From an optimization exercise on the open Yosys and OpenROAD flow, aimed at small area; shortcuts taken in it are not production practice.
Where RTL was checked, it was by simulation tests only, not by an equivalence proof against the original.
Not every run is shown, and edits may drop behaviour that the tests do not exercise.
Only the layout flow was run in runs 3 and 6; the RTL was not checked for function there.

File: flow/config.mk
export PLATFORM = sky130hd
export DESIGN_NAME = adpll_ctr
export DESIGN_NICKNAME = adpll_ctr
export VERILOG_FILES = /design/flow/design.v
export SDC_FILE = /design/flow/constraint.sdc
export NUM_CORES = 4
export LEC_CHECK = 0
export CAP_MARGIN = 20
export CORE_MARGIN = 2
export CORE_UTILIZATION = 40
export PLACE_DENSITY = 0.6
export SLEW_MARGIN = 20
File: flow/constraint.sdc
create_clock -name core_clock -period 40.0 [get_ports {clk}]
set_input_delay 8.0000 -clock core_clock [delete_from_list [all_inputs] [get_ports {clk}]]
set_output_delay 8.0000 -clock core_clock [all_outputs]
set_load 0.01 [all_outputs]
File: flow/design.v
`timescale 1fs / 1fs
module row_col_cod #(
		     parameter WORD_W = 8,
		     parameter ROW_W = 4,  
			 parameter SIZE = (1<<ROW_W)
		     )
   (
    input 		  rst,
    input 		  en,
    input 		  clk,
    input [WORD_W-1:0] 	  word,
    output reg [SIZE-1:0] r_all_nxt, 
    output reg [SIZE-1:0] row_nxt,
    output reg [SIZE-1:0] col_nxt);
   integer 		  i;
   reg [WORD_W-ROW_W-1:0] 	  r_all_bin, col_bin;
   always @* begin
      r_all_nxt[SIZE-1] = 1'b1;
      r_all_bin = word>>ROW_W;  
      for(i = 0; i < SIZE ; i=i+1)begin
	 if( i < r_all_bin)
	   r_all_nxt[i] = 1'b0;
	 else
	   r_all_nxt[i] = 1'b1;
	 if(i == r_all_bin)
	   row_nxt[i] = 1'b1;
	 else
	   row_nxt[i] = 1'b0;
      end
      col_bin = (word<<ROW_W)>>ROW_W;  
      if(r_all_bin[0] == 0)
	for(i=0; i < SIZE; i = i+1)
	  if(i < col_bin)
	    col_nxt[i] = 1'b1;
	  else
	    col_nxt[i] = 1'b0;
      else
	for(i=(SIZE-1); i >= 0 ; i = i-1)
	  if(i >= (SIZE-col_bin))
	    col_nxt[i] = 1'b1;
	  else
	    col_nxt[i] = 1'b0;
   end
endmodule 
`timescale 1fs / 1fs
module row_col_cod_reg #(
		     parameter WORD_W = 8,
		     parameter ROW_W = 4,  
			 parameter SIZE = (1<<ROW_W)
		     )
   (
    input 		  rst,
    input 		  en,
    input 		  clk,
	input [SIZE-1:0] r_all_nxt, 
    input [SIZE-1:0] row_nxt,
    input [SIZE-1:0] col_nxt,
    output reg [SIZE-1:0] r_all, 
    output reg [SIZE-1:0] row,
    output reg [SIZE-1:0] col);
   always @ (posedge clk, posedge rst) begin 
      if(rst)begin
	 r_all <= 16'd0;
	   col <= 16'd0;
	   row <= 16'd0;
      end
      else if(en)begin
	 r_all <= r_all_nxt;
	 row <= row_nxt;
	 col <= col_nxt;
      end
   end 
endmodule
`timescale 1fs / 1fs
module row_col_cod_5x5 #(
		     parameter MAX = 25  
		     )
   (
    input 		  rst,
    input 		  en,
    input 		  clk,
    input [4:0] 	  word,
    output reg [4:0] r_all, 
    output reg [4:0] row,
    output reg [4:0] col);
    parameter SIZE = 3'd5;  
   integer 		  i;
   reg [4:0] 	  r_all_nxt, row_nxt, col_nxt;
   reg [2:0] 	  r_all_bin; 
   reg [2:0] 	  col_bin;
   always @* begin
	  r_all_nxt[4] = 1'b1;
      r_all_nxt[3:0] = r_all[3:0];
      row_nxt = row;
      r_all_bin = 3'd0;
      col_bin = 3'd0;
      col_nxt = col;
      if(word > MAX)
	 r_all_nxt = {SIZE{1'b1}};
      else begin
	 if(word <= 5'd5)begin
	   r_all_bin = 3'd0;
	   col_bin = word;
	 end
	 else
	   if(word <= 5'd10)begin
	      r_all_bin = 3'd1;
	      col_bin = word - 5'd5;
	   end
	   else
	     if(word <= 5'd15)begin
		r_all_bin = 3'd2;
		col_bin = word - 5'd10;
	     end
	     else
	       if(word <= 5'd20)begin
		  r_all_bin = 3'd3;
		  col_bin = word - 5'd15;
	       end
	       else begin
		  r_all_bin = 3'd4;
		  col_bin = word - 5'd20;
	       end
	 for(i = 0; i < SIZE ; i=i+1)begin
	    if( i < r_all_bin)
	      r_all_nxt[i] = 1'b0;
	    else
	      r_all_nxt[i] = 1'b1;
	    if(i == r_all_bin)
	      row_nxt[i] = 1'b1;
	    else
	      row_nxt[i] = 1'b0;
	 end
	 if(r_all_bin[0] == 0)
	   for(i=0; i < SIZE; i = i+1)
	     if(i < col_bin)
	       col_nxt[i] = 1'b1;
	     else
	       col_nxt[i] = 1'b0;
	 else
	   for(i=(SIZE-1); i >= 0 ; i = i-1)
	     if(i >= (SIZE-col_bin))
	       col_nxt[i] = 1'b1;
	     else
	       col_nxt[i] = 1'b0;
      end
   end
   always @ (posedge clk, posedge rst) begin 
      if(rst)begin
	 r_all <= 5'd0;
	 row <= 5'd0;
	 col <= 5'd0;
      end
      else if(en)begin
	 r_all <= r_all_nxt;
	 row <= row_nxt;
	 col <= col_nxt;
      end
   end 
endmodule  
`timescale 1fs / 1fs
module tdc_digital (
		    input 	  rst,
		    input 	  en,
		    input 	  clk,
		    input [6:0]  counter_in,
		    input [15:0] phase_in,
		    output [11:0] tdc_word);
   reg [6:0]				      counter;
   reg [15:0] 				      phase; 				      
   integer 				      i,j;
   always @ (posedge clk, posedge rst) begin 
      if(rst == 1'b1) begin
	 for (i=0; i<7; i=i+1) 
	   counter[i] <= 1'b0;
	 for (i=0; i<16; i=i+1) 
	   phase[i] <= 1'b0;
      end
      else if(en == 1'b1) begin
	 for (i=0; i<7; i=i+1) 
	   counter[i] <= counter_in[i];
	 for (i=0; i<16; i=i+1) 
	   phase[i] <= phase_in[i];
      end
   end 
   wire [6:0]			      counter_aux,counter_mod;
   reg [6:0] 			      counter_last;
   assign counter_aux = (phase[0] == 1) ? counter-1 : counter;
   assign counter_mod = counter_last - counter_aux;
   reg 				      edge_flag;
   reg  [4:0] 			      edge_index,edge_index_last;
   wire [4:0] 			      phase_shift;
   always @* begin
      edge_flag = 1'b0;
      edge_index = 5'd0;
      for (j=1; j<16; j = j+1) begin
	 if(phase[j-1]==1'b1 && phase[j]==1'b0) begin
	    edge_index = j-1'd1;
	    edge_flag = 1'b1;
	 end
	 if(phase[j-1]==1'b0 && phase[j]==1'b1) begin
	    edge_index = j-1'b1 + 5'd16;
	    edge_flag = 1'b1;
	 end
      end
      if(edge_flag == 1'b0)
	if(phase[5] == 1'b1)
	  edge_index = 5'd15;
	else
	  edge_index = 5'd31;
   end 
   assign tdc_word = (counter_mod<<5) + edge_index - edge_index_last;
   always @ (posedge clk, posedge rst)
     if(rst) begin
	counter_last <= 1'b0;
	edge_index_last <= 1'b0;
	end
     else if(en) begin
       counter_last <= counter_aux;
	edge_index_last <= edge_index;
     end	
endmodule
`timescale 1fs / 1fs
module adpll_ctr0(
    input 	      rst,
    input 	      en,
    input 	      clk,
    input [26-1:0] FCW,
    input [1:0]       adpll_mode,
    output reg 	      channel_lock,
    output 	      channel_sat,
    input 	      data_mod,
    output 	      dco_pd,
    output [4:0]      dco_c_l_rall,
    output [4:0]      dco_c_l_row,
    output [4:0]      dco_c_l_col,
    output [15:0]     dco_c_m_rall,
    output [15:0]     dco_c_m_row,
    output [15:0]     dco_c_m_col,
    output [15:0]     dco_c_s_rall,
    output [15:0]     dco_c_s_row,
    output [15:0]     dco_c_s_col,
    output 	      tdc_pd,
    output 	      tdc_pd_inj,
    input [6:0]       tdc_ripple_count,
    input [15:0]      tdc_phase,
    input [3:0]       alpha_l,
    input [3:0]       alpha_m,
    input [3:0]       alpha_s_rx,
    input [3:0]       alpha_s_tx,
    input [3:0]       beta,
    input [2:0]       lambda_rx,
    input [2:0]       lambda_tx,
    input [1:0]       iir_n_rx,
    input [1:0]       iir_n_tx, 
    input [4:0]       FCW_mod,
    input [4:0]       dco_c_l_word_test,
    input [7:0]       dco_c_m_word_test,
    input [7:0]       dco_c_s_word_test,
    input 	      dco_pd_test,
    input 	      tdc_pd_test,
    input 	      tdc_pd_inj_test		 
		 );
   wire signed [4:0]  dco_c_l_word;
   wire signed [7:0]  dco_c_m_word;
   wire signed [7:0]  dco_c_s_word;
   wire [11:0] 	      tdc_word;
   wire [15:0]     dco_c_m_rall_nxt;
   wire [15:0]     dco_c_m_row_nxt;
   wire [15:0]     dco_c_m_col_nxt;
   wire [15:0]     dco_c_s_rall_nxt;
   wire [15:0]     dco_c_s_row_nxt;
   wire [15:0]     dco_c_s_col_nxt;
   parameter IDLE = 5'b00001, PU = 5'b00010, C_L = 5'b00100, C_M = 5'b01000, C_S = 5'b10000;
   parameter  PD = 2'd0, TEST = 2'd1, RX = 2'd2, TX = 2'd3;
   reg [26-1:0] FCW_last;
   reg [1:0] 	   adpll_mode_last;
   reg [3:0] 	   alpha;
   reg [8:0] 	   time_count, time_count_nxt;
   reg 		   dco_pd_state, dco_pd_state_nxt;
   reg 		   tdc_pd_state, tdc_pd_state_nxt;
   reg 		   tdc_pd_inj_state, tdc_pd_inj_state_nxt;
   reg [4:0] 	   state_rx, state_rx_nxt;
   reg 		   rst_accum, rst_accum_nxt;
   reg 		   rst_lock_detect_nxt, rst_lock_detect;
   reg 		   en_lock_detect_nxt, en_lock_detect;
   reg 		   channel_lock_nxt;
   reg 		   en_integral, en_integral_nxt;
   reg 		   en_mod,en_mod_nxt;
   wire 	   rst_accum_all;
   wire        rst_lock_detect_all;
   wire signed [7:0] 		otw_int_round_sat;
   reg signed [4:0] 		otw_l_fixed, otw_l_fixed_nxt;
   reg signed [7:0] 		otw_m_fixed, otw_m_fixed_nxt;
   reg signed [7:0] 		otw_s_fixed, otw_s_fixed_nxt;
   wire signed [27-1:0] 	      ph_diff;
   wire signed [27-1:0] 	      ph_diff_accum;
   reg signed [27-1:0] 	ph_diff_accum_last;
   wire signed [27-1:0] 	ph_diff_mod;
   wire signed [27-1:0] 	freq_dev;
   wire signed [27-1:0] 	integral;
   wire signed [27-1:0] 	integral_beta;
   reg signed [27-1:0] 	integral_last;
   reg [1:0] 			iir_n;
   reg [2:0] 			lambda;
   wire signed [27-1:0] 	iir_out;
   wire signed [27-1:0] 	iir1_in, iir2_in, iir3_in;
   wire signed [27-1:0] 	iir1_out, iir2_out, iir3_out;
   reg signed [27-1:0] 	iir1_out_last, iir2_out_last, iir3_out_last;
   reg signed [27-1-14:0]      aux1, aux1_nxt, aux2, aux2_nxt;
   reg [4:0] 			      aux1_count, aux1_count_nxt, aux2_count, aux2_count_nxt;
   reg 				      lock_detect, lock_detect_nxt;
   reg signed [27-1-14:0]       lock_detect_word, lock_detect_word_nxt;
   row_col_cod_5x5 row_col_cod_l(
			    .rst(rst),
			    .en(en),
			    .clk(clk),
			    .word((dco_c_l_word[4]==0)?dco_c_l_word+5'd13:
				  dco_c_l_word-5'd19),
			    .r_all(dco_c_l_rall),
			    .row(dco_c_l_row),
			    .col(dco_c_l_col)
			    );
   row_col_cod row_col_cod_m(
			    .rst(rst),
			    .en(en),
			    .clk(clk),
			    .word({~dco_c_m_word[7],dco_c_m_word[6:0]}), 
			    .r_all_nxt(dco_c_m_rall_nxt),
			    .row_nxt(dco_c_m_row_nxt),
			    .col_nxt(dco_c_m_col_nxt)
			    );
   row_col_cod_reg row_col_cod_reg_m(
			    .rst(rst),
			    .en(en),
			    .clk(clk),
				.r_all_nxt(dco_c_m_rall_nxt),
			    .row_nxt(dco_c_m_row_nxt),
			    .col_nxt(dco_c_m_col_nxt),
			    .r_all(dco_c_m_rall),
			    .row(dco_c_m_row),
			    .col(dco_c_m_col)
			    );
   row_col_cod row_col_cod_s(
			    .rst(rst),
			    .en(en),
			    .clk(clk),
			    .word({~dco_c_s_word[7],dco_c_s_word[6:0]}),
			    .r_all_nxt(dco_c_s_rall_nxt),
			    .row_nxt(dco_c_s_row_nxt),
			    .col_nxt(dco_c_s_col_nxt)
			    );
   row_col_cod_reg row_col_cod_reg_s(
			    .rst(rst),
			    .en(en),
			    .clk(clk),
				.r_all_nxt(dco_c_s_rall_nxt),
			    .row_nxt(dco_c_s_row_nxt),
			    .col_nxt(dco_c_s_col_nxt),
			    .r_all(dco_c_s_rall),
			    .row(dco_c_s_row),
			    .col(dco_c_s_col)
			    );
   tdc_digital tdc_digital0(
			  .clk(clk),
			  .rst(rst),
			  .en(en),
			  .counter_in(tdc_ripple_count),
			  .phase_in(tdc_phase),
			  .tdc_word(tdc_word));
   assign dco_pd = (adpll_mode == TEST)? dco_pd_test : dco_pd_state;
   assign tdc_pd = (adpll_mode == TEST)? tdc_pd_test : tdc_pd_state;
   assign tdc_pd_inj = (adpll_mode == TEST)? tdc_pd_inj_test : tdc_pd_inj_state;
   assign ph_diff = FCW - {tdc_word,{{(14){1'b0}}}};
   assign freq_dev = (data_mod == 1'b1)? 
		     {{{(12+1){1'b0}}},FCW_mod,{{(14-5){1'b0}}}}:
		     ~{{{(12+1){1'b0}}},FCW_mod,{{(14-5){1'b0}}}}+1;
   assign ph_diff_mod = (en_mod==1'b0)? ph_diff: ph_diff + freq_dev;
   assign ph_diff_accum = ph_diff_accum_last + ph_diff_mod;
   assign rst_accum_all = rst | rst_accum;
   always @ (posedge clk, posedge rst_accum_all)
     if(rst_accum_all)
       ph_diff_accum_last <= 27'd0;
     else if(en)
       ph_diff_accum_last <= ph_diff_accum;
   assign integral = iir_out + integral_last;
   assign integral_beta = integral >>> beta;
   always @ (posedge clk, posedge rst_accum_all)
      if(rst_accum_all)
         integral_last <= 27'd0;
      else if(en&en_integral) 
	          integral_last <= integral;
   assign iir1_in = ph_diff_accum;
   assign iir1_out = (iir1_in>>>lambda)-(iir1_out_last>>>lambda)+iir1_out_last;
   assign iir2_in = iir1_out;
   assign iir2_out = (iir2_in>>>lambda)-(iir2_out_last>>>lambda)+iir2_out_last;
   assign iir3_in = iir2_out;
   assign iir3_out = (iir3_in>>>lambda)-(iir3_out_last>>>lambda)+iir3_out_last;
   assign iir_out = iir_n[1] ? (iir_n[0] ? iir3_out : iir2_out) :
		    (iir_n[0] ? iir1_out : iir1_in);
   always @ (posedge clk, posedge rst_accum_all )
     if(rst_accum_all) begin
	iir1_out_last <= 27'd0;
	iir2_out_last <= 27'd0;
	iir3_out_last <= 27'd0;
     end
     else if(en) begin
	iir1_out_last <= iir1_out;
	iir2_out_last <= iir2_out;
	iir3_out_last <= iir3_out;
     end 
   wire signed [27-1:0] 	ntw;
   wire signed [27-1:0] 	otw;
   wire [14-1:0] 		otw_frac;
   wire signed [27-1-14:0] otw_int;
   wire signed [27-1-14:0] otw_int_round; 
   assign ntw = (en_integral == 1'b1)? integral_beta + (iir_out >>> alpha) :
		iir_out >>> alpha;
   assign otw = (ntw << 7);
   assign otw_int = otw[27-1:14];
   assign otw_int_round = (otw[13]) ? otw_int + 1 : otw_int;
   assign otw_int_round_sat = (state_rx == C_L)? ((otw_int_round > 16'sd12 ) ? 8'sd12 :
   			      ((otw_int_round < -16'sd13 ) ? -8'sd13:otw_int_round )) : 
			      (otw_int_round > 16'sd127 ) ? 8'sd127 :
			      ((otw_int_round < -16'sd128 ) ? -8'sd128: otw_int_round); 
   assign dco_c_l_word = (adpll_mode == TEST)? dco_c_l_word_test :
			 (((state_rx == C_L) && ~rst_accum )? otw_int_round_sat :
			  otw_l_fixed);
   assign dco_c_m_word = (adpll_mode == TEST)? dco_c_m_word_test :
			 (((state_rx == C_M) && ~rst_accum )? otw_int_round_sat :
			 otw_m_fixed);
   assign dco_c_s_word = (adpll_mode == TEST)? dco_c_s_word_test :
			 (((state_rx == C_S) && ~rst_accum )? otw_int_round_sat :
			 otw_s_fixed);
   assign channel_sat = (dco_c_s_word == -8'sd128) || (dco_c_s_word == 8'sd127);
   always @ * begin
      state_rx_nxt = state_rx;
      otw_l_fixed_nxt = otw_l_fixed;
      otw_m_fixed_nxt = otw_m_fixed;
      otw_s_fixed_nxt = otw_s_fixed;
      time_count_nxt = time_count;
      dco_pd_state_nxt = dco_pd_state;
      tdc_pd_state_nxt = tdc_pd_state;
      tdc_pd_inj_state_nxt = tdc_pd_inj_state;  
      rst_accum_nxt = rst_accum;
      rst_lock_detect_nxt = rst_lock_detect;
      en_lock_detect_nxt = en_lock_detect;
      alpha = alpha_s_rx;
      channel_lock_nxt = channel_lock;
      en_integral_nxt = en_integral;
      lambda = lambda_rx;
      iir_n = 2'd0;
      en_mod_nxt = en_mod;
      if( (FCW != FCW_last) || (adpll_mode != adpll_mode_last))
	state_rx_nxt = IDLE;
      else
	case(state_rx)
	  IDLE:
	    begin
	       time_count_nxt = 9'd0;
	       otw_l_fixed_nxt = 5'sd0;
	       otw_m_fixed_nxt = 8'sd0;
	       otw_s_fixed_nxt = 8'sd0;
	       en_lock_detect_nxt = 1'b0;
	       rst_lock_detect_nxt = 1'b1;
	       channel_lock_nxt = 1'b0;
	       en_integral_nxt = 1'b0;
	       en_mod_nxt = 1'b0;
	       if(adpll_mode == PD) begin
		  dco_pd_state_nxt = 1'b1;
		  tdc_pd_state_nxt = 1'b1;
		  tdc_pd_inj_state_nxt = 1'b1;
	       end
	       if(adpll_mode == RX || adpll_mode == TX )
		 state_rx_nxt = PU;
	    end
	  PU: 
	    begin
	       time_count_nxt = time_count + 9'd1;
	       dco_pd_state_nxt = 1'b0;
	       case(time_count)
		 6'd16: tdc_pd_state_nxt = 1'b0;
		 6'd48: tdc_pd_inj_state_nxt = 1'b0;
		 7'd112:
		   begin 
		      state_rx_nxt = C_L;
		      rst_accum_nxt = 1'b1;
		      time_count_nxt = 9'd0; 
		   end
	       endcase
	    end 
	  C_L:  
	    begin
	       rst_accum_nxt = 1'b0;
	       rst_lock_detect_nxt = 1'b0;
	       alpha = alpha_l;
	       en_lock_detect_nxt = 1'b1;
	       if(lock_detect & (~rst_lock_detect))begin
		  otw_l_fixed_nxt = lock_detect_word;	      
		  state_rx_nxt = C_M;
		  rst_accum_nxt = 1'b1;
		  rst_lock_detect_nxt = 1'b1;
	       end
	    end 
	  C_M:  
	    begin
	       rst_accum_nxt = 1'b0;
	       alpha = alpha_m;
	       rst_lock_detect_nxt = 1'b0;
	       if(lock_detect & (~rst_lock_detect))begin		  
		  otw_m_fixed_nxt = lock_detect_word;  
		  state_rx_nxt = C_S;
		  rst_accum_nxt = 1'b1;
		  en_lock_detect_nxt = 1'b0;
	       end
	    end 
	  C_S:  
	    begin 
	       case(adpll_mode)
		 RX: 
		   begin
		      rst_accum_nxt = 1'b0;
		      alpha = alpha_s_rx;
		      iir_n = iir_n_rx;
		      lambda = lambda_rx;
		      time_count_nxt = time_count + 9'd1;
		      if(beta > 4'd0)
			en_integral_nxt = 1'b1;
		      case(time_count)
			9'd480: channel_lock_nxt = 1'b1;   
		      endcase 
		   end 
		 TX:
		   begin
		      rst_accum_nxt = 1'b0;
		      alpha = alpha_s_tx;
		      iir_n = iir_n_tx;
		      lambda = lambda_tx;
		      time_count_nxt = time_count + 9'd1;
		      case(time_count)
			9'd480: channel_lock_nxt = 1'b1;   
		      endcase
		      if(channel_lock == 1'b1) 
			en_mod_nxt = 1'b1;
		   end	 
	       endcase
	    end
	endcase  
   end
   always @ (posedge clk, posedge rst)
     if(rst)begin
	state_rx <= IDLE;
	time_count <= 9'd0;
	dco_pd_state <= 1'b1;
	tdc_pd_state <= 1'b1;
	tdc_pd_inj_state <= 1'b1;
	rst_accum <= 1'b0;
	otw_l_fixed <= 5'sd0;
	otw_m_fixed <= 8'sd0;
	otw_s_fixed <= 8'sd0;
	en_lock_detect <= 1'b0;
	rst_lock_detect <= 1'b0;
	channel_lock <= 1'b0;
	en_integral <= 1'b0;
	en_mod <= 1'b0;
	FCW_last <= 26'd0;
	adpll_mode_last <= 2'd0;
     end
     else if(en)begin
	state_rx <= state_rx_nxt;
	time_count <= time_count_nxt;
	dco_pd_state <= dco_pd_state_nxt;
	tdc_pd_state <= tdc_pd_state_nxt;
	tdc_pd_inj_state <= tdc_pd_inj_state_nxt;
   	rst_accum <= rst_accum_nxt;
	otw_l_fixed <= otw_l_fixed_nxt;
	otw_m_fixed <= otw_m_fixed_nxt;
	otw_s_fixed <= otw_s_fixed_nxt;
	en_lock_detect <= en_lock_detect_nxt;
	rst_lock_detect <= rst_lock_detect_nxt ;
	channel_lock <= channel_lock_nxt;
	en_integral <= en_integral_nxt;
	en_mod <= en_mod_nxt;
	FCW_last <= FCW;
	adpll_mode_last <= adpll_mode;
     end 
   always @ * begin
      aux1_nxt = aux1;
      aux2_nxt = aux2;
      aux1_count_nxt = aux1_count;
      aux2_count_nxt = aux2_count;
      lock_detect_nxt = lock_detect;
      lock_detect_word_nxt = lock_detect_word;
      if(otw_int_round_sat == aux1) begin
	 aux1_count_nxt = aux1_count_nxt + 4'd1;
	 if(aux1_count_nxt == 4'd15 || (state_rx == C_L && aux1_count_nxt == 5'd8 )  )begin
	    lock_detect_nxt = 1'b1;
	    lock_detect_word_nxt = aux1;
	 end
      end
      else 
	if(otw_int_round_sat == aux2) begin
	   aux2_count_nxt = aux2_count_nxt + 4'd1;
	   if(aux2_count_nxt == 4'd15 || (state_rx == C_L && aux1_count_nxt == 5'd8 ) )begin
	      lock_detect_nxt = 1'b1;
	      lock_detect_word_nxt = aux2;   
	   end	   
	end
	else begin
	   aux1_nxt = otw_int_round;
	   aux1_count_nxt = 4'd1;
	   aux2_nxt = aux1;
	   aux2_count_nxt = aux1_count;
	end 
   end 
   assign rst_lock_detect_all  = rst|rst_lock_detect;
   always @ (posedge clk, posedge rst_lock_detect_all)
     if(rst_lock_detect_all)begin
	aux1 <= {(27-14){1'b1}};
     aux2 <= {(27-14){1'b1}};
     aux1_count <=4'h0;
     aux2_count <= 4'h0;
     lock_detect <= 1'b0;
     lock_detect_word <= {(27-14){1'b1}};
  end
     else if(en & en_lock_detect)begin
	aux1 <= aux1_nxt;
	aux2 <= aux2_nxt;
	aux1_count <= aux1_count_nxt;
	aux2_count <= aux2_count_nxt;
	lock_detect <= lock_detect_nxt;
	lock_detect_word <= lock_detect_word_nxt;
     end
endmodule 
`timescale 1fs / 1fs
module adpll_ctr
   (
    input                     rst,
    input                     clk,
    input                     valid,
    input [5-1:0] address,
    input [26-1:0] wdata,
    input                     wstrb,
    output [1:0]              rdata,
    output reg                ready,
    input                     data_mod,  
    output                    dco_pd,
    output reg [1:0]          dco_osc_gain,
    output [4:0]              dco_c_l_rall,
    output [4:0]              dco_c_l_row,
    output [4:0]              dco_c_l_col,
    output [15:0]             dco_c_m_rall,
    output [15:0]             dco_c_m_row,
    output [15:0]             dco_c_m_col,
    output [15:0]             dco_c_s_rall,
    output [15:0]             dco_c_s_row,
    output [15:0]             dco_c_s_col,
    output                    tdc_pd,
    output                    tdc_pd_inj,
    output reg [2:0]          tdc_ctr_freq,
    input [6:0]               tdc_ripple_count,
    input [15:0]              tdc_phase
    );
   always @(posedge clk, posedge rst) begin
     if (rst)
       ready <= 1'b0;
     else
       ready <= valid;
   end
   reg                        rst_soft;
   reg [26-1:0]            FCW;
   reg [1:0]                  adpll_mode;
   reg                        en;
   reg [3:0]                  alpha_l;
   reg [3:0]                  alpha_m;
   reg [3:0]                  alpha_s_rx;
   reg [3:0]                  alpha_s_tx;
   reg [3:0]                  beta;
   reg [2:0]                  lambda_rx;
   reg [2:0]                  lambda_tx;
   reg [1:0]                  iir_n_rx;
   reg [1:0]                  iir_n_tx;
   reg [4:0]                  FCW_mod;
   reg signed [4:0]           dco_c_l_word_test;
   reg signed [7:0]           dco_c_m_word_test;
   reg signed [7:0]           dco_c_s_word_test;
   reg                        dco_pd_test;
   reg                        tdc_pd_test;
   reg                        tdc_pd_inj_test;
   wire                       rst_int;
   assign rst_int = rst | rst_soft;
   wire                       channel_lock;
   wire                       channel_sat;
   assign rdata = (address == (5'd0))? {{1'b0}, channel_lock}:
                  (address == (5'd23))? {{1'b0}, channel_sat}:
                  {2'b11};
   always @ (posedge clk, posedge rst) begin
     if (rst) begin
        rst_soft <= 1'b0;
        FCW <= 26'h2620000;  
        adpll_mode <= 2'b0;
        en <= 1'b0;
        alpha_l <= 4'd14;
        alpha_m <= 4'd8;
        alpha_s_rx <= 4'd7;
        alpha_s_tx <= 4'd4;
        beta <= 4'd0;
        lambda_rx <= 3'd2;
        lambda_tx <= 3'd2;
        iir_n_rx <= 2'd3;
        iir_n_tx <= 2'd2;
        FCW_mod <= 5'b01001;  
        dco_c_l_word_test <= 5'sd0;
        dco_c_m_word_test <= 8'sd0;
        dco_c_s_word_test <= 8'sd0;
        dco_pd_test <= 1'b1;
        tdc_pd_test <= 1'b1;
        tdc_pd_inj_test <= 1'b1;
        tdc_ctr_freq <= 3'b100;
        dco_osc_gain <= 2'b10;
     end else if (valid & wstrb) begin
        case (address)
          (5'd1): rst_soft <= wdata[0];
          (5'd2): FCW <= wdata[26-1:0];
          (5'd3): adpll_mode <= wdata[1:0];
          (5'd4): en <= wdata[0];
          (5'd5): alpha_l <= wdata[3:0];
          (5'd6): alpha_m <= wdata[3:0];
          (5'd7): alpha_s_rx <= wdata[3:0];
          (5'd8): alpha_s_tx <= wdata[3:0];
          (5'd9): beta <= wdata[3:0];
          (5'd10): lambda_rx <= wdata[2:0];
          (5'd11): lambda_tx <= wdata[2:0];
          (5'd12): iir_n_rx <= wdata[1:0];
          (5'd13): iir_n_tx <= wdata[1:0];
          (5'd14): FCW_mod <= wdata[4:0];
          (5'd15): dco_c_l_word_test <= wdata[4:0];
          (5'd16): dco_c_m_word_test <= wdata[7:0];
          (5'd17): dco_c_s_word_test <= wdata[7:0];
          (5'd18): dco_pd_test <= wdata[0];
          (5'd19): tdc_pd_test <= wdata[0];
          (5'd20): tdc_pd_inj_test <= wdata[0];
          (5'd21): tdc_ctr_freq <= wdata[2:0];
          (5'd22): dco_osc_gain <= wdata[1:0];
          default:;
        endcase
     end
   end
   adpll_ctr0 adpll_ctr0
     (
	  .clk               (clk),
	  .rst               (rst_int),
	  .en                (en),
	  .FCW               (FCW[26-1:0]),
	  .adpll_mode        (adpll_mode[1:0]),
	  .data_mod          (data_mod),
	  .tdc_ripple_count  (tdc_ripple_count[6:0]),
	  .tdc_phase         (tdc_phase[15:0]),
	  .alpha_l           (alpha_l[3:0]),
	  .alpha_m           (alpha_m[3:0]),
	  .alpha_s_rx        (alpha_s_rx[3:0]),
	  .alpha_s_tx        (alpha_s_tx[3:0]),
	  .beta              (beta[3:0]),
	  .lambda_rx         (lambda_rx[2:0]),
	  .lambda_tx         (lambda_tx[2:0]),
	  .iir_n_rx          (iir_n_rx[1:0]),
	  .iir_n_tx          (iir_n_tx[1:0]),
	  .FCW_mod           (FCW_mod[4:0]),
	  .dco_c_l_word_test (dco_c_l_word_test[4:0]),
	  .dco_c_m_word_test (dco_c_m_word_test[7:0]),
	  .dco_c_s_word_test (dco_c_s_word_test[7:0]),
	  .dco_pd_test       (dco_pd_test),
	  .tdc_pd_test       (tdc_pd_test),
	  .tdc_pd_inj_test   (tdc_pd_inj_test),
	  .channel_lock      (channel_lock),
	  .channel_sat       (channel_sat),
	  .dco_pd            (dco_pd),
	  .dco_c_l_rall      (dco_c_l_rall[4:0]),
	  .dco_c_l_row       (dco_c_l_row[4:0]),
	  .dco_c_l_col       (dco_c_l_col[4:0]),
	  .dco_c_m_rall      (dco_c_m_rall[15:0]),
	  .dco_c_m_row       (dco_c_m_row[15:0]),
	  .dco_c_m_col       (dco_c_m_col[15:0]),
	  .dco_c_s_rall      (dco_c_s_rall[15:0]),
	  .dco_c_s_row       (dco_c_s_row[15:0]),
	  .dco_c_s_col       (dco_c_s_col[15:0]),
	  .tdc_pd            (tdc_pd),
	  .tdc_pd_inj        (tdc_pd_inj)
      );
endmodule
File: flow/run.sh
#!/bin/bash
# synth_recipe.tcl (not shown) runs the flow's synth.tcl, then flattens the netlist and writes it again
# the make line also repeats each setting of config.mk as NAME=value (left out here)
make -C /OpenROAD-flow-scripts/flow DESIGN_CONFIG=/design/flow/config.mk WORK_HOME=/design/flow/orfs CLKGATE_MAP_FILE= SYNTH_SCRIPT=/design/flow/synth_recipe.tcl finish
### M1 wires, run 1

Cells faint in the background.
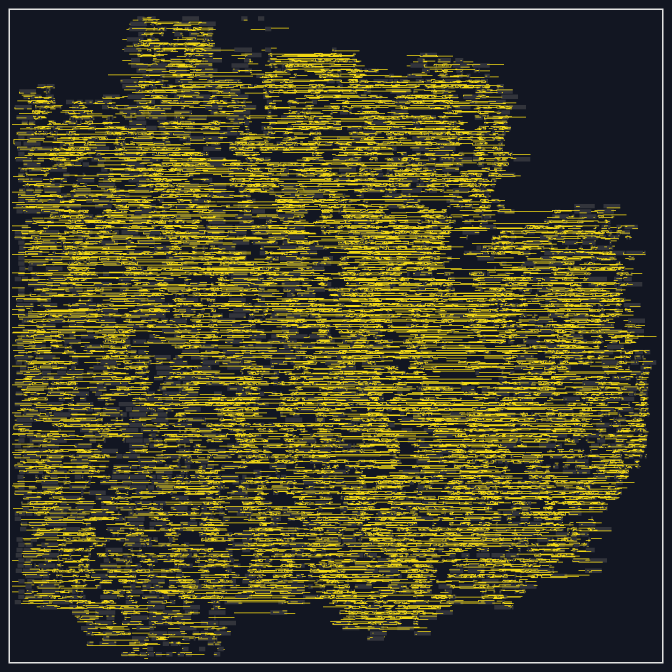
main direction: horizontal
wire length on this layer: 66.4 mm
nets with wire on the layer: 5,674
longest straight run: 59.8 µm
met1 Use GR: 34.3%
final WL: 154,000 µm

### Signal wires on met2, run 1

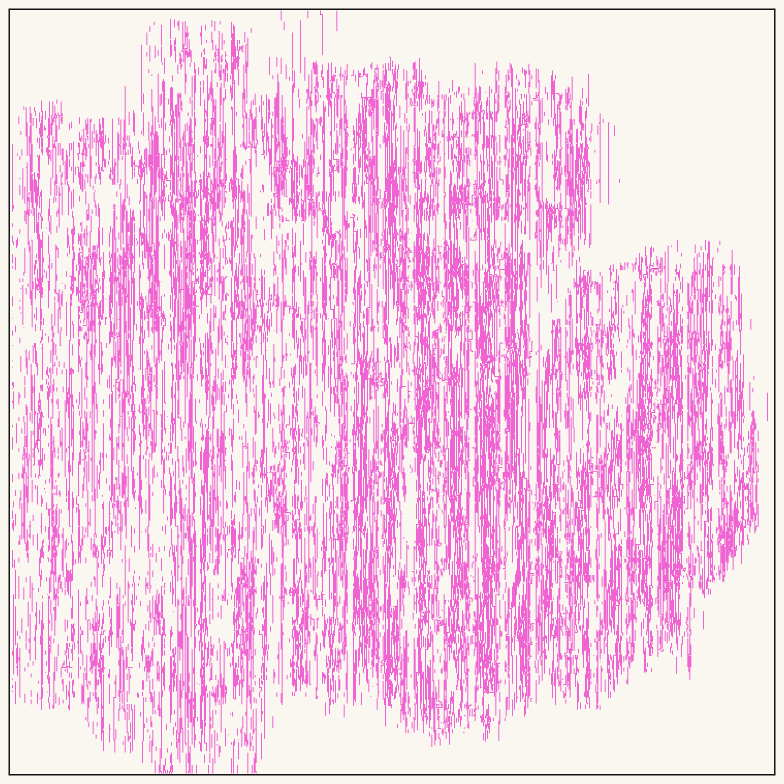
main direction: vertical
share of all routed wire: 46%
nets with wire on the layer: 5,020
wire length on this layer: 70.0 mm
M2 GR Usage: 41.8%
vias: 42,381

### M3 wires, run 1

Cells faint in the background.
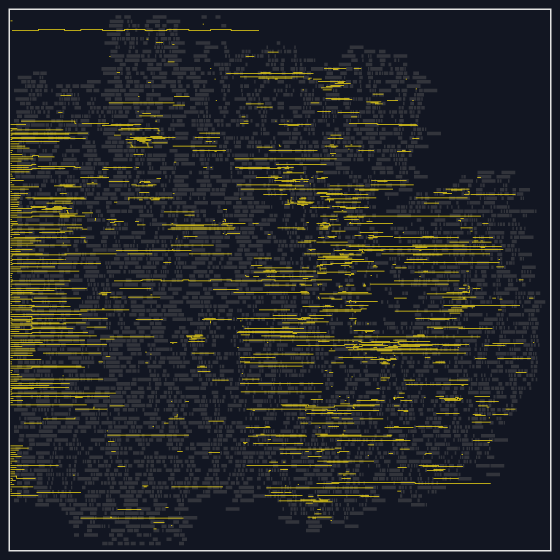
nets with wire on the layer: 618
wire length on this layer: 11,200 µm
met3 global-route usage: 5.38%

==> flow_metrics.env, run 1 <==
export IMPL_cts_root_buf="clkbuf_16"
export IMPL_yosysUniqueCellTypes=122
export IMPL_dr_wl_met3_um=11200
export IMPL_path_common_cell="a21o_1"
export IMPL_bufAreaShareNonClock_pct=5.45
export IMPL_first_iter_violations=3531
export IMPL_clk_latency_ns=0.65
export IMPL_place_ws_ns=-0.0736
export IMPL_gr_total_overflow=0
export IMPL_cp_slowest_cell="clkdlybuf4s50_1"
export IMPL_ios=181
export IMPL_multi_input_cells=4388
export IMPL_wl_met1_um=66400
export IMPL_path_max_fanout=9
export IMPL_buffers=309
export IMPL_post_route_min_period_ns=38.52
export IMPL_synth_edff_count=0
export IMPL_synthFlopType="dfrtp_1"
export IMPL_worstSetupStartpointType="input port"
export IMPL_outcome="timing/DRC/antenna clean"
export IMPL_area_delta_synth_final_pct=13.9
export IMPL_clk_pin_slew_ns=0.06
export IMPL_grt_pass1_vias=40928
export IMPL_final_nets=6006
export IMPL_post_cts_buffers=0
export IMPL_whs_ns=0.478
export IMPL_post_dp_hpwl_um=117000
export IMPL_drv_cap=0
export IMPL_setup_reg_to_reg_worst_slack_ns=12.78
export IMPL_ys_warn_count=6
export IMPL_largest_cell_class="multi-input combinational cells"
## run 1: worst paths after layout
kind	cells after the start	start	endpoint
max	97	data_mod	rdata[0]
min	1	adpll_ctr0.lock_detect	adpll_ctr0.lock_detect
max reg2reg	104	adpll_ctr0.tdc_digital0.phase[11]	adpll_ctr0.row_col_cod_l.col[2]
min reg2reg	1	adpll_ctr0.lock_detect	adpll_ctr0.lock_detect
max in group asynchronous	4	rst	adpll_ctr0.row_col_cod_reg_s.r_all[7]
min in group asynchronous	2	rst_soft	adpll_ctr0.otw_m_fixed[5]
## run 1: cell usage in the layout, fill, tap and decap left out, types with 23 or more instances in the layout
master / count
a211oi_1: 83
a21o_1: 82
a21oi_1: 439
a22oi_1: 28
a31oi_1: 70
and2_1: 32
and3_1: 57
buf_4: 125
clkbuf_16: 68
clkdlybuf4s50_1: 180
dfrtp_1: 419
dfstp_2: 62
fa_1: 84
ha_1: 224
inv_1: 385
mux2_2: 228
mux2i_1: 168
mux4_2: 23
nand2_1: 692
nand2b_1: 45
nand3_1: 119
nand4_1: 46
nor2_1: 474
nor2b_1: 33
nor3_1: 82
nor4_1: 24
o211ai_1: 76
o21a_1: 41
o21ai_0: 385
o21ai_1: 25
o21bai_1: 26
o22ai_1: 23
o31ai_1: 23
or3_1: 33
xnor2_1: 123
xor2_1: 103
## run 1: metrics by stage
stage               cells  setup TNS, ns
global placement     7051              0
floorplan            5565              0
finish               7190              0
detailed placement   7051        -0.0736
global route         7187        -0.0203
CTS                  7171              0
## run 1: cell families after synthesis
family                   synth area share (%)
XOR/XNOR                                 4.80
AND/OR/NAND/NOR                          18.3
adder cells (fa/ha/maj)                  10.0
flip-flops                               26.8
AO/OA/AOI/OAI                            22.7
buffers and inverters                    5.87
multiplexers                             11.5
## run 1: synthesized netlist by cell type (119+ instances only)
library cell  count  share of area, %
a21oi_1         446               4.9
ha_1            228               6.3
nand2_1         692               5.7
nor2_1          477               4.0
o21ai_0         392               4.3
inv_1           386               3.2
mux2_2          231               5.7
clkbuf_1        242               2.0
nand3_1         119               1.3
xnor2_1         127               2.5
mux2i_1         173               3.8
dfrtp_1         420                23
--- run 2 (changed files replaced; the others as in run 1) ---
==> flow/design.v <==
`timescale 1fs / 1fs
module row_col_cod #(
		     parameter WORD_W = 8,
		     parameter ROW_W = 4,  
		     parameter SIZE = (1<<ROW_W)
		     )
   (
    input 		  rst,
    input 		  en,
    input 		  clk,
    input 		  off,
    input [WORD_W-1:0] 	  word_nxt,
    output reg [SIZE-1:0] r_all,
    output reg [SIZE-1:0] row,
    output reg [SIZE-1:0] col);
   integer 		  i;
   reg [WORD_W-1:0] 	  word;
   reg [WORD_W-ROW_W-1:0] r_all_bin, col_bin;
   always @ (posedge clk, posedge rst)
     if(rst)
       word <= {WORD_W{1'b0}};
     else if(en)
       word <= word_nxt;
   always @* begin
      r_all_bin = word>>ROW_W;
      col_bin = word[ROW_W-1:0];
      for(i = 0; i < SIZE ; i=i+1) begin
	 r_all[i] = ~off & ~(i < r_all_bin);
	 row[i] = ~off & (i == r_all_bin);
	 if(r_all_bin[0] == 0)
	   col[i] = ~off & (i < col_bin);
	 else
	   col[i] = ~off & (i >= (SIZE-col_bin));
      end
   end
endmodule
`timescale 1fs / 1fs
module row_col_cod_5x5 #(
		     parameter MAX = 25  
		     )
   (
    input 	     rst,
    input 	     en,
    input 	     clk,
    input 	     off,
    input [4:0]      word_nxt,
    output reg [4:0] r_all,
    output reg [4:0] row,
    output reg [4:0] col);
   parameter SIZE = 3'd5;  
   integer 	     i;
   reg [4:0] 	     word;    
   reg 		     inv;     
   reg 		     none;    
   always @ (posedge clk, posedge rst)
     if(rst) begin
	word <= 5'd0;
	inv <= 1'b0;
	none <= 1'b1;
     end
     else if(en) begin
	inv <= (word_nxt > MAX);
	if(word_nxt <= MAX) begin
	   word <= word_nxt;
	   none <= 1'b0;
	end
     end
   reg [2:0] 	     r_all_bin;
   reg [2:0] 	     col_bin;
   always @* begin
      if(word <= 5'd5)begin
	 r_all_bin = 3'd0;
	 col_bin = word;
      end
      else if(word <= 5'd10)begin
	 r_all_bin = 3'd1;
	 col_bin = word - 5'd5;
      end
      else if(word <= 5'd15)begin
	 r_all_bin = 3'd2;
	 col_bin = word - 5'd10;
      end
      else if(word <= 5'd20)begin
	 r_all_bin = 3'd3;
	 col_bin = word - 5'd15;
      end
      else begin
	 r_all_bin = 3'd4;
	 col_bin = word - 5'd20;
      end
      for(i = 0; i < SIZE ; i=i+1)begin
	 r_all[i] = ~off & (inv | ~(i < r_all_bin));
	 row[i] = ~none & (i == r_all_bin);
	 if(r_all_bin[0] == 0)
	   col[i] = ~none & (i < col_bin);
	 else
	   col[i] = ~none & (i >= (SIZE-col_bin));
      end
   end
endmodule  
`timescale 1fs / 1fs
module tdc_digital (
		    input 	  rst,
		    input 	  en,
		    input 	  clk,
		    input [6:0]  counter_in,
		    input [15:0] phase_in,
		    output [11:0] tdc_word);
   integer 				      j;
   reg 				      edge_flag;
   reg  [4:0] 			      edge_index_in;
   always @* begin
      edge_flag = 1'b0;
      edge_index_in = 5'd0;
      for (j=1; j<16; j = j+1) begin
	 if(phase_in[j-1]==1'b1 && phase_in[j]==1'b0) begin
	    edge_index_in = j-1'd1;
	    edge_flag = 1'b1;
	 end
	 if(phase_in[j-1]==1'b0 && phase_in[j]==1'b1) begin
	    edge_index_in = j-1'b1 + 5'd16;
	    edge_flag = 1'b1;
	 end
      end
      if(edge_flag == 1'b0)
	if(phase_in[5] == 1'b1)
	  edge_index_in = 5'd15;
	else
	  edge_index_in = 5'd31;
   end
   wire [6:0] counter_aux_in = phase_in[0] ? counter_in - 7'd1 : counter_in;
   reg [6:0]  counter_aux, counter_last;
   reg [4:0]  edge_index, edge_index_last;
   always @ (posedge clk, posedge rst)
     if(rst) begin
	counter_aux <= 7'd0;
	edge_index <= 5'd31;
	counter_last <= 7'd0;
	edge_index_last <= 5'd0;
     end
     else if(en) begin
	counter_aux <= counter_aux_in;
	edge_index <= edge_index_in;
	counter_last <= counter_aux;
	edge_index_last <= edge_index;
     end
   wire [6:0] counter_mod = counter_last - counter_aux;
   assign tdc_word = (counter_mod<<5) + edge_index - edge_index_last;
endmodule
`timescale 1fs / 1fs
module adpll_ctr0(
    input 	      rst,
    input 	      en,
    input 	      clk,
    input [26-1:0] FCW,
    input [1:0]       adpll_mode,
    output reg 	      channel_lock,
    output 	      channel_sat,
    input 	      data_mod,
    output 	      dco_pd,
    output [4:0]      dco_c_l_rall,
    output [4:0]      dco_c_l_row,
    output [4:0]      dco_c_l_col,
    output [15:0]     dco_c_m_rall,
    output [15:0]     dco_c_m_row,
    output [15:0]     dco_c_m_col,
    output [15:0]     dco_c_s_rall,
    output [15:0]     dco_c_s_row,
    output [15:0]     dco_c_s_col,
    output 	      tdc_pd,
    output 	      tdc_pd_inj,
    input [6:0]       tdc_ripple_count,
    input [15:0]      tdc_phase,
    input [3:0]       alpha_l,
    input [3:0]       alpha_m,
    input [3:0]       alpha_s_rx,
    input [3:0]       alpha_s_tx,
    input [3:0]       beta,
    input [2:0]       lambda_rx,
    input [2:0]       lambda_tx,
    input [1:0]       iir_n_rx,
    input [1:0]       iir_n_tx, 
    input [4:0]       FCW_mod,
    input [4:0]       dco_c_l_word_test,
    input [7:0]       dco_c_m_word_test,
    input [7:0]       dco_c_s_word_test,
    input 	      dco_pd_test,
    input 	      tdc_pd_test,
    input 	      tdc_pd_inj_test		 
		 );
   wire signed [4:0]  dco_c_l_word;
   wire signed [7:0]  dco_c_m_word;
   wire signed [7:0]  dco_c_s_word;
   wire [11:0] 	      tdc_word;
   parameter IDLE = 5'b00001, PU = 5'b00010, C_L = 5'b00100, C_M = 5'b01000, C_S = 5'b10000;
   parameter  PD = 2'd0, TEST = 2'd1, RX = 2'd2, TX = 2'd3;
   reg [26-1:0] FCW_last;
   reg [1:0] 	   adpll_mode_last;
   reg [3:0] 	   alpha;
   reg [8:0] 	   time_count, time_count_nxt;
   reg 		   dco_pd_state, dco_pd_state_nxt;
   reg 		   tdc_pd_state, tdc_pd_state_nxt;
   reg 		   tdc_pd_inj_state, tdc_pd_inj_state_nxt;
   reg [4:0] 	   state_rx, state_rx_nxt;
   reg 		   rst_accum, rst_accum_nxt;
   reg 		   rst_lock_detect_nxt, rst_lock_detect;
   reg 		   en_lock_detect_nxt, en_lock_detect;
   reg 		   channel_lock_nxt;
   reg 		   en_integral, en_integral_nxt;
   reg 		   en_mod,en_mod_nxt;
   reg 		   dec_off;  
   wire 	   rst_accum_all;
   wire        rst_lock_detect_all;
   wire signed [7:0] 		otw_int_round_sat;
   reg signed [4:0] 		otw_l_fixed, otw_l_fixed_nxt;
   reg signed [7:0] 		otw_m_fixed, otw_m_fixed_nxt;
   wire signed [27-1:0] 	      ph_diff;
   wire signed [27-1:0] 	      ph_diff_accum;
   reg signed [27-1:0] 	ph_diff_accum_last;
   wire signed [27-1:0] 	ph_diff_mod;
   wire signed [27-1:0] 	freq_dev;
   wire signed [27-1:0] 	integral;
   wire signed [27-1:0] 	integral_beta;
   reg signed [27-1:0] 	integral_last;
   reg [1:0] 			iir_n;
   reg [2:0] 			lambda;
   wire signed [27-1:0] 	iir_out;
   wire signed [27-1:0] 	iir1_in, iir2_in, iir3_in;
   wire signed [27-1:0] 	iir1_out, iir2_out, iir3_out;
   reg signed [27-1:0] 	iir1_out_last, iir2_out_last, iir3_out_last;
   reg [7:0] 			      aux1, aux1_nxt, aux2, aux2_nxt;
   reg 				      aux1_oor, aux1_oor_nxt, aux2_oor, aux2_oor_nxt;
   reg [4:0] 			      aux1_count, aux1_count_nxt, aux2_count, aux2_count_nxt;
   reg 				      lock_detect, lock_detect_nxt;
   reg [7:0] 			      lock_detect_word, lock_detect_word_nxt;
   always @ (posedge clk, posedge rst)
     if(rst)
       dec_off <= 1'b1;
     else if(en)
       dec_off <= 1'b0;
   row_col_cod_5x5 row_col_cod_l(
			    .rst(rst),
			    .en(en),
			    .clk(clk),
			    .off(dec_off),
			    .word_nxt((dco_c_l_word[4]==0)?dco_c_l_word+5'd13:
				      dco_c_l_word-5'd19),
			    .r_all(dco_c_l_rall),
			    .row(dco_c_l_row),
			    .col(dco_c_l_col)
			    );
   row_col_cod row_col_cod_m(
			    .rst(rst),
			    .en(en),
			    .clk(clk),
			    .off(dec_off),
			    .word_nxt({~dco_c_m_word[7],dco_c_m_word[6:0]}),
			    .r_all(dco_c_m_rall),
			    .row(dco_c_m_row),
			    .col(dco_c_m_col)
			    );
   row_col_cod row_col_cod_s(
			    .rst(rst),
			    .en(en),
			    .clk(clk),
			    .off(dec_off),
			    .word_nxt({~dco_c_s_word[7],dco_c_s_word[6:0]}),
			    .r_all(dco_c_s_rall),
			    .row(dco_c_s_row),
			    .col(dco_c_s_col)
			    );
   tdc_digital tdc_digital0(
			  .clk(clk),
			  .rst(rst),
			  .en(en),
			  .counter_in(tdc_ripple_count),
			  .phase_in(tdc_phase),
			  .tdc_word(tdc_word));
   assign dco_pd = (adpll_mode == TEST)? dco_pd_test : dco_pd_state;
   assign tdc_pd = (adpll_mode == TEST)? tdc_pd_test : tdc_pd_state;
   assign tdc_pd_inj = (adpll_mode == TEST)? tdc_pd_inj_test : tdc_pd_inj_state;
   assign ph_diff = FCW - {tdc_word,{{(14){1'b0}}}};
   assign freq_dev = (data_mod == 1'b1)?
		     {{{(12+1){1'b0}}},FCW_mod,{{(14-5){1'b0}}}}:
		     ~{{{(12+1){1'b0}}},FCW_mod,{{(14-5){1'b0}}}}+1;
   assign ph_diff_mod = (en_mod==1'b0)? ph_diff: ph_diff + freq_dev;
   assign ph_diff_accum = ph_diff_accum_last + ph_diff_mod;
   assign rst_accum_all = rst | rst_accum;
   always @ (posedge clk, posedge rst_accum_all)
     if(rst_accum_all)
       ph_diff_accum_last <= 27'd0;
     else if(en)
       ph_diff_accum_last <= ph_diff_accum;
   assign integral = iir_out + integral_last;
   assign integral_beta = integral >>> beta;
   always @ (posedge clk, posedge rst_accum_all)
      if(rst_accum_all)
         integral_last <= 27'd0;
      else if(en&en_integral)
	 integral_last <= integral;
   function [27-1:0] iir_stage(input [27-1:0] x, input [27-1:0] y, input [2:0] l);
      reg signed [27:0] d;
      reg [27:0] ds;
      reg [7:0]     bw;
      begin
	 d = {x[27-1],x} - {y[27-1],y};
	 bw = d[7:0] ^ x[7:0] ^ y[7:0];
	 ds = d >>> l;
	 iir_stage = y + ds[27-1:0] + bw[l];
      end
   endfunction
   assign iir1_in = ph_diff_accum;
   assign iir1_out = iir_stage(iir1_in, iir1_out_last, lambda);
   assign iir2_in = iir1_out;
   assign iir2_out = iir_stage(iir2_in, iir2_out_last, lambda);
   assign iir3_in = iir2_out;
   assign iir3_out = iir_stage(iir3_in, iir3_out_last, lambda);
   assign iir_out = iir_n[1] ? (iir_n[0] ? iir3_out : iir2_out) :
		    (iir_n[0] ? iir1_out : iir1_in);
   always @ (posedge clk, posedge rst_accum_all )
     if(rst_accum_all) begin
	iir1_out_last <= 27'd0;
	iir2_out_last <= 27'd0;
	iir3_out_last <= 27'd0;
     end
     else if(en) begin
	iir1_out_last <= iir1_out;
	iir2_out_last <= iir2_out;
	iir3_out_last <= iir3_out;
     end
   wire signed [27-1:0] 	ntw;
   wire signed [27-1:0] 	otw;
   wire signed [27-1-14:0] otw_int;
   wire signed [27-1-14:0] otw_int_round;
   wire signed [27-1:0] 	iir_alpha = iir_out >>> alpha;
   wire signed [27-1:0] 	integral_term = integral_beta & {27{en_integral}};
   assign ntw = integral_term + iir_alpha;
   assign otw = (ntw << 7);
   assign otw_int = otw[27-1:14];
   assign otw_int_round = (otw[13]) ? otw_int + 1 : otw_int;
   assign otw_int_round_sat = (state_rx == C_L)? ((otw_int_round > 16'sd12 ) ? 8'sd12 :
   			      ((otw_int_round < -16'sd13 ) ? -8'sd13:otw_int_round )) :
			      (otw_int_round > 16'sd127 ) ? 8'sd127 :
			      ((otw_int_round < -16'sd128 ) ? -8'sd128: otw_int_round);
   assign dco_c_l_word = (adpll_mode == TEST)? dco_c_l_word_test :
			 (((state_rx == C_L) && ~rst_accum )? otw_int_round_sat :
			  otw_l_fixed);
   assign dco_c_m_word = (adpll_mode == TEST)? dco_c_m_word_test :
			 (((state_rx == C_M) && ~rst_accum )? otw_int_round_sat :
			 otw_m_fixed);
   assign dco_c_s_word = (adpll_mode == TEST)? dco_c_s_word_test :
			 (((state_rx == C_S) && ~rst_accum )? otw_int_round_sat :
			 8'sd0);
   assign channel_sat = (dco_c_s_word == -8'sd128) || (dco_c_s_word == 8'sd127);
   always @ * begin
      state_rx_nxt = state_rx;
      otw_l_fixed_nxt = otw_l_fixed;
      otw_m_fixed_nxt = otw_m_fixed;
      time_count_nxt = time_count;
      dco_pd_state_nxt = dco_pd_state;
      tdc_pd_state_nxt = tdc_pd_state;
      tdc_pd_inj_state_nxt = tdc_pd_inj_state;
      rst_accum_nxt = rst_accum;
      rst_lock_detect_nxt = rst_lock_detect;
      en_lock_detect_nxt = en_lock_detect;
      alpha = alpha_s_rx;
      channel_lock_nxt = channel_lock;
      en_integral_nxt = en_integral;
      lambda = lambda_rx;
      iir_n = 2'd0;
      en_mod_nxt = en_mod;
      if( (FCW != FCW_last) || (adpll_mode != adpll_mode_last))
	state_rx_nxt = IDLE;
      else
	case(state_rx)
	  IDLE:
	    begin
	       time_count_nxt = 9'd0;
	       otw_l_fixed_nxt = 5'sd0;
	       otw_m_fixed_nxt = 8'sd0;
	       en_lock_detect_nxt = 1'b0;
	       rst_lock_detect_nxt = 1'b1;
	       channel_lock_nxt = 1'b0;
	       en_integral_nxt = 1'b0;
	       en_mod_nxt = 1'b0;
	       if(adpll_mode == PD) begin
		  dco_pd_state_nxt = 1'b1;
		  tdc_pd_state_nxt = 1'b1;
		  tdc_pd_inj_state_nxt = 1'b1;
	       end
	       if(adpll_mode == RX || adpll_mode == TX )
		 state_rx_nxt = PU;
	    end
	  PU: 
	    begin
	       time_count_nxt = time_count + 9'd1;
	       dco_pd_state_nxt = 1'b0;
	       case(time_count)
		 6'd16: tdc_pd_state_nxt = 1'b0;
		 6'd48: tdc_pd_inj_state_nxt = 1'b0;
		 7'd112:
		   begin
		      state_rx_nxt = C_L;
		      rst_accum_nxt = 1'b1;
		      time_count_nxt = 9'd0;
		   end
	       endcase
	    end
	  C_L:  
	    begin
	       rst_accum_nxt = 1'b0;
	       rst_lock_detect_nxt = 1'b0;
	       alpha = alpha_l;
	       en_lock_detect_nxt = 1'b1;
	       if(lock_detect & (~rst_lock_detect))begin
		  otw_l_fixed_nxt = lock_detect_word[4:0];
		  state_rx_nxt = C_M;
		  rst_accum_nxt = 1'b1;
		  rst_lock_detect_nxt = 1'b1;
	       end
	    end
	  C_M:  
	    begin
	       rst_accum_nxt = 1'b0;
	       alpha = alpha_m;
	       rst_lock_detect_nxt = 1'b0;
	       if(lock_detect & (~rst_lock_detect))begin
		  otw_m_fixed_nxt = lock_detect_word;
		  state_rx_nxt = C_S;
		  rst_accum_nxt = 1'b1;
		  en_lock_detect_nxt = 1'b0;
	       end
	    end
	  C_S:  
	    begin
	       case(adpll_mode)
		 RX:
		   begin
		      rst_accum_nxt = 1'b0;
		      alpha = alpha_s_rx;
		      iir_n = iir_n_rx;
		      lambda = lambda_rx;
		      time_count_nxt = time_count + 9'd1;
		      if(beta > 4'd0)
			en_integral_nxt = 1'b1;
		      if(time_count == 9'd480)
			channel_lock_nxt = 1'b1;   
		   end
		 TX:
		   begin
		      rst_accum_nxt = 1'b0;
		      alpha = alpha_s_tx;
		      iir_n = iir_n_tx;
		      lambda = lambda_tx;
		      time_count_nxt = time_count + 9'd1;
		      if(time_count == 9'd480)
			channel_lock_nxt = 1'b1;   
		      if(channel_lock == 1'b1)
			en_mod_nxt = 1'b1;
		   end
	       endcase
	    end
	endcase  
   end
   always @ (posedge clk, posedge rst)
     if(rst)begin
	state_rx <= IDLE;
	time_count <= 9'd0;
	dco_pd_state <= 1'b1;
	tdc_pd_state <= 1'b1;
	tdc_pd_inj_state <= 1'b1;
	rst_accum <= 1'b0;
	otw_l_fixed <= 5'sd0;
	otw_m_fixed <= 8'sd0;
	en_lock_detect <= 1'b0;
	rst_lock_detect <= 1'b0;
	channel_lock <= 1'b0;
	en_integral <= 1'b0;
	en_mod <= 1'b0;
	FCW_last <= 26'd0;
	adpll_mode_last <= 2'd0;
     end
     else if(en)begin
	state_rx <= state_rx_nxt;
	time_count <= time_count_nxt;
	dco_pd_state <= dco_pd_state_nxt;
	tdc_pd_state <= tdc_pd_state_nxt;
	tdc_pd_inj_state <= tdc_pd_inj_state_nxt;
	rst_accum <= rst_accum_nxt;
	otw_l_fixed <= otw_l_fixed_nxt;
	otw_m_fixed <= otw_m_fixed_nxt;
	en_lock_detect <= en_lock_detect_nxt;
	rst_lock_detect <= rst_lock_detect_nxt ;
	channel_lock <= channel_lock_nxt;
	en_integral <= en_integral_nxt;
	en_mod <= en_mod_nxt;
	FCW_last <= FCW;
	adpll_mode_last <= adpll_mode;
     end
   wire otw_int_round_oor = ~((&otw_int_round[12:7]) | ~(|otw_int_round[12:7]));
   wire match1 = ~aux1_oor & (otw_int_round_sat == aux1);
   wire match2 = ~aux2_oor & (otw_int_round_sat == aux2);
   always @ * begin
      aux1_nxt = aux1;
      aux2_nxt = aux2;
      aux1_oor_nxt = aux1_oor;
      aux2_oor_nxt = aux2_oor;
      aux1_count_nxt = aux1_count;
      aux2_count_nxt = aux2_count;
      lock_detect_nxt = lock_detect;
      lock_detect_word_nxt = lock_detect_word;
      if(match1) begin
	 aux1_count_nxt = aux1_count + 5'd1;
	 if(aux1_count_nxt == 5'd15 || (state_rx == C_L && aux1_count_nxt == 5'd8 )  )begin
	    lock_detect_nxt = 1'b1;
	    lock_detect_word_nxt = aux1;
	 end
      end
      else
	if(match2) begin
	   aux2_count_nxt = aux2_count + 5'd1;
	   if(aux2_count_nxt == 5'd15 || (state_rx == C_L && aux1_count == 5'd8 ) )begin
	      lock_detect_nxt = 1'b1;
	      lock_detect_word_nxt = aux2;
	   end
	end
	else begin
	   aux1_nxt = otw_int_round[7:0];
	   aux1_oor_nxt = otw_int_round_oor;
	   aux1_count_nxt = 5'd1;
	   aux2_nxt = aux1;
	   aux2_oor_nxt = aux1_oor;
	   aux2_count_nxt = aux1_count;
	end
   end
   assign rst_lock_detect_all  = rst|rst_lock_detect;
   always @ (posedge clk, posedge rst_lock_detect_all)
     if(rst_lock_detect_all)begin
	aux1 <= 8'hff;
	aux2 <= 8'hff;
	aux1_oor <= 1'b0;
	aux2_oor <= 1'b0;
	aux1_count <= 5'h0;
	aux2_count <= 5'h0;
	lock_detect <= 1'b0;
	lock_detect_word <= 8'hff;
     end
     else if(en & en_lock_detect)begin
	aux1 <= aux1_nxt;
	aux2 <= aux2_nxt;
	aux1_oor <= aux1_oor_nxt;
	aux2_oor <= aux2_oor_nxt;
	aux1_count <= aux1_count_nxt;
	aux2_count <= aux2_count_nxt;
	lock_detect <= lock_detect_nxt;
	lock_detect_word <= lock_detect_word_nxt;
     end
endmodule
`timescale 1fs / 1fs
module adpll_ctr
   (
    input                     rst,
    input                     clk,
    input                     valid,
    input [5-1:0] address,
    input [26-1:0] wdata,
    input                     wstrb,
    output [1:0]              rdata,
    output reg                ready,
    input                     data_mod,  
    output                    dco_pd,
    output reg [1:0]          dco_osc_gain,
    output [4:0]              dco_c_l_rall,
    output [4:0]              dco_c_l_row,
    output [4:0]              dco_c_l_col,
    output [15:0]             dco_c_m_rall,
    output [15:0]             dco_c_m_row,
    output [15:0]             dco_c_m_col,
    output [15:0]             dco_c_s_rall,
    output [15:0]             dco_c_s_row,
    output [15:0]             dco_c_s_col,
    output                    tdc_pd,
    output                    tdc_pd_inj,
    output reg [2:0]          tdc_ctr_freq,
    input [6:0]               tdc_ripple_count,
    input [15:0]              tdc_phase
    );
   always @(posedge clk, posedge rst) begin
     if (rst)
       ready <= 1'b0;
     else
       ready <= valid;
   end
   reg                        rst_soft;
   reg [26-1:0]            FCW;
   reg [1:0]                  adpll_mode;
   reg                        en;
   reg [3:0]                  alpha_l;
   reg [3:0]                  alpha_m;
   reg [3:0]                  alpha_s_rx;
   reg [3:0]                  alpha_s_tx;
   reg [3:0]                  beta;
   reg [2:0]                  lambda_rx;
   reg [2:0]                  lambda_tx;
   reg [1:0]                  iir_n_rx;
   reg [1:0]                  iir_n_tx;
   reg [4:0]                  FCW_mod;
   reg signed [4:0]           dco_c_l_word_test;
   reg signed [7:0]           dco_c_m_word_test;
   reg signed [7:0]           dco_c_s_word_test;
   reg                        dco_pd_test;
   reg                        tdc_pd_test;
   reg                        tdc_pd_inj_test;
   wire                       rst_int;
   assign rst_int = rst | rst_soft;
   wire                       channel_lock;
   wire                       channel_sat;
   assign rdata = (address == (5'd0))? {{1'b0}, channel_lock}:
                  (address == (5'd23))? {{1'b0}, channel_sat}:
                  {2'b11};
   always @ (posedge clk, posedge rst) begin
     if (rst) begin
        rst_soft <= 1'b0;
        FCW <= 26'h2620000;  
        adpll_mode <= 2'b0;
        en <= 1'b0;
        alpha_l <= 4'd14;
        alpha_m <= 4'd8;
        alpha_s_rx <= 4'd7;
        alpha_s_tx <= 4'd4;
        beta <= 4'd0;
        lambda_rx <= 3'd2;
        lambda_tx <= 3'd2;
        iir_n_rx <= 2'd3;
        iir_n_tx <= 2'd2;
        FCW_mod <= 5'b01001;  
        dco_c_l_word_test <= 5'sd0;
        dco_c_m_word_test <= 8'sd0;
        dco_c_s_word_test <= 8'sd0;
        dco_pd_test <= 1'b1;
        tdc_pd_test <= 1'b1;
        tdc_pd_inj_test <= 1'b1;
        tdc_ctr_freq <= 3'b100;
        dco_osc_gain <= 2'b10;
     end else if (valid & wstrb) begin
        case (address)
          (5'd1): rst_soft <= wdata[0];
          (5'd2): FCW <= wdata[26-1:0];
          (5'd3): adpll_mode <= wdata[1:0];
          (5'd4): en <= wdata[0];
          (5'd5): alpha_l <= wdata[3:0];
          (5'd6): alpha_m <= wdata[3:0];
          (5'd7): alpha_s_rx <= wdata[3:0];
          (5'd8): alpha_s_tx <= wdata[3:0];
          (5'd9): beta <= wdata[3:0];
          (5'd10): lambda_rx <= wdata[2:0];
          (5'd11): lambda_tx <= wdata[2:0];
          (5'd12): iir_n_rx <= wdata[1:0];
          (5'd13): iir_n_tx <= wdata[1:0];
          (5'd14): FCW_mod <= wdata[4:0];
          (5'd15): dco_c_l_word_test <= wdata[4:0];
          (5'd16): dco_c_m_word_test <= wdata[7:0];
          (5'd17): dco_c_s_word_test <= wdata[7:0];
          (5'd18): dco_pd_test <= wdata[0];
          (5'd19): tdc_pd_test <= wdata[0];
          (5'd20): tdc_pd_inj_test <= wdata[0];
          (5'd21): tdc_ctr_freq <= wdata[2:0];
          (5'd22): dco_osc_gain <= wdata[1:0];
          default:;
        endcase
     end
   end
   adpll_ctr0 adpll_ctr0
     (
	  .clk               (clk),
	  .rst               (rst_int),
	  .en                (en),
	  .FCW               (FCW[26-1:0]),
	  .adpll_mode        (adpll_mode[1:0]),
	  .data_mod          (data_mod),
	  .tdc_ripple_count  (tdc_ripple_count[6:0]),
	  .tdc_phase         (tdc_phase[15:0]),
	  .alpha_l           (alpha_l[3:0]),
	  .alpha_m           (alpha_m[3:0]),
	  .alpha_s_rx        (alpha_s_rx[3:0]),
	  .alpha_s_tx        (alpha_s_tx[3:0]),
	  .beta              (beta[3:0]),
	  .lambda_rx         (lambda_rx[2:0]),
	  .lambda_tx         (lambda_tx[2:0]),
	  .iir_n_rx          (iir_n_rx[1:0]),
	  .iir_n_tx          (iir_n_tx[1:0]),
	  .FCW_mod           (FCW_mod[4:0]),
	  .dco_c_l_word_test (dco_c_l_word_test[4:0]),
	  .dco_c_m_word_test (dco_c_m_word_test[7:0]),
	  .dco_c_s_word_test (dco_c_s_word_test[7:0]),
	  .dco_pd_test       (dco_pd_test),
	  .tdc_pd_test       (tdc_pd_test),
	  .tdc_pd_inj_test   (tdc_pd_inj_test),
	  .channel_lock      (channel_lock),
	  .channel_sat       (channel_sat),
	  .dco_pd            (dco_pd),
	  .dco_c_l_rall      (dco_c_l_rall[4:0]),
	  .dco_c_l_row       (dco_c_l_row[4:0]),
	  .dco_c_l_col       (dco_c_l_col[4:0]),
	  .dco_c_m_rall      (dco_c_m_rall[15:0]),
	  .dco_c_m_row       (dco_c_m_row[15:0]),
	  .dco_c_m_col       (dco_c_m_col[15:0]),
	  .dco_c_s_rall      (dco_c_s_rall[15:0]),
	  .dco_c_s_row       (dco_c_s_row[15:0]),
	  .dco_c_s_col       (dco_c_s_col[15:0]),
	  .tdc_pd            (tdc_pd),
	  .tdc_pd_inj        (tdc_pd_inj)
      );
endmodule
### Placement view, run 2

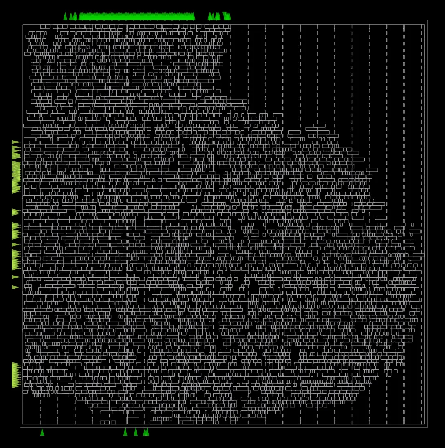
FFs & Latches: 379
Final Util: 46.8%
Layout fillers: 10,129
core area: 102,000 µm²
sequential share of cell area: 20.0%

### Signal wires on met2, run 2

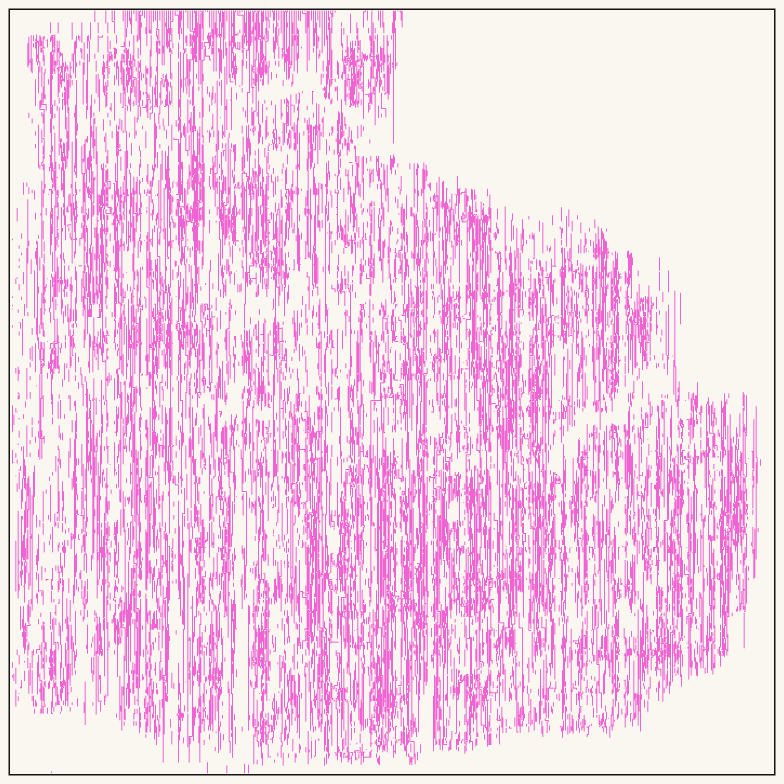
longest straight run: 85.8 µm
nets with wire on the layer: 4,862
M2 GR Usage: 39.5%
vias: 39,841
final WL: 136,000 µm

==> run 2 against run 1 <==
Fmax shrank 0.26%. Clock skew is 0.0054 ns lower. Setup slack lost 0.099 ns. Synthesized cell count decreased by 6.6%. Via count is 6.0% lower. Still clean on timing, DRC and antenna. Critical path type unchanged. Hold slack better by 0.0048 ns. Die area is 8.9% lower. Register-to-register slack improved by 2.5 ns. Cell count fell by 4.8%. Highest routed layer is now met4. Global-route usage fell by 1.1 points.
==> flow_metrics.env, run 2 <==
export IMPL_worstSetupStartpointType="input port"
export IMPL_yosys_area_top_type_share_pct=19.5
export IMPL_first_iter_violations=3366
export IMPL_synth_most_common_cell="nand2_1"
export IMPL_clk_pin_slew_ns=0.06
export IMPL_synth_compound_area_share_pct=24.1
export IMPL_largest_cell_class="multi-input combinational cells"
export IMPL_grt_max_degree=201
export IMPL_bufAreaShareNonClock_pct=7.92
export IMPL_synth_area_mux_share_pct=11.1
export IMPL_yosys_area_share_adder_pct=10.0
export IMPL_cts_root_buf="clkbuf_16"
export IMPL_nWellTaps=1368
export IMPL_ys_warn_count=5
export IMPL_ys_top_cells_by_count="nand2_1 (658), nor2_1 (433), o21ai_0 (415)"
export IMPL_path_max_fanout=8
export IMPL_vias_per_cell=5.82
export IMPL_path_common_cell="a21o_1"
export IMPL_final_common_cell="nand2_1"
export IMPL_die_width_um=325
export IMPL_ant_nets=0
export IMPL_multi_input_cells=4325
export IMPL_drive_above_1_share_pct=14.2
export IMPL_drcViolationCount=0
export IMPL_yosys_area_top_type="dfrtp_1"
export IMPL_yosys_top_cells_area="dfrtp_1 (19%), ha_1 (9.3%), mux2_2 (6.3%)"
export IMPL_grt_pass1_vias=37767
export IMPL_synth_top_family_by_area="compound AO/OA/AOI/OAI gates"
export IMPL_cp_slowest_cell="or4_4"
export IMPL_final_nets=5820
export IMPL_multi_input_area_um2=30000
export IMPL_final_cell_mix="nand2_1 (658), nor2_1 (432), o21ai_0 (399)"
export IMPL_yosys_area_share_simple_pct=19.7
export IMPL_synth_edff_count=0
export IMPL_area_delta_synth_final_pct=15.9
export IMPL_drv_cap=0
export IMPL_post_route_min_period_ns=38.62
export IMPL_routedWlPerCell_um=19.9
export IMPL_post_dp_hpwl_um=105000
export IMPL_synth_xor_area_share_pct=7.15
export IMPL_clk_latency_ns=0.63
export IMPL_place_ws_ns=0.347
export IMPL_yosysUniqueCellTypes=121
export IMPL_outcome="timing/DRC/antenna clean"
export IMPL_synthFlopType="dfrtp_1"
export IMPL_gr_total_overflow=0
### M3 wires, run 2

Cells faint in the background.
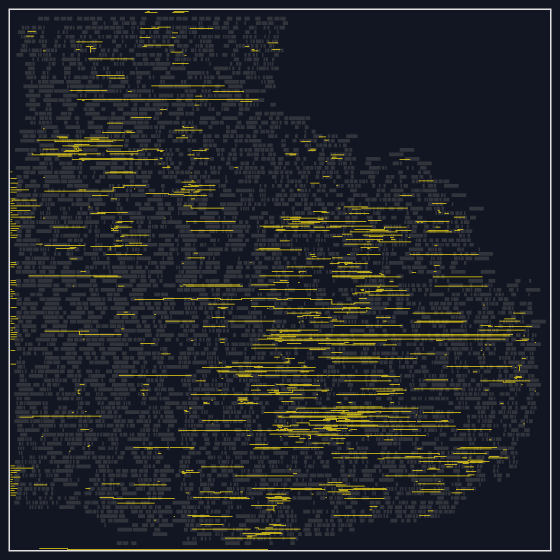
longest straight run: 148 µm
main direction: horizontal
wire length on this layer: 8,280 µm
share of all routed wire: 6.1%
met3 global-route usage: 2.91%

### Sizing map, run 2

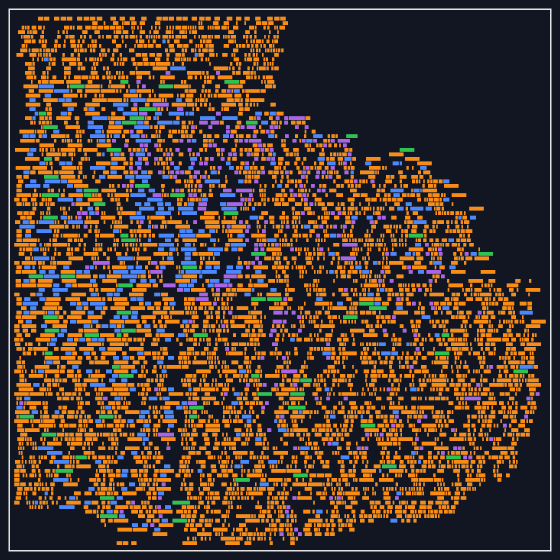
[_3 and _4 cells] purple | cells: 294 | share: 5.4%
[_6 and larger] green | cells: 71 | share: 1.3%
[_2 cells] blue | cells: 414 | share: 7.6%
[_0 and _1 cells] orange | cells: 4,699 | share: 86%
Signal buffers: 436
final instance area: 47,700 µm²

run 2: cell types whose count changed in the layout (fill, tap and decap cells not counted), moves of 22 or more:
cell | before | now
ha_1 | 224 | 302
fa_1 | 84 | 15
nand2_1 | 692 | 658
a21o_1 | 82 | 143
xnor2_1 | 123 | 211
a21oi_1 | 439 | 393
nor2b_1 | 33 | 55
nor2_1 | 474 | 432
dfrtp_1 | 419 | 319
buf_4 | 125 | 250
inv_1 | 385 | 244
o211ai_1 | 76 | 51
run 2: cells by family after synthesis:
| logic type | count (synthesis) |
|---|---|
| compound gates | 1527 |
| flops | 379 |
| fa+ha+maj | 321 |
| xor+xnor | 330 |
| mux | 419 |
| simple gates | 1728 |
| buf+inv | 495 |
run 2: what timing repair did:
| item | CTS | global route |
|---|---|---|
| setup buffers | 0 | 8 |
| hold buffers | 0 | 0 |
| endpoints found under the setup margin | 0 | 1 |
| gates resized for setup | 0 | 68 |
run 2: routing by layer:
layer / vias up / GRT usage (%) / share of wire, %
met1: 19119 / 35.9 / 47
li1: 19271 / - / -
met2: 1261 / 39.5 / 44
met4: 0 / 6.58 / 2.7
met3: 190 / 2.91 / 6.1
met5: - / 0 / 0
run 2: final timing paths:
| check | endpoint | start | cells past startpoint | slack (ns) |
|---|---|---|---|---|
| worst max-delay path | rdata[0] | data_mod | 113 | 1.38 |
| worst min-delay path | adpll_ctr0.iir3_out_last[26] | adpll_ctr0.iir3_out_last[26] | 1 | 0.48 |
| worst max register to register | adpll_ctr0.row_col_cod_l.word[4] | adpll_ctr0.tdc_digital0.edge_index[1] | 107 | 15.24 |
| worst min register to register | adpll_ctr0.iir3_out_last[26] | adpll_ctr0.iir3_out_last[26] | 1 | 0.48 |
| max in group asynchronous | en | rst | 3 | 30.77 |
| min in group asynchronous | adpll_ctr0.lock_detect | adpll_ctr0.rst_lock_detect | 2 | 0.60 |
run 2: through the flow:
| step | hold slack (ns) | std cells | TNS [ns] |
|---|---|---|---|
| after floorplan | 0.445 | 5199 | 0 |
| after global placement | 0.464 | 6748 | 0 |
| after detailed placement | 0.463 | 6749 | 0 |
| after CTS | 0.479 | 6837 | 0 |
| after global routing | 0.508 | 6846 | -0.0324 |
| final | 0.483 | 6848 | 0 |
==> run 3, diff against run 2 <==
--- a/flow/design.v
+++ b/flow/design.v
@@ -217,8 +217,6 @@
    wire signed [27-1:0] 	      ph_diff;
    wire signed [27-1:0] 	      ph_diff_accum;
    reg signed [27-1:0] 	ph_diff_accum_last;
-   wire signed [27-1:0] 	ph_diff_mod;
-   wire signed [27-1:0] 	freq_dev;
    wire signed [27-1:0] 	integral;
    wire signed [27-1:0] 	integral_beta;
    reg signed [27-1:0] 	integral_last;
@@ -279,19 +277,34 @@
    assign dco_pd = (adpll_mode == TEST)? dco_pd_test : dco_pd_state;
    assign tdc_pd = (adpll_mode == TEST)? tdc_pd_test : tdc_pd_state;
    assign tdc_pd_inj = (adpll_mode == TEST)? tdc_pd_inj_test : tdc_pd_inj_state;
-   assign ph_diff = FCW - {tdc_word,{{(14){1'b0}}}};
-   assign freq_dev = (data_mod == 1'b1)?
-		     {{{(12+1){1'b0}}},FCW_mod,{{(14-5){1'b0}}}}:
-		     ~{{{(12+1){1'b0}}},FCW_mod,{{(14-5){1'b0}}}}+1;
-   assign ph_diff_mod = (en_mod==1'b0)? ph_diff: ph_diff + freq_dev;
-   assign ph_diff_accum = ph_diff_accum_last + ph_diff_mod;
+   function [27+1:0] rca(input [27:0] a, input [27:0] b, input ci);
+      integer i;
+      reg     c;
+      begin
+	 c = ci;
+	 for (i = 0; i <= 27; i = i + 1) begin
+	    rca[i] = a[i] ^ b[i] ^ c;
+	    c = (a[i] & b[i]) | (a[i] & c) | (b[i] & c);
+	 end
+	 rca[27+1] = c;
+      end
+   endfunction
+   wire [27+1:0] ph_diff_hi = rca({{(27+1-12){1'b0}},FCW[26-1:14]},
+				     ~{{(27+1-12){1'b0}},tdc_word}, 1'b1);
+   assign ph_diff = {ph_diff_hi[27-1-14:0], FCW[14-1:0]};
+   wire [27-10:0] mod_op = {{(27-14){1'b0}},FCW_mod} ^ {(27-9){~data_mod}};
+   wire [27+1:0] accum_p = rca({1'b0,ph_diff_accum_last}, {1'b0,ph_diff}, 1'b0);
+   wire [27+1:0] accum_hi = rca({10'd0,accum_p[27-1:9]},
+				   {10'd0,mod_op & {(27-9){en_mod}}}, en_mod & ~data_mod);
+   assign ph_diff_accum = {accum_hi[27-10:0], accum_p[8:0]};
    assign rst_accum_all = rst | rst_accum;
    always @ (posedge clk, posedge rst_accum_all)
      if(rst_accum_all)
        ph_diff_accum_last <= 27'd0;
      else if(en)
        ph_diff_accum_last <= ph_diff_accum;
-   assign integral = iir_out + integral_last;
+   wire [27+1:0] integral_s = rca({1'b0,iir_out}, {1'b0,integral_last}, 1'b0);
+   assign integral = integral_s[27-1:0];
    assign integral_beta = integral >>> beta;
    always @ (posedge clk, posedge rst_accum_all)
       if(rst_accum_all)
@@ -300,13 +313,16 @@
 	 integral_last <= integral;
    function [27-1:0] iir_stage(input [27-1:0] x, input [27-1:0] y, input [2:0] l);
       reg signed [27:0] d;
+      reg [27+1:0] t;
       reg [27:0] ds;
       reg [7:0]     bw;
       begin
-	 d = {x[27-1],x} - {y[27-1],y};
+	 t = rca({x[27-1],x}, ~{y[27-1],y}, 1'b1);
+	 d = t[27:0];
 	 bw = d[7:0] ^ x[7:0] ^ y[7:0];
 	 ds = d >>> l;
-	 iir_stage = y + ds[27-1:0] + bw[l];
+	 t = rca({1'b0,y}, {1'b0,ds[27-1:0]}, bw[l]);
+	 iir_stage = t[27-1:0];
       end
    endfunction
    assign iir1_in = ph_diff_accum;
@@ -334,10 +350,12 @@
    wire signed [27-1-14:0] otw_int_round;
    wire signed [27-1:0] 	iir_alpha = iir_out >>> alpha;
    wire signed [27-1:0] 	integral_term = integral_beta & {27{en_integral}};
-   assign ntw = integral_term + iir_alpha;
+   wire [27+1:0] ntw_s = rca({1'b0,integral_term}, {1'b0,iir_alpha}, 1'b0);
+   assign ntw = ntw_s[27-1:0];
    assign otw = (ntw << 7);
    assign otw_int = otw[27-1:14];
-   assign otw_int_round = (otw[13]) ? otw_int + 1 : otw_int;
+   wire [27+1:0] otw_int_round_s = rca({{(14+1){1'b0}},otw_int}, {(27+1){1'b0}}, otw[13]);
+   assign otw_int_round = otw_int_round_s[27-1-14:0];
    assign otw_int_round_sat = (state_rx == C_L)? ((otw_int_round > 16'sd12 ) ? 8'sd12 :
    			      ((otw_int_round < -16'sd13 ) ? -8'sd13:otw_int_round )) :
 			      (otw_int_round > 16'sd127 ) ? 8'sd127 :
### Placement view, run 3

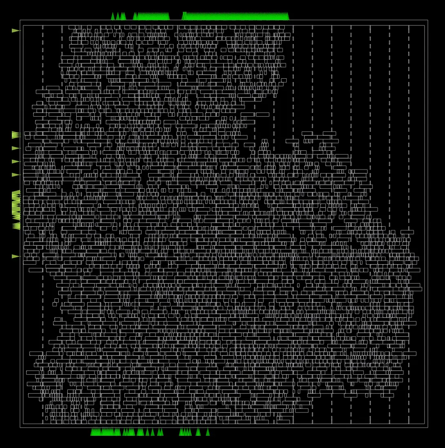
Non-Filler Instances: 5,338
sequential share of cell area: 22.7%
Layout fillers: 7,519

### M3 wires, run 3

Cells faint in the background.
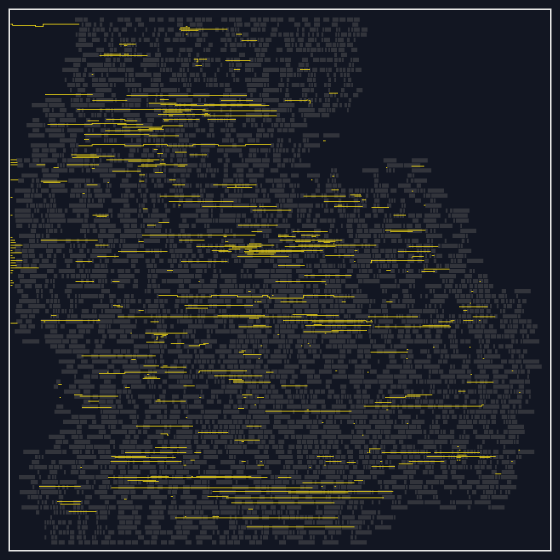
wire length on this layer: 4,910 µm
nets with wire on the layer: 263
main direction: horizontal
share of all routed wire: 4.8%
longest straight run: 109 µm
vias: 28,638
met3 global-route usage: 3.30%
final WL: 102,000 µm

==> run 3 against run 2 <==
Now fails the layout checks on setup timing. Clock-buffer cell count shrank 2. Cell area down 12%. Fmax down 11%. Die area fell by 19%. Routed wire length decreased by 25%. Non-clock buffer count is 299 higher. Setup slack got worse by 4.8 ns. Synthesized cell count is 30% lower. Critical endpoint unchanged.
==> flow_metrics.env, run 3 <==
export IMPL_synth_xor_area_share_pct=4.09
export IMPL_drive_above_1_share_pct=27.2
export IMPL_synth_area_mux_share_pct=15.6
export IMPL_rr_worst_depth=113
export IMPL_vias_per_cell=5.36
export IMPL_fin_ws_ns=-3.44
export IMPL_r2r_end="adpll_ctr0.row_col_cod_l.word[1]"
export IMPL_setup_reg_to_reg_worst_slack_ns=6.66
export IMPL_r2r_start="FCW[0]"
export IMPL_outcome="complete, but fails checks"
export IMPL_drv_cap=0
export IMPL_die_width_um=292
export IMPL_synth_edff_count=0
export IMPL_ios=181
export IMPL_startpoint="data_mod"
export IMPL_yosys_area_share_adder_pct=17.2
export IMPL_check_faults="setup timing"
export IMPL_ys_top_cells_by_count="nand2_1 (416), dfrtp_1 (320), nor2_1 (308)"
export IMPL_drcViolationCount=0
export IMPL_routedWlPerCell_um=19.1
export IMPL_synthFlopType="dfrtp_1"
export IMPL_finalSetupViolations=1
export IMPL_clk_pin_slew_ns=0.06
export IMPL_path_common_cell="fa_2"
export IMPL_cp_slowest_cell="fa_2"
export IMPL_final_nets=4602
export IMPL_clk_latency_ns=0.62
export IMPL_worstSetupStartpointType="input port"
export IMPL_first_iter_violations=2217
export IMPL_final_common_cell="buf_4"
export IMPL_grt_pass1_vias=28529
### M1 wires, run 3

Cells faint in the background.
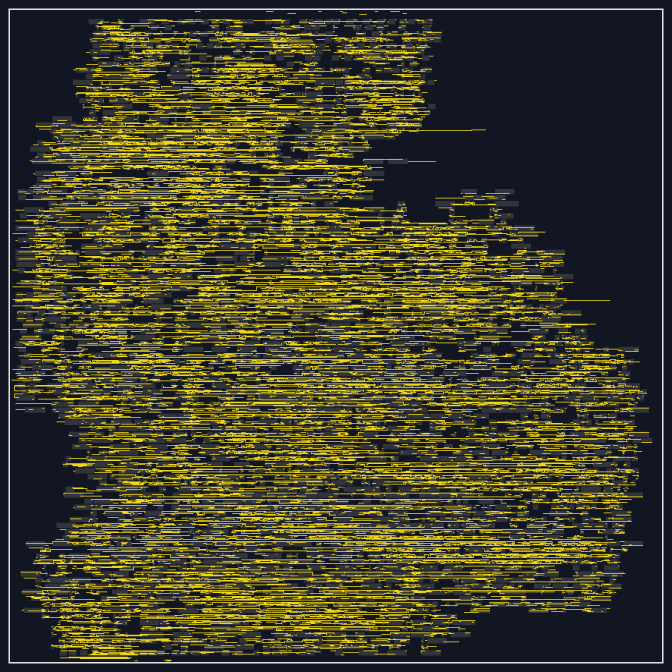
wire length on this layer: 48.3 mm
share of all routed wire: 47%
nets with wire on the layer: 4,356
main direction: horizontal
longest straight run: 163 µm
met1 Use GR: 34.3%

### Sizing map, run 3

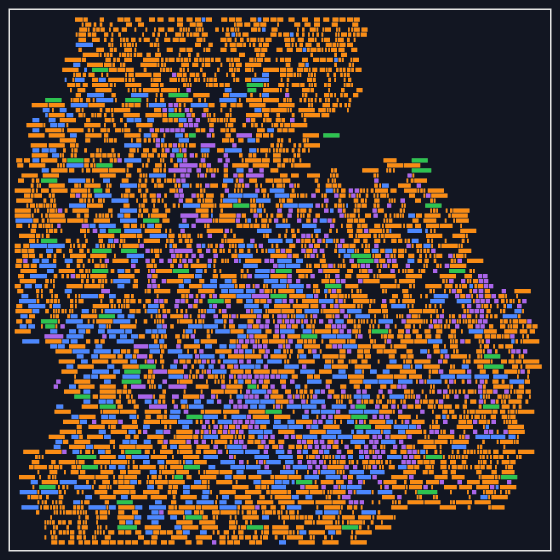
[_0 and _1 cells] orange | cells: 3,106 | share: 73%
[_3 and _4 cells] purple | cells: 581 | share: 14%
[_6 and larger] green | cells: 66 | share: 1.5%
[_2 cells] blue | cells: 514 | share: 12%
Signal buffers: 735
Area Overhead vs Synth: 26.9%
final instance area: 42,200 µm²
final setup margin: -3.44 ns

[run 3: changes by cell type after synthesis, moves of 125 or more]
| cell | previous run | this run |
|---|---|---|
| nor2_1 | 433 | 308 |
| o21ai_0 | 415 | 201 |
| fa_1 | 15 | 234 |
| nand2_1 | 658 | 416 |
| a21oi_1 | 399 | 254 |
| ha_1 | 306 | 80 |
| xnor2_1 | 219 | 86 |
[run 3: repair_timing]
item	4_1_cts	5_1_grt
setup buffers	120	1
cloned	0	0
pin swaps	43	7
setup endpoints to repair	1	1
resized for setup	78	14
[run 3: cell type report]
class / instances / area [µm²] / area share [%]
timing repair buffer: 735 / 5990 / 14.2
clock inverter: 23 / 359 / 0.851
clock buffer: 65 / 1310 / 3.09
inverter: 296 / 1120 / 2.65
sequential: 379 / 9560 / 22.7
tap: 1070 / 1340 / 3.17
multi-input combinational: 2769 / 22500 / 53.3
antenna: 1 / 2.50 / 0.00593
[run 3: worst max-delay path: cells and delay by family]
kind / cells / cell delay (ns)
and+or+nand+nor: 14 / 2.44
xor gates and xnor gates: 5 / 0.70
muxes: 6 / 1.30
AOI/OAI and AO/OA: 16 / 2.73
buffers and inverters: 10 / 1.20
adders and majority gates: 53 / 18.98
[run 3: per-stage QoR]
step           instances  hold slack [ns]  setup slack, ns  TNS, ns
5_1_grt             5337            0.504            -4.59    -4.59
3_3_place_gp        5127            0.453            -4.69    -4.69
2_1_floorplan       3656            0.436            -3.13    -3.13
3_5_place_dp        5128            0.455            -5.00    -5.00
4_1_cts             5336            0.473            -3.40    -3.40
6_report            5338            0.468            -3.44    -3.44
[run 3: cells by family after synthesis]
family                   count (synthesis)
AND/OR/NAND/NOR                       1083
AO/OA/AOI/OAI                          735
buffers and inverters                  508
multiplexers                           482
flip-flops                             379
adder cells (fa/ha/maj)                317
XOR/XNOR                               152
[run 3: per-layer routing]
| layer | wire [µm] | vias up |
|---|---|---|
| li1 | - | 13716 |
| met1 | 48300 | 14087 |
| met2 | 45700 | 680 |
| met3 | 4910 | 155 |
| met4 | 3150 | 0 |
| met5 | 0 | - |
==> run 4, diff against run 3 <==
--- a/flow/design.v
+++ b/flow/design.v
@@ -278,15 +278,28 @@
    assign tdc_pd = (adpll_mode == TEST)? tdc_pd_test : tdc_pd_state;
    assign tdc_pd_inj = (adpll_mode == TEST)? tdc_pd_inj_test : tdc_pd_inj_state;
    function [27+1:0] rca(input [27:0] a, input [27:0] b, input ci);
-      integer i;
-      reg     c;
+      integer i, d;
+      reg [27:0] p, g, pp, gg;
       begin
-	 c = ci;
-	 for (i = 0; i <= 27; i = i + 1) begin
-	    rca[i] = a[i] ^ b[i] ^ c;
-	    c = (a[i] & b[i]) | (a[i] & c) | (b[i] & c);
-	 end
-	 rca[27+1] = c;
+	 p = a ^ b;
+	 g = a & b;
+	 g[0] = g[0] | (p[0] & ci);
+	 pp = p;
+	 gg = g;
+	 for (d = 1; d <= 27; d = d * 2)
+	   for (i = 2*d-1; i <= 27; i = i + 2*d) begin
+	      gg[i] = gg[i] | (pp[i] & gg[i-d]);
+	      pp[i] = pp[i] & pp[i-d];
+	   end
+	 for (d = 16; d >= 1; d = d / 2)
+	   for (i = 3*d-1; i <= 27; i = i + 2*d) begin
+	      gg[i] = gg[i] | (pp[i] & gg[i-d]);
+	      pp[i] = pp[i] & pp[i-d];
+	   end
+	 rca[0] = p[0] ^ ci;
+	 for (i = 1; i <= 27; i = i + 1)
+	   rca[i] = p[i] ^ gg[i-1];
+	 rca[27+1] = gg[27];
       end
    endfunction
    wire [27+1:0] ph_diff_hi = rca({{(27+1-12){1'b0}},FCW[26-1:14]},
--- a/flow/config.mk
+++ b/flow/config.mk
@@ -7,6 +7,6 @@
 export LEC_CHECK = 0
 export CAP_MARGIN = 20
 export CORE_MARGIN = 2
-export CORE_UTILIZATION = 40
-export PLACE_DENSITY = 0.6
+export CORE_UTILIZATION = 60
+export PLACE_DENSITY = 0.72
 export SLEW_MARGIN = 20
### Placement view, run 4

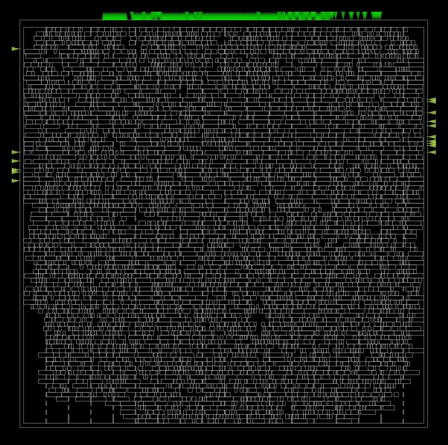
core area: 60,600 µm²
Layout fillers: 4,855
Non-Filler Instances: 5,307

### M3 wires, run 4

Cells faint in the background.
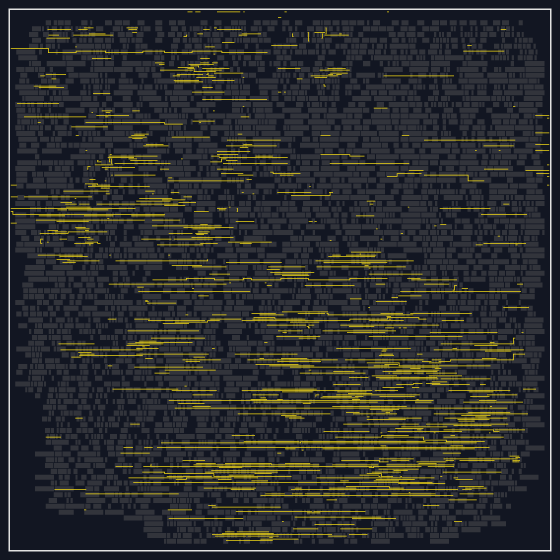
longest straight run: 155 µm
main direction: horizontal
met3 global-route usage: 6.87%
final WL: 109,000 µm
vias: 32,678

==> run 4 against run 3 <==
Now clean on timing, DRC and antenna. Hold slack improved by 0.014 ns. Clock skew fell by 0.031 ns. Critical path depth rose by 15. Sequential share of layout area fell by 0.18 points. Sequential cell count did not move. Cell area rose by 0.80%. Synthesized cell count rose by 17%. Via count rose by 14%. Largest cell class unchanged. Fmax rose by 11%. Critical endpoint unchanged. Critical path type unchanged.
==> flow_metrics.env, run 4 <==
export IMPL_cts_root_buf="clkbuf_16"
export IMPL_yosysUniqueCellTypes=101
export IMPL_final_area_um2=42500
export IMPL_yosys_top_cells_area="dfrtp_1 (22%), ha_1 (9.9%), fa_1 (7.3%)"
export IMPL_synth_most_common_cell="nand2_1"
export IMPL_grt_max_degree=136
export IMPL_drive_above_1_share_pct=15.3
export IMPL_synthFlopType="dfrtp_1"
export IMPL_ant_nets=0
export IMPL_yosys_area_top_type_share_pct=21.7
export IMPL_drv_cap=0
export IMPL_finalSetupTns_ns=0
export IMPL_final_util_pct=70.2
export IMPL_fin_ws_ns=0.990
export IMPL_drcViolationCount=0
export IMPL_wl_met1_um=48000
export IMPL_gr_total_overflow=0
export IMPL_first_iter_violations=2969
export IMPL_cp_slowest_cell="fa_1"
export IMPL_finalSetupViolations=0
export IMPL_whs_ns=0.481
export IMPL_ios=181
export IMPL_outcome="timing/DRC/antenna clean"
export IMPL_path_common_cell="a21o_1"
export IMPL_top_layer_used="met5"
export IMPL_grt_pass1_vias=31259
export IMPL_final_nets=4969
export IMPL_dpl_cell_count=5200
export IMPL_yosys_area_top_type="dfrtp_1"
export IMPL_die_width_um=252
export IMPL_regArea_um2=9560
export IMPL_ys_warn_count=5
export IMPL_cts_hold_buf=0
export IMPL_multi_input_area_um2=26000
export IMPL_area_delta_synth_final_pct=15.0
export IMPL_place_ws_ns=-0.273
export IMPL_worstSetupStartpointType="input port"
export IMPL_vias_per_cell=6.16
### M1 wires, run 4

Cells faint in the background.
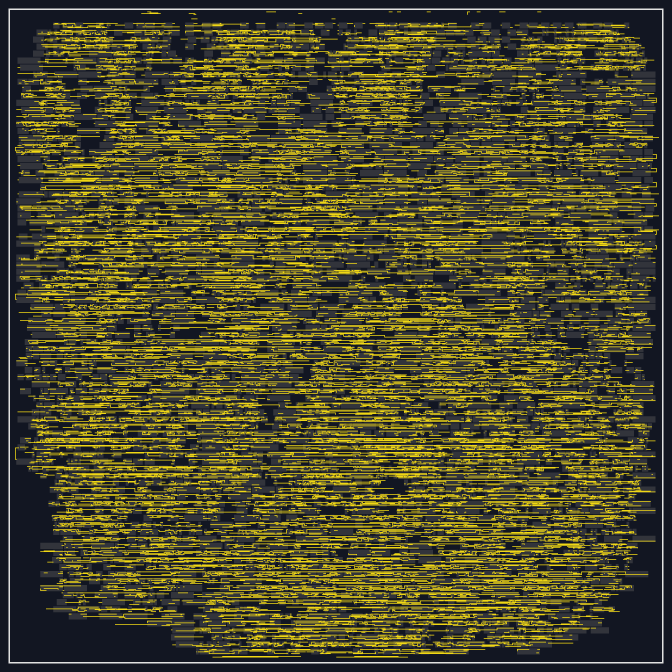
longest straight run: 81.0 µm
main direction: horizontal
wire length on this layer: 48.0 mm
share of all routed wire: 44%
met1 Use GR: 48.5%

### Signal wires on met2, run 4

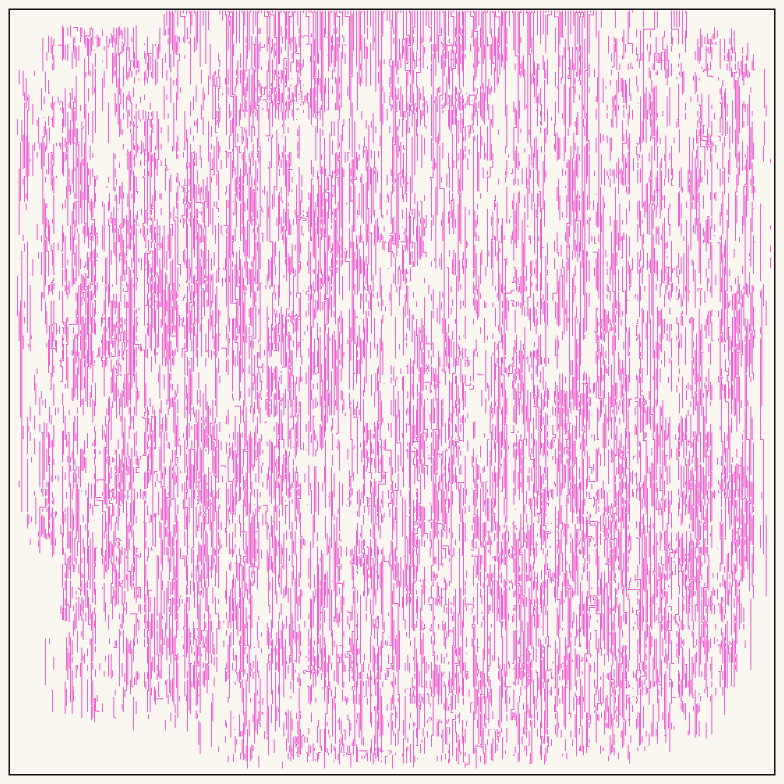
main direction: vertical
wire length on this layer: 49.3 mm
longest straight run: 86.0 µm
nets with wire on the layer: 4,238
M2 GR Usage: 51.9%

## run 4: cell types whose count changed after synthesis, sizes merged, moves of 46 or more
cell | previous run | this run
a21oi | 254 | 300
xnor2 | 87 | 158
o21ai | 205 | 337
ha | 80 | 293
fa | 234 | 135
nor2 | 309 | 373
a21o | 20 | 84
## run 4: final timing paths
path / startpoint / end / slack (ns) / cells after the start
max reg2reg: FCW[0] / adpll_ctr0.row_col_cod_l.word[1] / 13.72 / 127
min in group asynchronous: rst_soft / adpll_ctr0.rst_accum / 0.49 / 1
min reg2reg: adpll_ctr0.otw_l_fixed[4] / adpll_ctr0.otw_l_fixed[4] / 0.48 / 2
max in group asynchronous: rst / adpll_ctr0.tdc_digital0.edge_index_last[1] / 30.57 / 3
max: data_mod / rdata[0] / 0.99 / 119
min: adpll_ctr0.otw_l_fixed[4] / adpll_ctr0.otw_l_fixed[4] / 0.48 / 2
## run 4: logic make-up after synthesis
family / count (synthesis) / synth area share [%]
AO/OA/AOI/OAI: 1052 / 17.6
XOR/XNOR: 250 / 5.95
adder cells (fa/ha/maj): 428 / 17.2
buffers and inverters: 499 / 5.22
flip-flops: 379 / 25.9
multiplexers: 433 / 12.7
AND/OR/NAND/NOR: 1226 / 15.4
## run 4: final cells by class
class	instances	share of cell area, %
multi-input cells	3389	61.1
flip-flops and latches	379	22.5
repair buffers	364	7.50
clock buffers	66	3.27
inverters	300	2.65
well taps	782	2.30
clock inverters	24	0.680
diodes	3	0.0177
## run 4: critical path: cells and delay by family
| kind | cells | cell delay [ns] |
|---|---|---|
| xor+xnor | 8 | 1.56 |
| fa+ha+maj | 19 | 6.94 |
| mux | 8 | 1.54 |
| buf+inv | 8 | 0.87 |
| simple gates | 32 | 4.28 |
| compound gates | 44 | 7.79 |
## run 4: timing repair
action                                  CTS  global route
setup buffers                             0            14
endpoints found under the setup margin    1             1
resized for setup                         5           107
pin swaps                                 0            21
## run 4: per-layer routing
layer | vias up | global-route usage (%)
met5 | - | 0
met4 | 4 | 10.1
met1 | 15896 | 48.5
li1 | 15409 | -
met2 | 1199 | 51.9
met3 | 170 | 6.87
==> run 5, diff against run 4 <==
--- a/flow/config.mk
+++ b/flow/config.mk
@@ -7,6 +7,6 @@
 export LEC_CHECK = 0
 export CAP_MARGIN = 20
 export CORE_MARGIN = 2
-export CORE_UTILIZATION = 60
-export PLACE_DENSITY = 0.72
+export CORE_UTILIZATION = 40
+export PLACE_DENSITY = 0.6
 export SLEW_MARGIN = 20
### Signal wires on met2, run 5

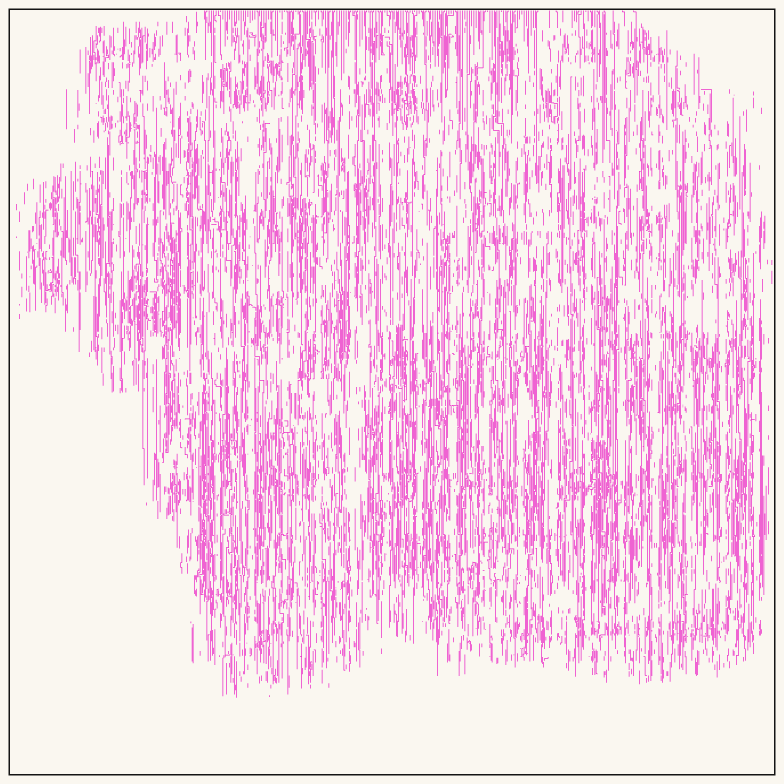
wire length on this layer: 51.8 mm
share of all routed wire: 47%
longest straight run: 111 µm
nets with wire on the layer: 4,121
final WL: 111,000 µm
M2 GR Usage: 37.6%
vias: 31,545

### M3 wires, run 5

Cells faint in the background.
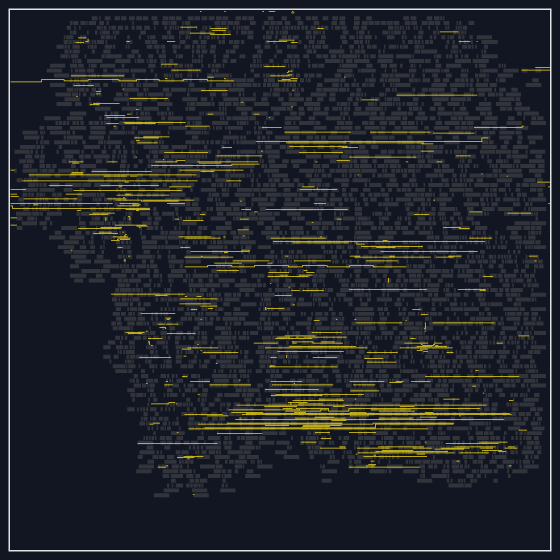
main direction: horizontal
wire length on this layer: 6,710 µm
share of all routed wire: 6.1%
met3 global-route usage: 4.33%

==> run 5 against run 4 <==
Critical endpoint unchanged. Setup slack better by 0.15 ns. Register-to-register slack better by 0.35 ns. Die area is 49% higher. Clock-buffer cell count is 11 higher. Still clean. Utilization is 24 points lower. First-iteration DRC count is 20% lower.
==> flow_metrics.env, run 5 <==
export IMPL_drcViolationCount=0
export IMPL_outcome="timing/DRC/antenna clean"
export IMPL_post_dp_hpwl_um=85300
export IMPL_path_max_fanout=4
export IMPL_yosys_area_top_type_share_pct=21.7
export IMPL_path_common_cell="a21o_1"
export IMPL_clk_latency_ns=0.63
export IMPL_r2r_end="adpll_ctr0.row_col_cod_l.word[1]"
export IMPL_cp_slowest_cell="fa_1"
export IMPL_synth_xor_area_share_pct=5.95
export IMPL_synth_most_common_cell="nand2_1"
export IMPL_drv_cap=0
export IMPL_setup_reg_to_reg_worst_slack_ns=14.07
export IMPL_synth_area_mux_share_pct=12.7
export IMPL_stdcell_count=5667
export IMPL_synth_edff_count=0
export IMPL_r2r_start="adpll_ctr0.tdc_digital0.edge_index[0]"
export IMPL_grt_max_degree=172
export IMPL_rr_worst_depth=120
export IMPL_vias_per_cell=5.57
export IMPL_ys_warn_count=5
export IMPL_worstSetupStartpointType="input port"
export IMPL_fillers=8899
export IMPL_finalSetupViolations=0
export IMPL_drive_above_1_share_pct=14.0
### M1 wires, run 5

Cells faint in the background.
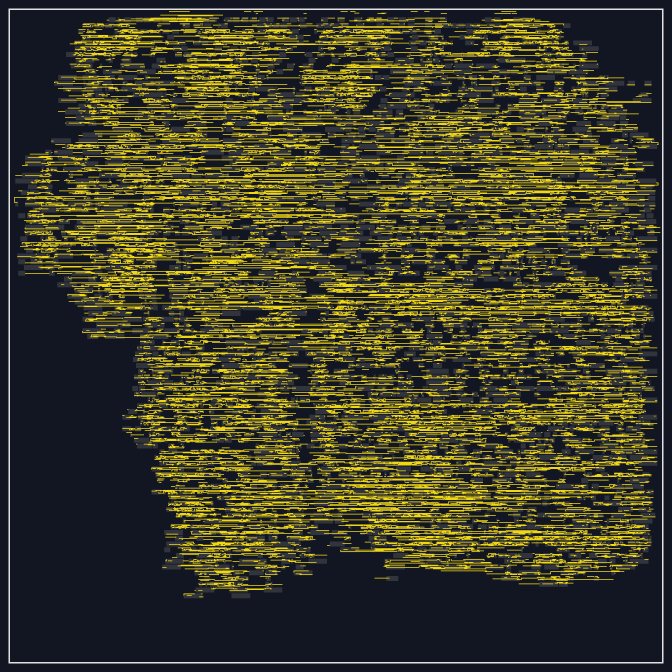
nets with wire on the layer: 4,670
longest straight run: 114 µm
share of all routed wire: 44%
met1 Use GR: 30.7%

### Sizing map, run 5

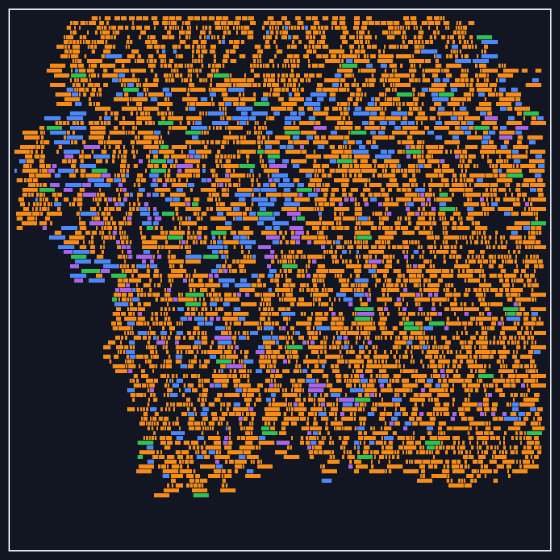
[_0 and _1 cells] orange | cells: 3,854 | share: 86%
[_2 cells] blue | cells: 381 | share: 8.5%
[_6 and larger] green | cells: 66 | share: 1.5%
[_3 and _4 cells] purple | cells: 178 | share: 4.0%
Signal buffers: 321
Area Overhead vs Synth: 15.4%
final instance area: 42,600 µm²
final setup margin: 1.14 ns

[run 5: layout make-up]
cell class                      instances  area share, %
Multi-Input combinational cell       3389           61.0
Sequential cell                       379           22.4
Timing Repair Buffer                  321           6.78
Tap cell                             1186           3.48
Clock buffer                           77           3.26
Inverter                              300           2.65
Clock inverter                         13          0.379
Antenna cell                            2         0.0117
[run 5: logic make-up after synthesis]
group	count (synthesis)
AO/OA/AOI/OAI	1052
adder cells (fa/ha/maj)	428
multiplexers	433
AND/OR/NAND/NOR	1226
XOR/XNOR	250
buffers and inverters	499
flip-flops	379
[run 5: worst max path at each step]
stage	cells past startpoint	slack, ns	to	from
finish	114	1.14	rdata[0]	data_mod
global route	117	-0.10	rdata[0]	data_mod
CTS	116	0.05	rdata[0]	data_mod
detailed placement	110	-0.51	rdata[0]	data_mod
global placement	110	0.20	rdata[0]	data_mod
floorplan	108	2.38	rdata[0]	data_mod
[run 5: repair_timing]
action,CTS,global route
endpoints found under the setup margin,1,1
pin swaps,0,33
setup buffers,0,20
resized for setup,5,105
[run 5: per-layer routing]
layer	track usage, %	part of all wire (%)	vias to the layer above
met2	37.6	47	757
met5	0	0.037	-
met3	4.33	6.1	182
met1	30.7	44	15255
met4	7.08	3.0	6
li1	-	-	15345
[run 5: metrics by stage]
step                hold WS (ns)  setup WS (ns)  area [µm²]  TNS, ns
floorplan                  0.439           2.38       36900        0
global placement           0.369          0.202       40400        0
detailed placement         0.368         -0.514       40400   -0.514
CTS                        0.406         0.0458       42000        0
global route               0.437         -0.103       42600   -0.103
finish                     0.413           1.14       42600        0
==> run 6, diff against run 5 <==
--- a/flow/design.v
+++ b/flow/design.v
@@ -277,6 +277,18 @@
    assign dco_pd = (adpll_mode == TEST)? dco_pd_test : dco_pd_state;
    assign tdc_pd = (adpll_mode == TEST)? tdc_pd_test : tdc_pd_state;
    assign tdc_pd_inj = (adpll_mode == TEST)? tdc_pd_inj_test : tdc_pd_inj_state;
+   function [27+1:0] rip(input [27:0] a, input [27:0] b, input ci);
+      integer i;
+      reg     c;
+      begin
+	 c = ci;
+	 for (i = 0; i <= 27; i = i + 1) begin
+	    rip[i] = a[i] ^ b[i] ^ c;
+	    c = (a[i] & b[i]) | (a[i] & c) | (b[i] & c);
+	 end
+	 rip[27+1] = c;
+      end
+   endfunction
    function [27+1:0] rca(input [27:0] a, input [27:0] b, input ci);
       integer i, d;
       reg [27:0] p, g, pp, gg;
@@ -302,14 +314,15 @@
 	 rca[27+1] = gg[27];
       end
    endfunction
-   wire [27+1:0] ph_diff_hi = rca({{(27+1-12){1'b0}},FCW[26-1:14]},
+   wire [27+1:0] ph_diff_hi = rip({{(27+1-12){1'b0}},FCW[26-1:14]},
 				     ~{{(27+1-12){1'b0}},tdc_word}, 1'b1);
    assign ph_diff = {ph_diff_hi[27-1-14:0], FCW[14-1:0]};
-   wire [27-10:0] mod_op = {{(27-14){1'b0}},FCW_mod} ^ {(27-9){~data_mod}};
-   wire [27+1:0] accum_p = rca({1'b0,ph_diff_accum_last}, {1'b0,ph_diff}, 1'b0);
-   wire [27+1:0] accum_hi = rca({10'd0,accum_p[27-1:9]},
-				   {10'd0,mod_op & {(27-9){en_mod}}}, en_mod & ~data_mod);
-   assign ph_diff_accum = {accum_hi[27-10:0], accum_p[8:0]};
+   wire [27+1:0] accum_p = rip({1'b0,ph_diff_accum_last}, {1'b0,ph_diff}, 1'b0);
+   wire [27-10:0] mod_add = {{(27-14){1'b0}},FCW_mod} & {(27-9){en_mod}};
+   wire [27+1:0] accum_hi1 = rip({10'd0,accum_p[27-1:9]}, {10'd0,mod_add}, 1'b0);
+   wire [27+1:0] accum_hi0 = rip({10'd0,accum_p[27-1:9]}, {10'd0,~mod_add}, 1'b1);
+   assign ph_diff_accum = {data_mod ? accum_hi1[27-10:0] : accum_hi0[27-10:0],
+			   accum_p[8:0]};
    assign rst_accum_all = rst | rst_accum;
    always @ (posedge clk, posedge rst_accum_all)
      if(rst_accum_all)
@@ -330,7 +343,7 @@
       reg [27:0] ds;
       reg [7:0]     bw;
       begin
-	 t = rca({x[27-1],x}, ~{y[27-1],y}, 1'b1);
+	 t = rip({x[27-1],x}, ~{y[27-1],y}, 1'b1);
 	 d = t[27:0];
 	 bw = d[7:0] ^ x[7:0] ^ y[7:0];
 	 ds = d >>> l;
--- a/flow/config.mk
+++ b/flow/config.mk
@@ -5,6 +5,7 @@
 export SDC_FILE = /design/flow/constraint.sdc
 export NUM_CORES = 4
 export LEC_CHECK = 0
+export ABC_AREA = 1
 export CAP_MARGIN = 20
 export CORE_MARGIN = 2
 export CORE_UTILIZATION = 40
### M3 wires, run 6

Cells faint in the background.
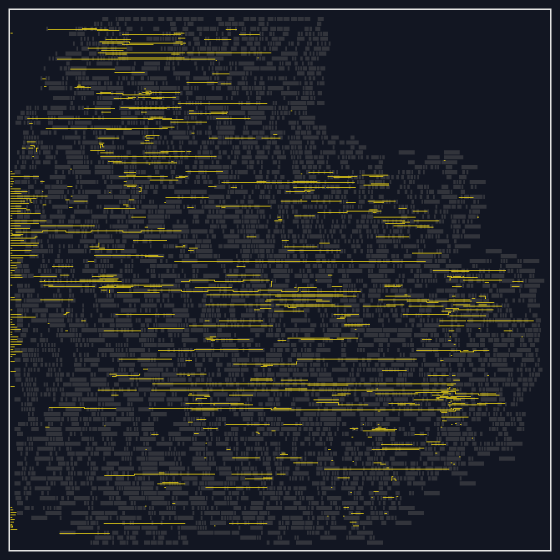
share of all routed wire: 5.9%
main direction: horizontal
wire length on this layer: 6,500 µm
longest straight run: 167 µm
nets with wire on the layer: 379
vias: 32,984
met3 global-route usage: 3.01%
final WL: 110,000 µm

### Sizing map, run 6

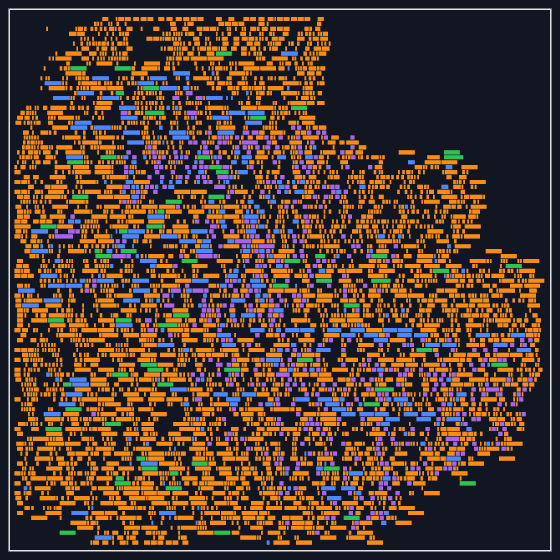
[_6 and larger] green | cells: 65 | share: 1.2%
[_2 cells] blue | cells: 311 | share: 6.0%
[_3 and _4 cells] purple | cells: 468 | share: 9.0%
[_0 and _1 cells] orange | cells: 4,368 | share: 84%
Area Overhead vs Synth: 22.9%
final instance area: 42,300 µm²
Signal buffers: 613
final setup margin: 1.11 ns

==> run 6 against run 5 <==
Setup slack got worse by 0.032 ns. Still clean. Clock-buffer cell count decreased by 9. Cell area decreased by 0.76%. Routed wire length decreased by 1.1%. Sequential cell count unchanged. Clock skew decreased by 0.0075 ns. Register-to-register slack got worse by 4.2 ns. Synthesized area decreased by 6.8%. Synthesized cell count increased by 10%. Utilization increased by 3.1 points. Critical path depth increased by 9. Critical endpoint unchanged.
==> flow_metrics.env, run 6 <==
export IMPL_clk_latency_ns=0.62
export IMPL_yosys_area_top_type_share_pct=23.3
export IMPL_grt_pass1_vias=31750
export IMPL_die_width_um=297
export IMPL_bufAreaShareNonClock_pct=11.9
export IMPL_worstSetupStartpointType="input port"
export IMPL_vias_per_cell=5.19
export IMPL_regArea_um2=9560
export IMPL_drv_cap=0
export IMPL_yosys_area_top_type="dfrtp_1"
export IMPL_post_dp_hpwl_um=83700
export IMPL_final_common_cell="nand2_1"
export IMPL_multi_input_cells=3555
export IMPL_final_cell_mix="nand2_1 (1,204), o21ai_0 (588), inv_1 (530)"
export IMPL_multi_input_area_um2=22500
export IMPL_outcome="timing/DRC/antenna clean"
export IMPL_post_route_min_period_ns=38.89
export IMPL_drive_above_1_share_pct=16.2
export IMPL_postPlaceCellArea_um2=39900
export IMPL_ys_top_cells_by_count="nand2_1 (1,217), o21ai_0 (633), inv_1 (537)"
export IMPL_grt_max_degree=93
export IMPL_clkCellAreaFrac_pct=3.72
export IMPL_synthFlopType="dfrtp_1"
export IMPL_synth_most_common_cell="nand2_1"
export IMPL_routedWlPerCell_um=17.3
export IMPL_multi_input_area_share_pct=53.2
### M1 wires, run 6

Cells faint in the background.
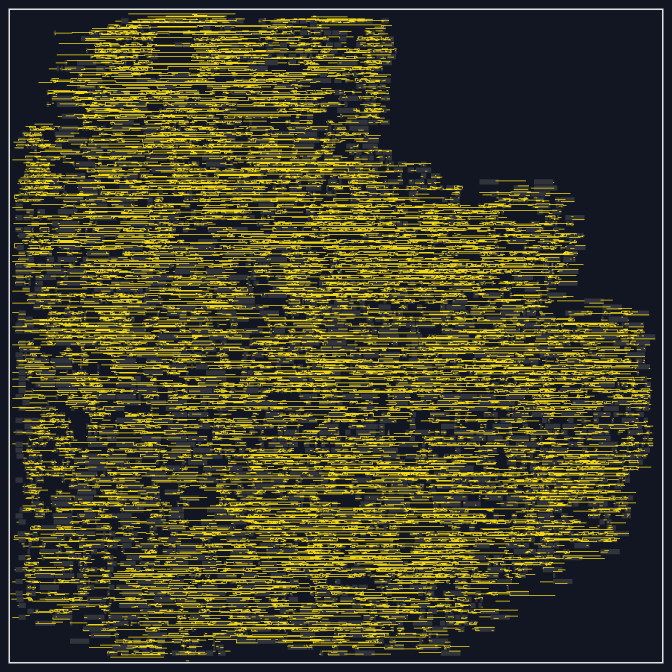
nets with wire on the layer: 5,316
main direction: horizontal
met1 Use GR: 35.6%

### Placement view, run 6

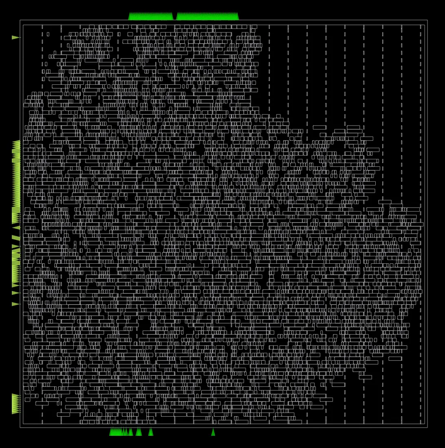
Final Util: 49.6%
Non-Filler Instances: 6,357
Layout fillers: 8,503
Row Count: 107

==> run 6: cell types whose count changed after synthesis, moves of 72 or more <==
cell,previous run,this run
a21oi_1,299,170
inv_1,297,537
a21o_1,84,12
mux2_2,199,8
mux2i_1,212,69
o21ai_0,329,633
nand3_1,67,191
ha_1,293,216
nand2_1,444,1217
==> run 6: cell families after synthesis <==
kind of cell / synth area share (%)
fa+ha+maj: 17.6
mux: 2.41
buf+inv: 8.43
simple gates: 23.2
flops: 27.8
xor+xnor: 4.12
compound gates: 16.4
==> run 6: per-layer routing <==
layer | GRT usage (%) | wire length [µm] | vias up
met1 | 35.6 | 51600 | 15590
met4 | 5.90 | 2710 | 0
met2 | 38.7 | 48900 | 965
met3 | 3.01 | 6500 | 159
met5 | 0 | 0 | -
li1 | - | - | 16270
==> run 6: stage by stage <==
step                      std cells  setup WS, ns  TNS, ns
final                          6357          1.11        0
after global routing           6356        -0.194   -0.194
after CTS                      6336       0.00255        0
after detailed placement       6227         -1.60    -1.60
after global placement         6227         -1.10    -1.10
after floorplan                4692         0.584        0
==> run 6: worst max-delay path: cells and delay by family <==
family	cells	cell delay, ns
XOR/XNOR	3	0.50
AO/OA/AOI/OAI	29	3.59
AND/OR/NAND/NOR	34	3.33
adder cells (fa/ha/maj)	38	13.53
multiplexers	2	0.39
buffers and inverters	17	1.49
==> run 6: final timing paths <==
kind                                                start                           endpoint  slack (ns)  cells past startpoint
min in group asynchronous                        rst_soft       adpll_ctr0.integral_last[24]        0.50                      1
setup / recovery                                 data_mod                           rdata[0]        1.11                    123
setup reg to reg                                   FCW[0]                 adpll_ctr0.aux2[6]        9.83                    137
hold reg to reg            adpll_ctr0.lock_detect_word[7]     adpll_ctr0.lock_detect_word[7]        0.47                      2
hold / removal             adpll_ctr0.lock_detect_word[7]     adpll_ctr0.lock_detect_word[7]        0.47                      2
max in group asynchronous                             rst  adpll_ctr0.ph_diff_accum_last[18]       29.89                      4
==> run 6: what timing repair did <==
action	4_1_cts	5_1_grt
resized for setup	58	135
setup buffers	21	20
setup endpoints to repair	1	1
pin swaps	17	64
==> run 7, diff against run 6 <==
--- a/flow/design.v
+++ b/flow/design.v
@@ -343,7 +343,7 @@
       reg [27:0] ds;
       reg [7:0]     bw;
       begin
-	 t = rip({x[27-1],x}, ~{y[27-1],y}, 1'b1);
+	 t = rca({x[27-1],x}, ~{y[27-1],y}, 1'b1);
 	 d = t[27:0];
 	 bw = d[7:0] ^ x[7:0] ^ y[7:0];
 	 ds = d >>> l;
### Signal wires on met2, run 7

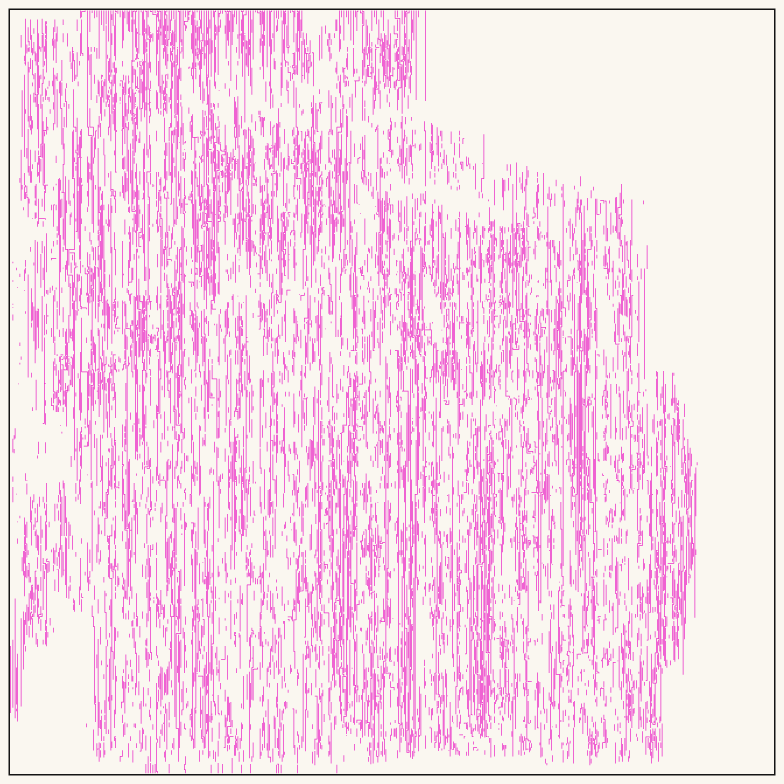
wire length on this layer: 44.3 mm
main direction: vertical
share of all routed wire: 44%
vias: 31,695
final WL: 101,000 µm
M2 GR Usage: 34.8%

### M3 wires, run 7

Cells faint in the background.
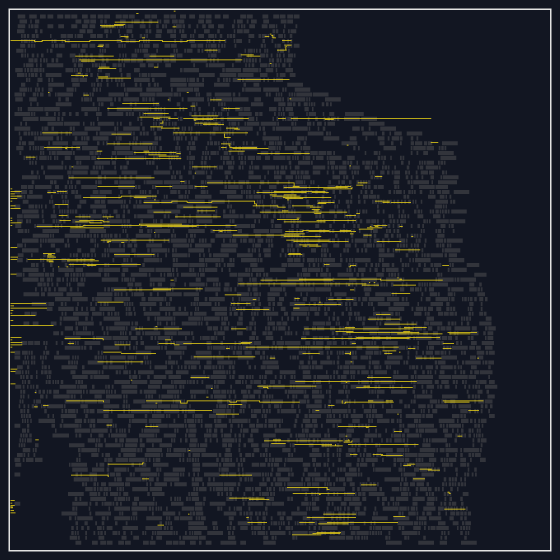
wire length on this layer: 4,840 µm
longest straight run: 90.6 µm
met3 global-route usage: 2.64%

==> run 7 against run 6 <==
Die area is 2.8% higher. Largest cell class unchanged. Cell count is 4.2% lower. Critical endpoint unchanged. Synthesized cell count is 2.4% higher. Critical path type unchanged.
==> flow_metrics.env, run 7 <==
export IMPL_outcome="timing/DRC/antenna clean"
export IMPL_cp_slowest_cell="o21ai_0"
export IMPL_cp_endpoint="rdata[0]"
export IMPL_area_delta_synth_final_pct=12.5
export IMPL_wl_met1_um=50100
export IMPL_final_nets=5364
export IMPL_yosys_top_cells_area="dfrtp_1 (23%), nand2_1 (13%), ha_1 (9.6%)"
export IMPL_post_cts_buffers=0
export IMPL_synth_most_common_cell="nand2_1"
export IMPL_path_common_cell="nand2_1"
export IMPL_ios=181
export IMPL_yosys_area_top_type="dfrtp_1"
export IMPL_post_route_min_period_ns=37.49
export IMPL_multi_input_area_um2=22700
export IMPL_path_max_fanout=34
export IMPL_worst_path_stages=113
export IMPL_crit_family="compound AO/OA/AOI/OAI gates"
export IMPL_clk_pin_slew_ns=0.06
export IMPL_final_area_um2=39800
export IMPL_vias_per_cell=5.21
export IMPL_grt_pass1_vias=30428
export IMPL_post_dp_hpwl_um=77500
export IMPL_finalSetupTns_ns=0
export IMPL_clk_latency_ns=0.62
export IMPL_synth_edff_count=0
export IMPL_cts_root_buf="clkbuf_16"
export IMPL_drive_above_1_share_pct=6.60
export IMPL_ys_warn_count=5
export IMPL_grt_max_degree=136
### Placement view, run 7

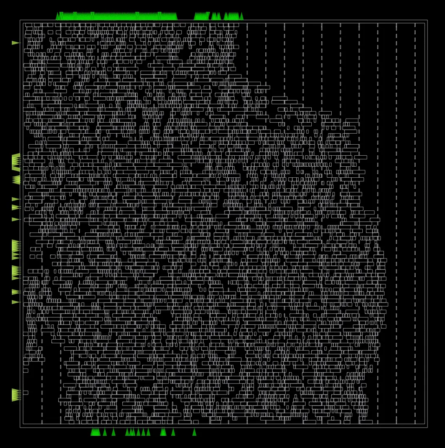
Non-Filler Instances: 6,089
core area: 88,100 µm²

### M1 wires, run 7

Cells faint in the background.
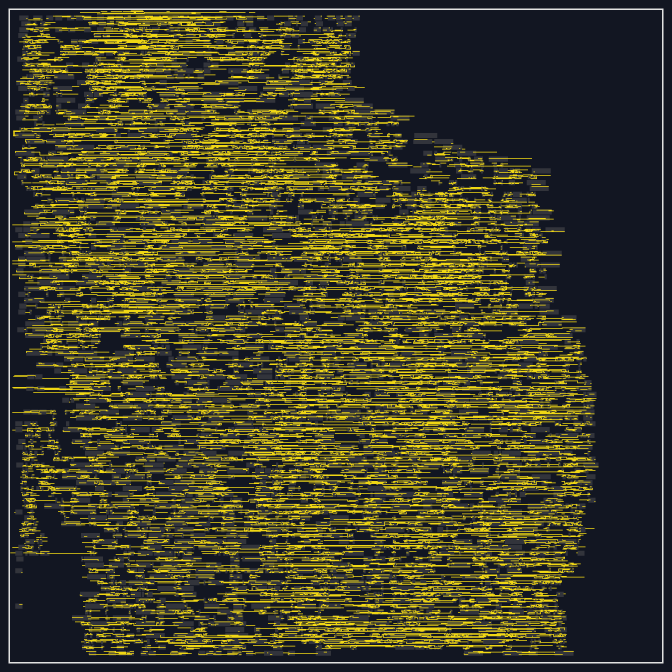
nets with wire on the layer: 5,084
wire length on this layer: 50.1 mm
main direction: horizontal
share of all routed wire: 49%
met1 Use GR: 33.0%

run 7: cell types whose count changed after synthesis, sizes merged, moves of 25 or more:
cell / before / now
a21oi: 170 / 207
ha: 216 / 272
inv: 574 / 623
nand2: 1245 / 1215
nor2: 328 / 274
o21ai: 653 / 678
run 7: area by class of cell:
cell class / instances / area share (%)
multi-input cells: 3616 / 57.1
flip-flops and latches: 379 / 24.0
inverters: 624 / 5.91
repair buffers: 214 / 5.19
well taps: 1165 / 3.66
clock buffers: 74 / 3.49
clock inverters: 15 / 0.653
diodes: 2 / 0.0126
run 7: logic make-up (layout without fill, tap and decap cells):
family,count (synthesis),after routing,share of synthesized area (%)
XOR/XNOR,177,177,4.40
AO/OA/AOI/OAI,1080,1080,16.8
AND/OR/NAND/NOR,1842,1842,22.1
adder cells (fa/ha/maj),422,422,18.1
other,0,2,0
flip-flops,379,379,27.0
multiplexers,95,95,2.70
buffers and inverters,810,927,8.87
run 7: worst min path at each step:
stage                                                 to  slack, ns                           start
after floorplan                   adpll_ctr0.lock_detect       0.42          adpll_ctr0.lock_detect
after global placement            adpll_ctr0.lock_detect       0.44          adpll_ctr0.lock_detect
after detailed placement          adpll_ctr0.lock_detect       0.44          adpll_ctr0.lock_detect
after CTS                         adpll_ctr0.lock_detect       0.46          adpll_ctr0.lock_detect
after global routing      adpll_ctr0.lock_detect_word[2]       0.47  adpll_ctr0.lock_detect_word[2]
final                             adpll_ctr0.lock_detect       0.45          adpll_ctr0.lock_detect
run 7: stage by stage:
step                      cells  setup slack [ns]
after floorplan            4805              5.92
after global placement     5998              2.37
after detailed placement   5998              1.85
after CTS                  6087              1.76
after global routing       6088             0.304
final                      6089              2.51
run 7: worst reg2reg max path, delay by kind of cell, from the launching register on:
family	cells	cell delay, ns
adder cells (fa/ha/maj)	44	14.62
multiplexers	1	0.18
AND/OR/NAND/NOR	40	5.81
flip-flops	1	0.42
XOR/XNOR	4	0.84
buffers and inverters	9	0.76
AO/OA/AOI/OAI	35	6.43
run 7: layer usage:
layer / GRT usage [%] / up-vias
li1: - / 15931
met1: 33.0 / 14955
met2: 34.8 / 695
met3: 2.64 / 114
met4: 5.02 / 0
met5: 0 / -

-- static timing again, ports no longer ideal --
The results above use ideal ports. As a check the final layouts listed here were re-extracted and re-timed, cells and wires unchanged. Step 1 assumes that a clkbuf_16 drives the clock port and a buf_2 every other input. Step 2 times the ports against the registers' clock, not the clock port: input delays grow and output delays shrink by t, the midpoint of the rising clock arrivals with the driver on. Three values: ideal, step 1, step 2; two values: the first two.
run | t (ns) | setup slack, ns | latest minus earliest clock arrival (ns) | pins driven straight from the clock port
run 1 | 0.701 | 1.481 / 1.407 / 1.407 | 0.047 / 0.047 | 1
run 2 | 0.674 | 1.382 / 1.310 / 1.310 | 0.042 / 0.042 | 1
run 3 | 0.665 | -3.440 / -3.466 / -3.466 | 0.055 / 0.056 | 1
run 4 | 0.674 | 0.990 / 0.927 / 0.927 | 0.025 / 0.024 | 1
run 5 | 0.672 | 1.138 / 1.069 / 1.069 | 0.047 / 0.047 | 1
run 6 | 0.667 | 1.106 / 1.085 / 1.085 | 0.039 / 0.039 | 1
run 7 | 0.676 | 2.509 / 2.489 / 2.489 | 0.034 / 0.034 | 1
The setup slack of run 1, which loses most, moves by -0.074 ns with the drivers and by -0.074 ns with both steps.
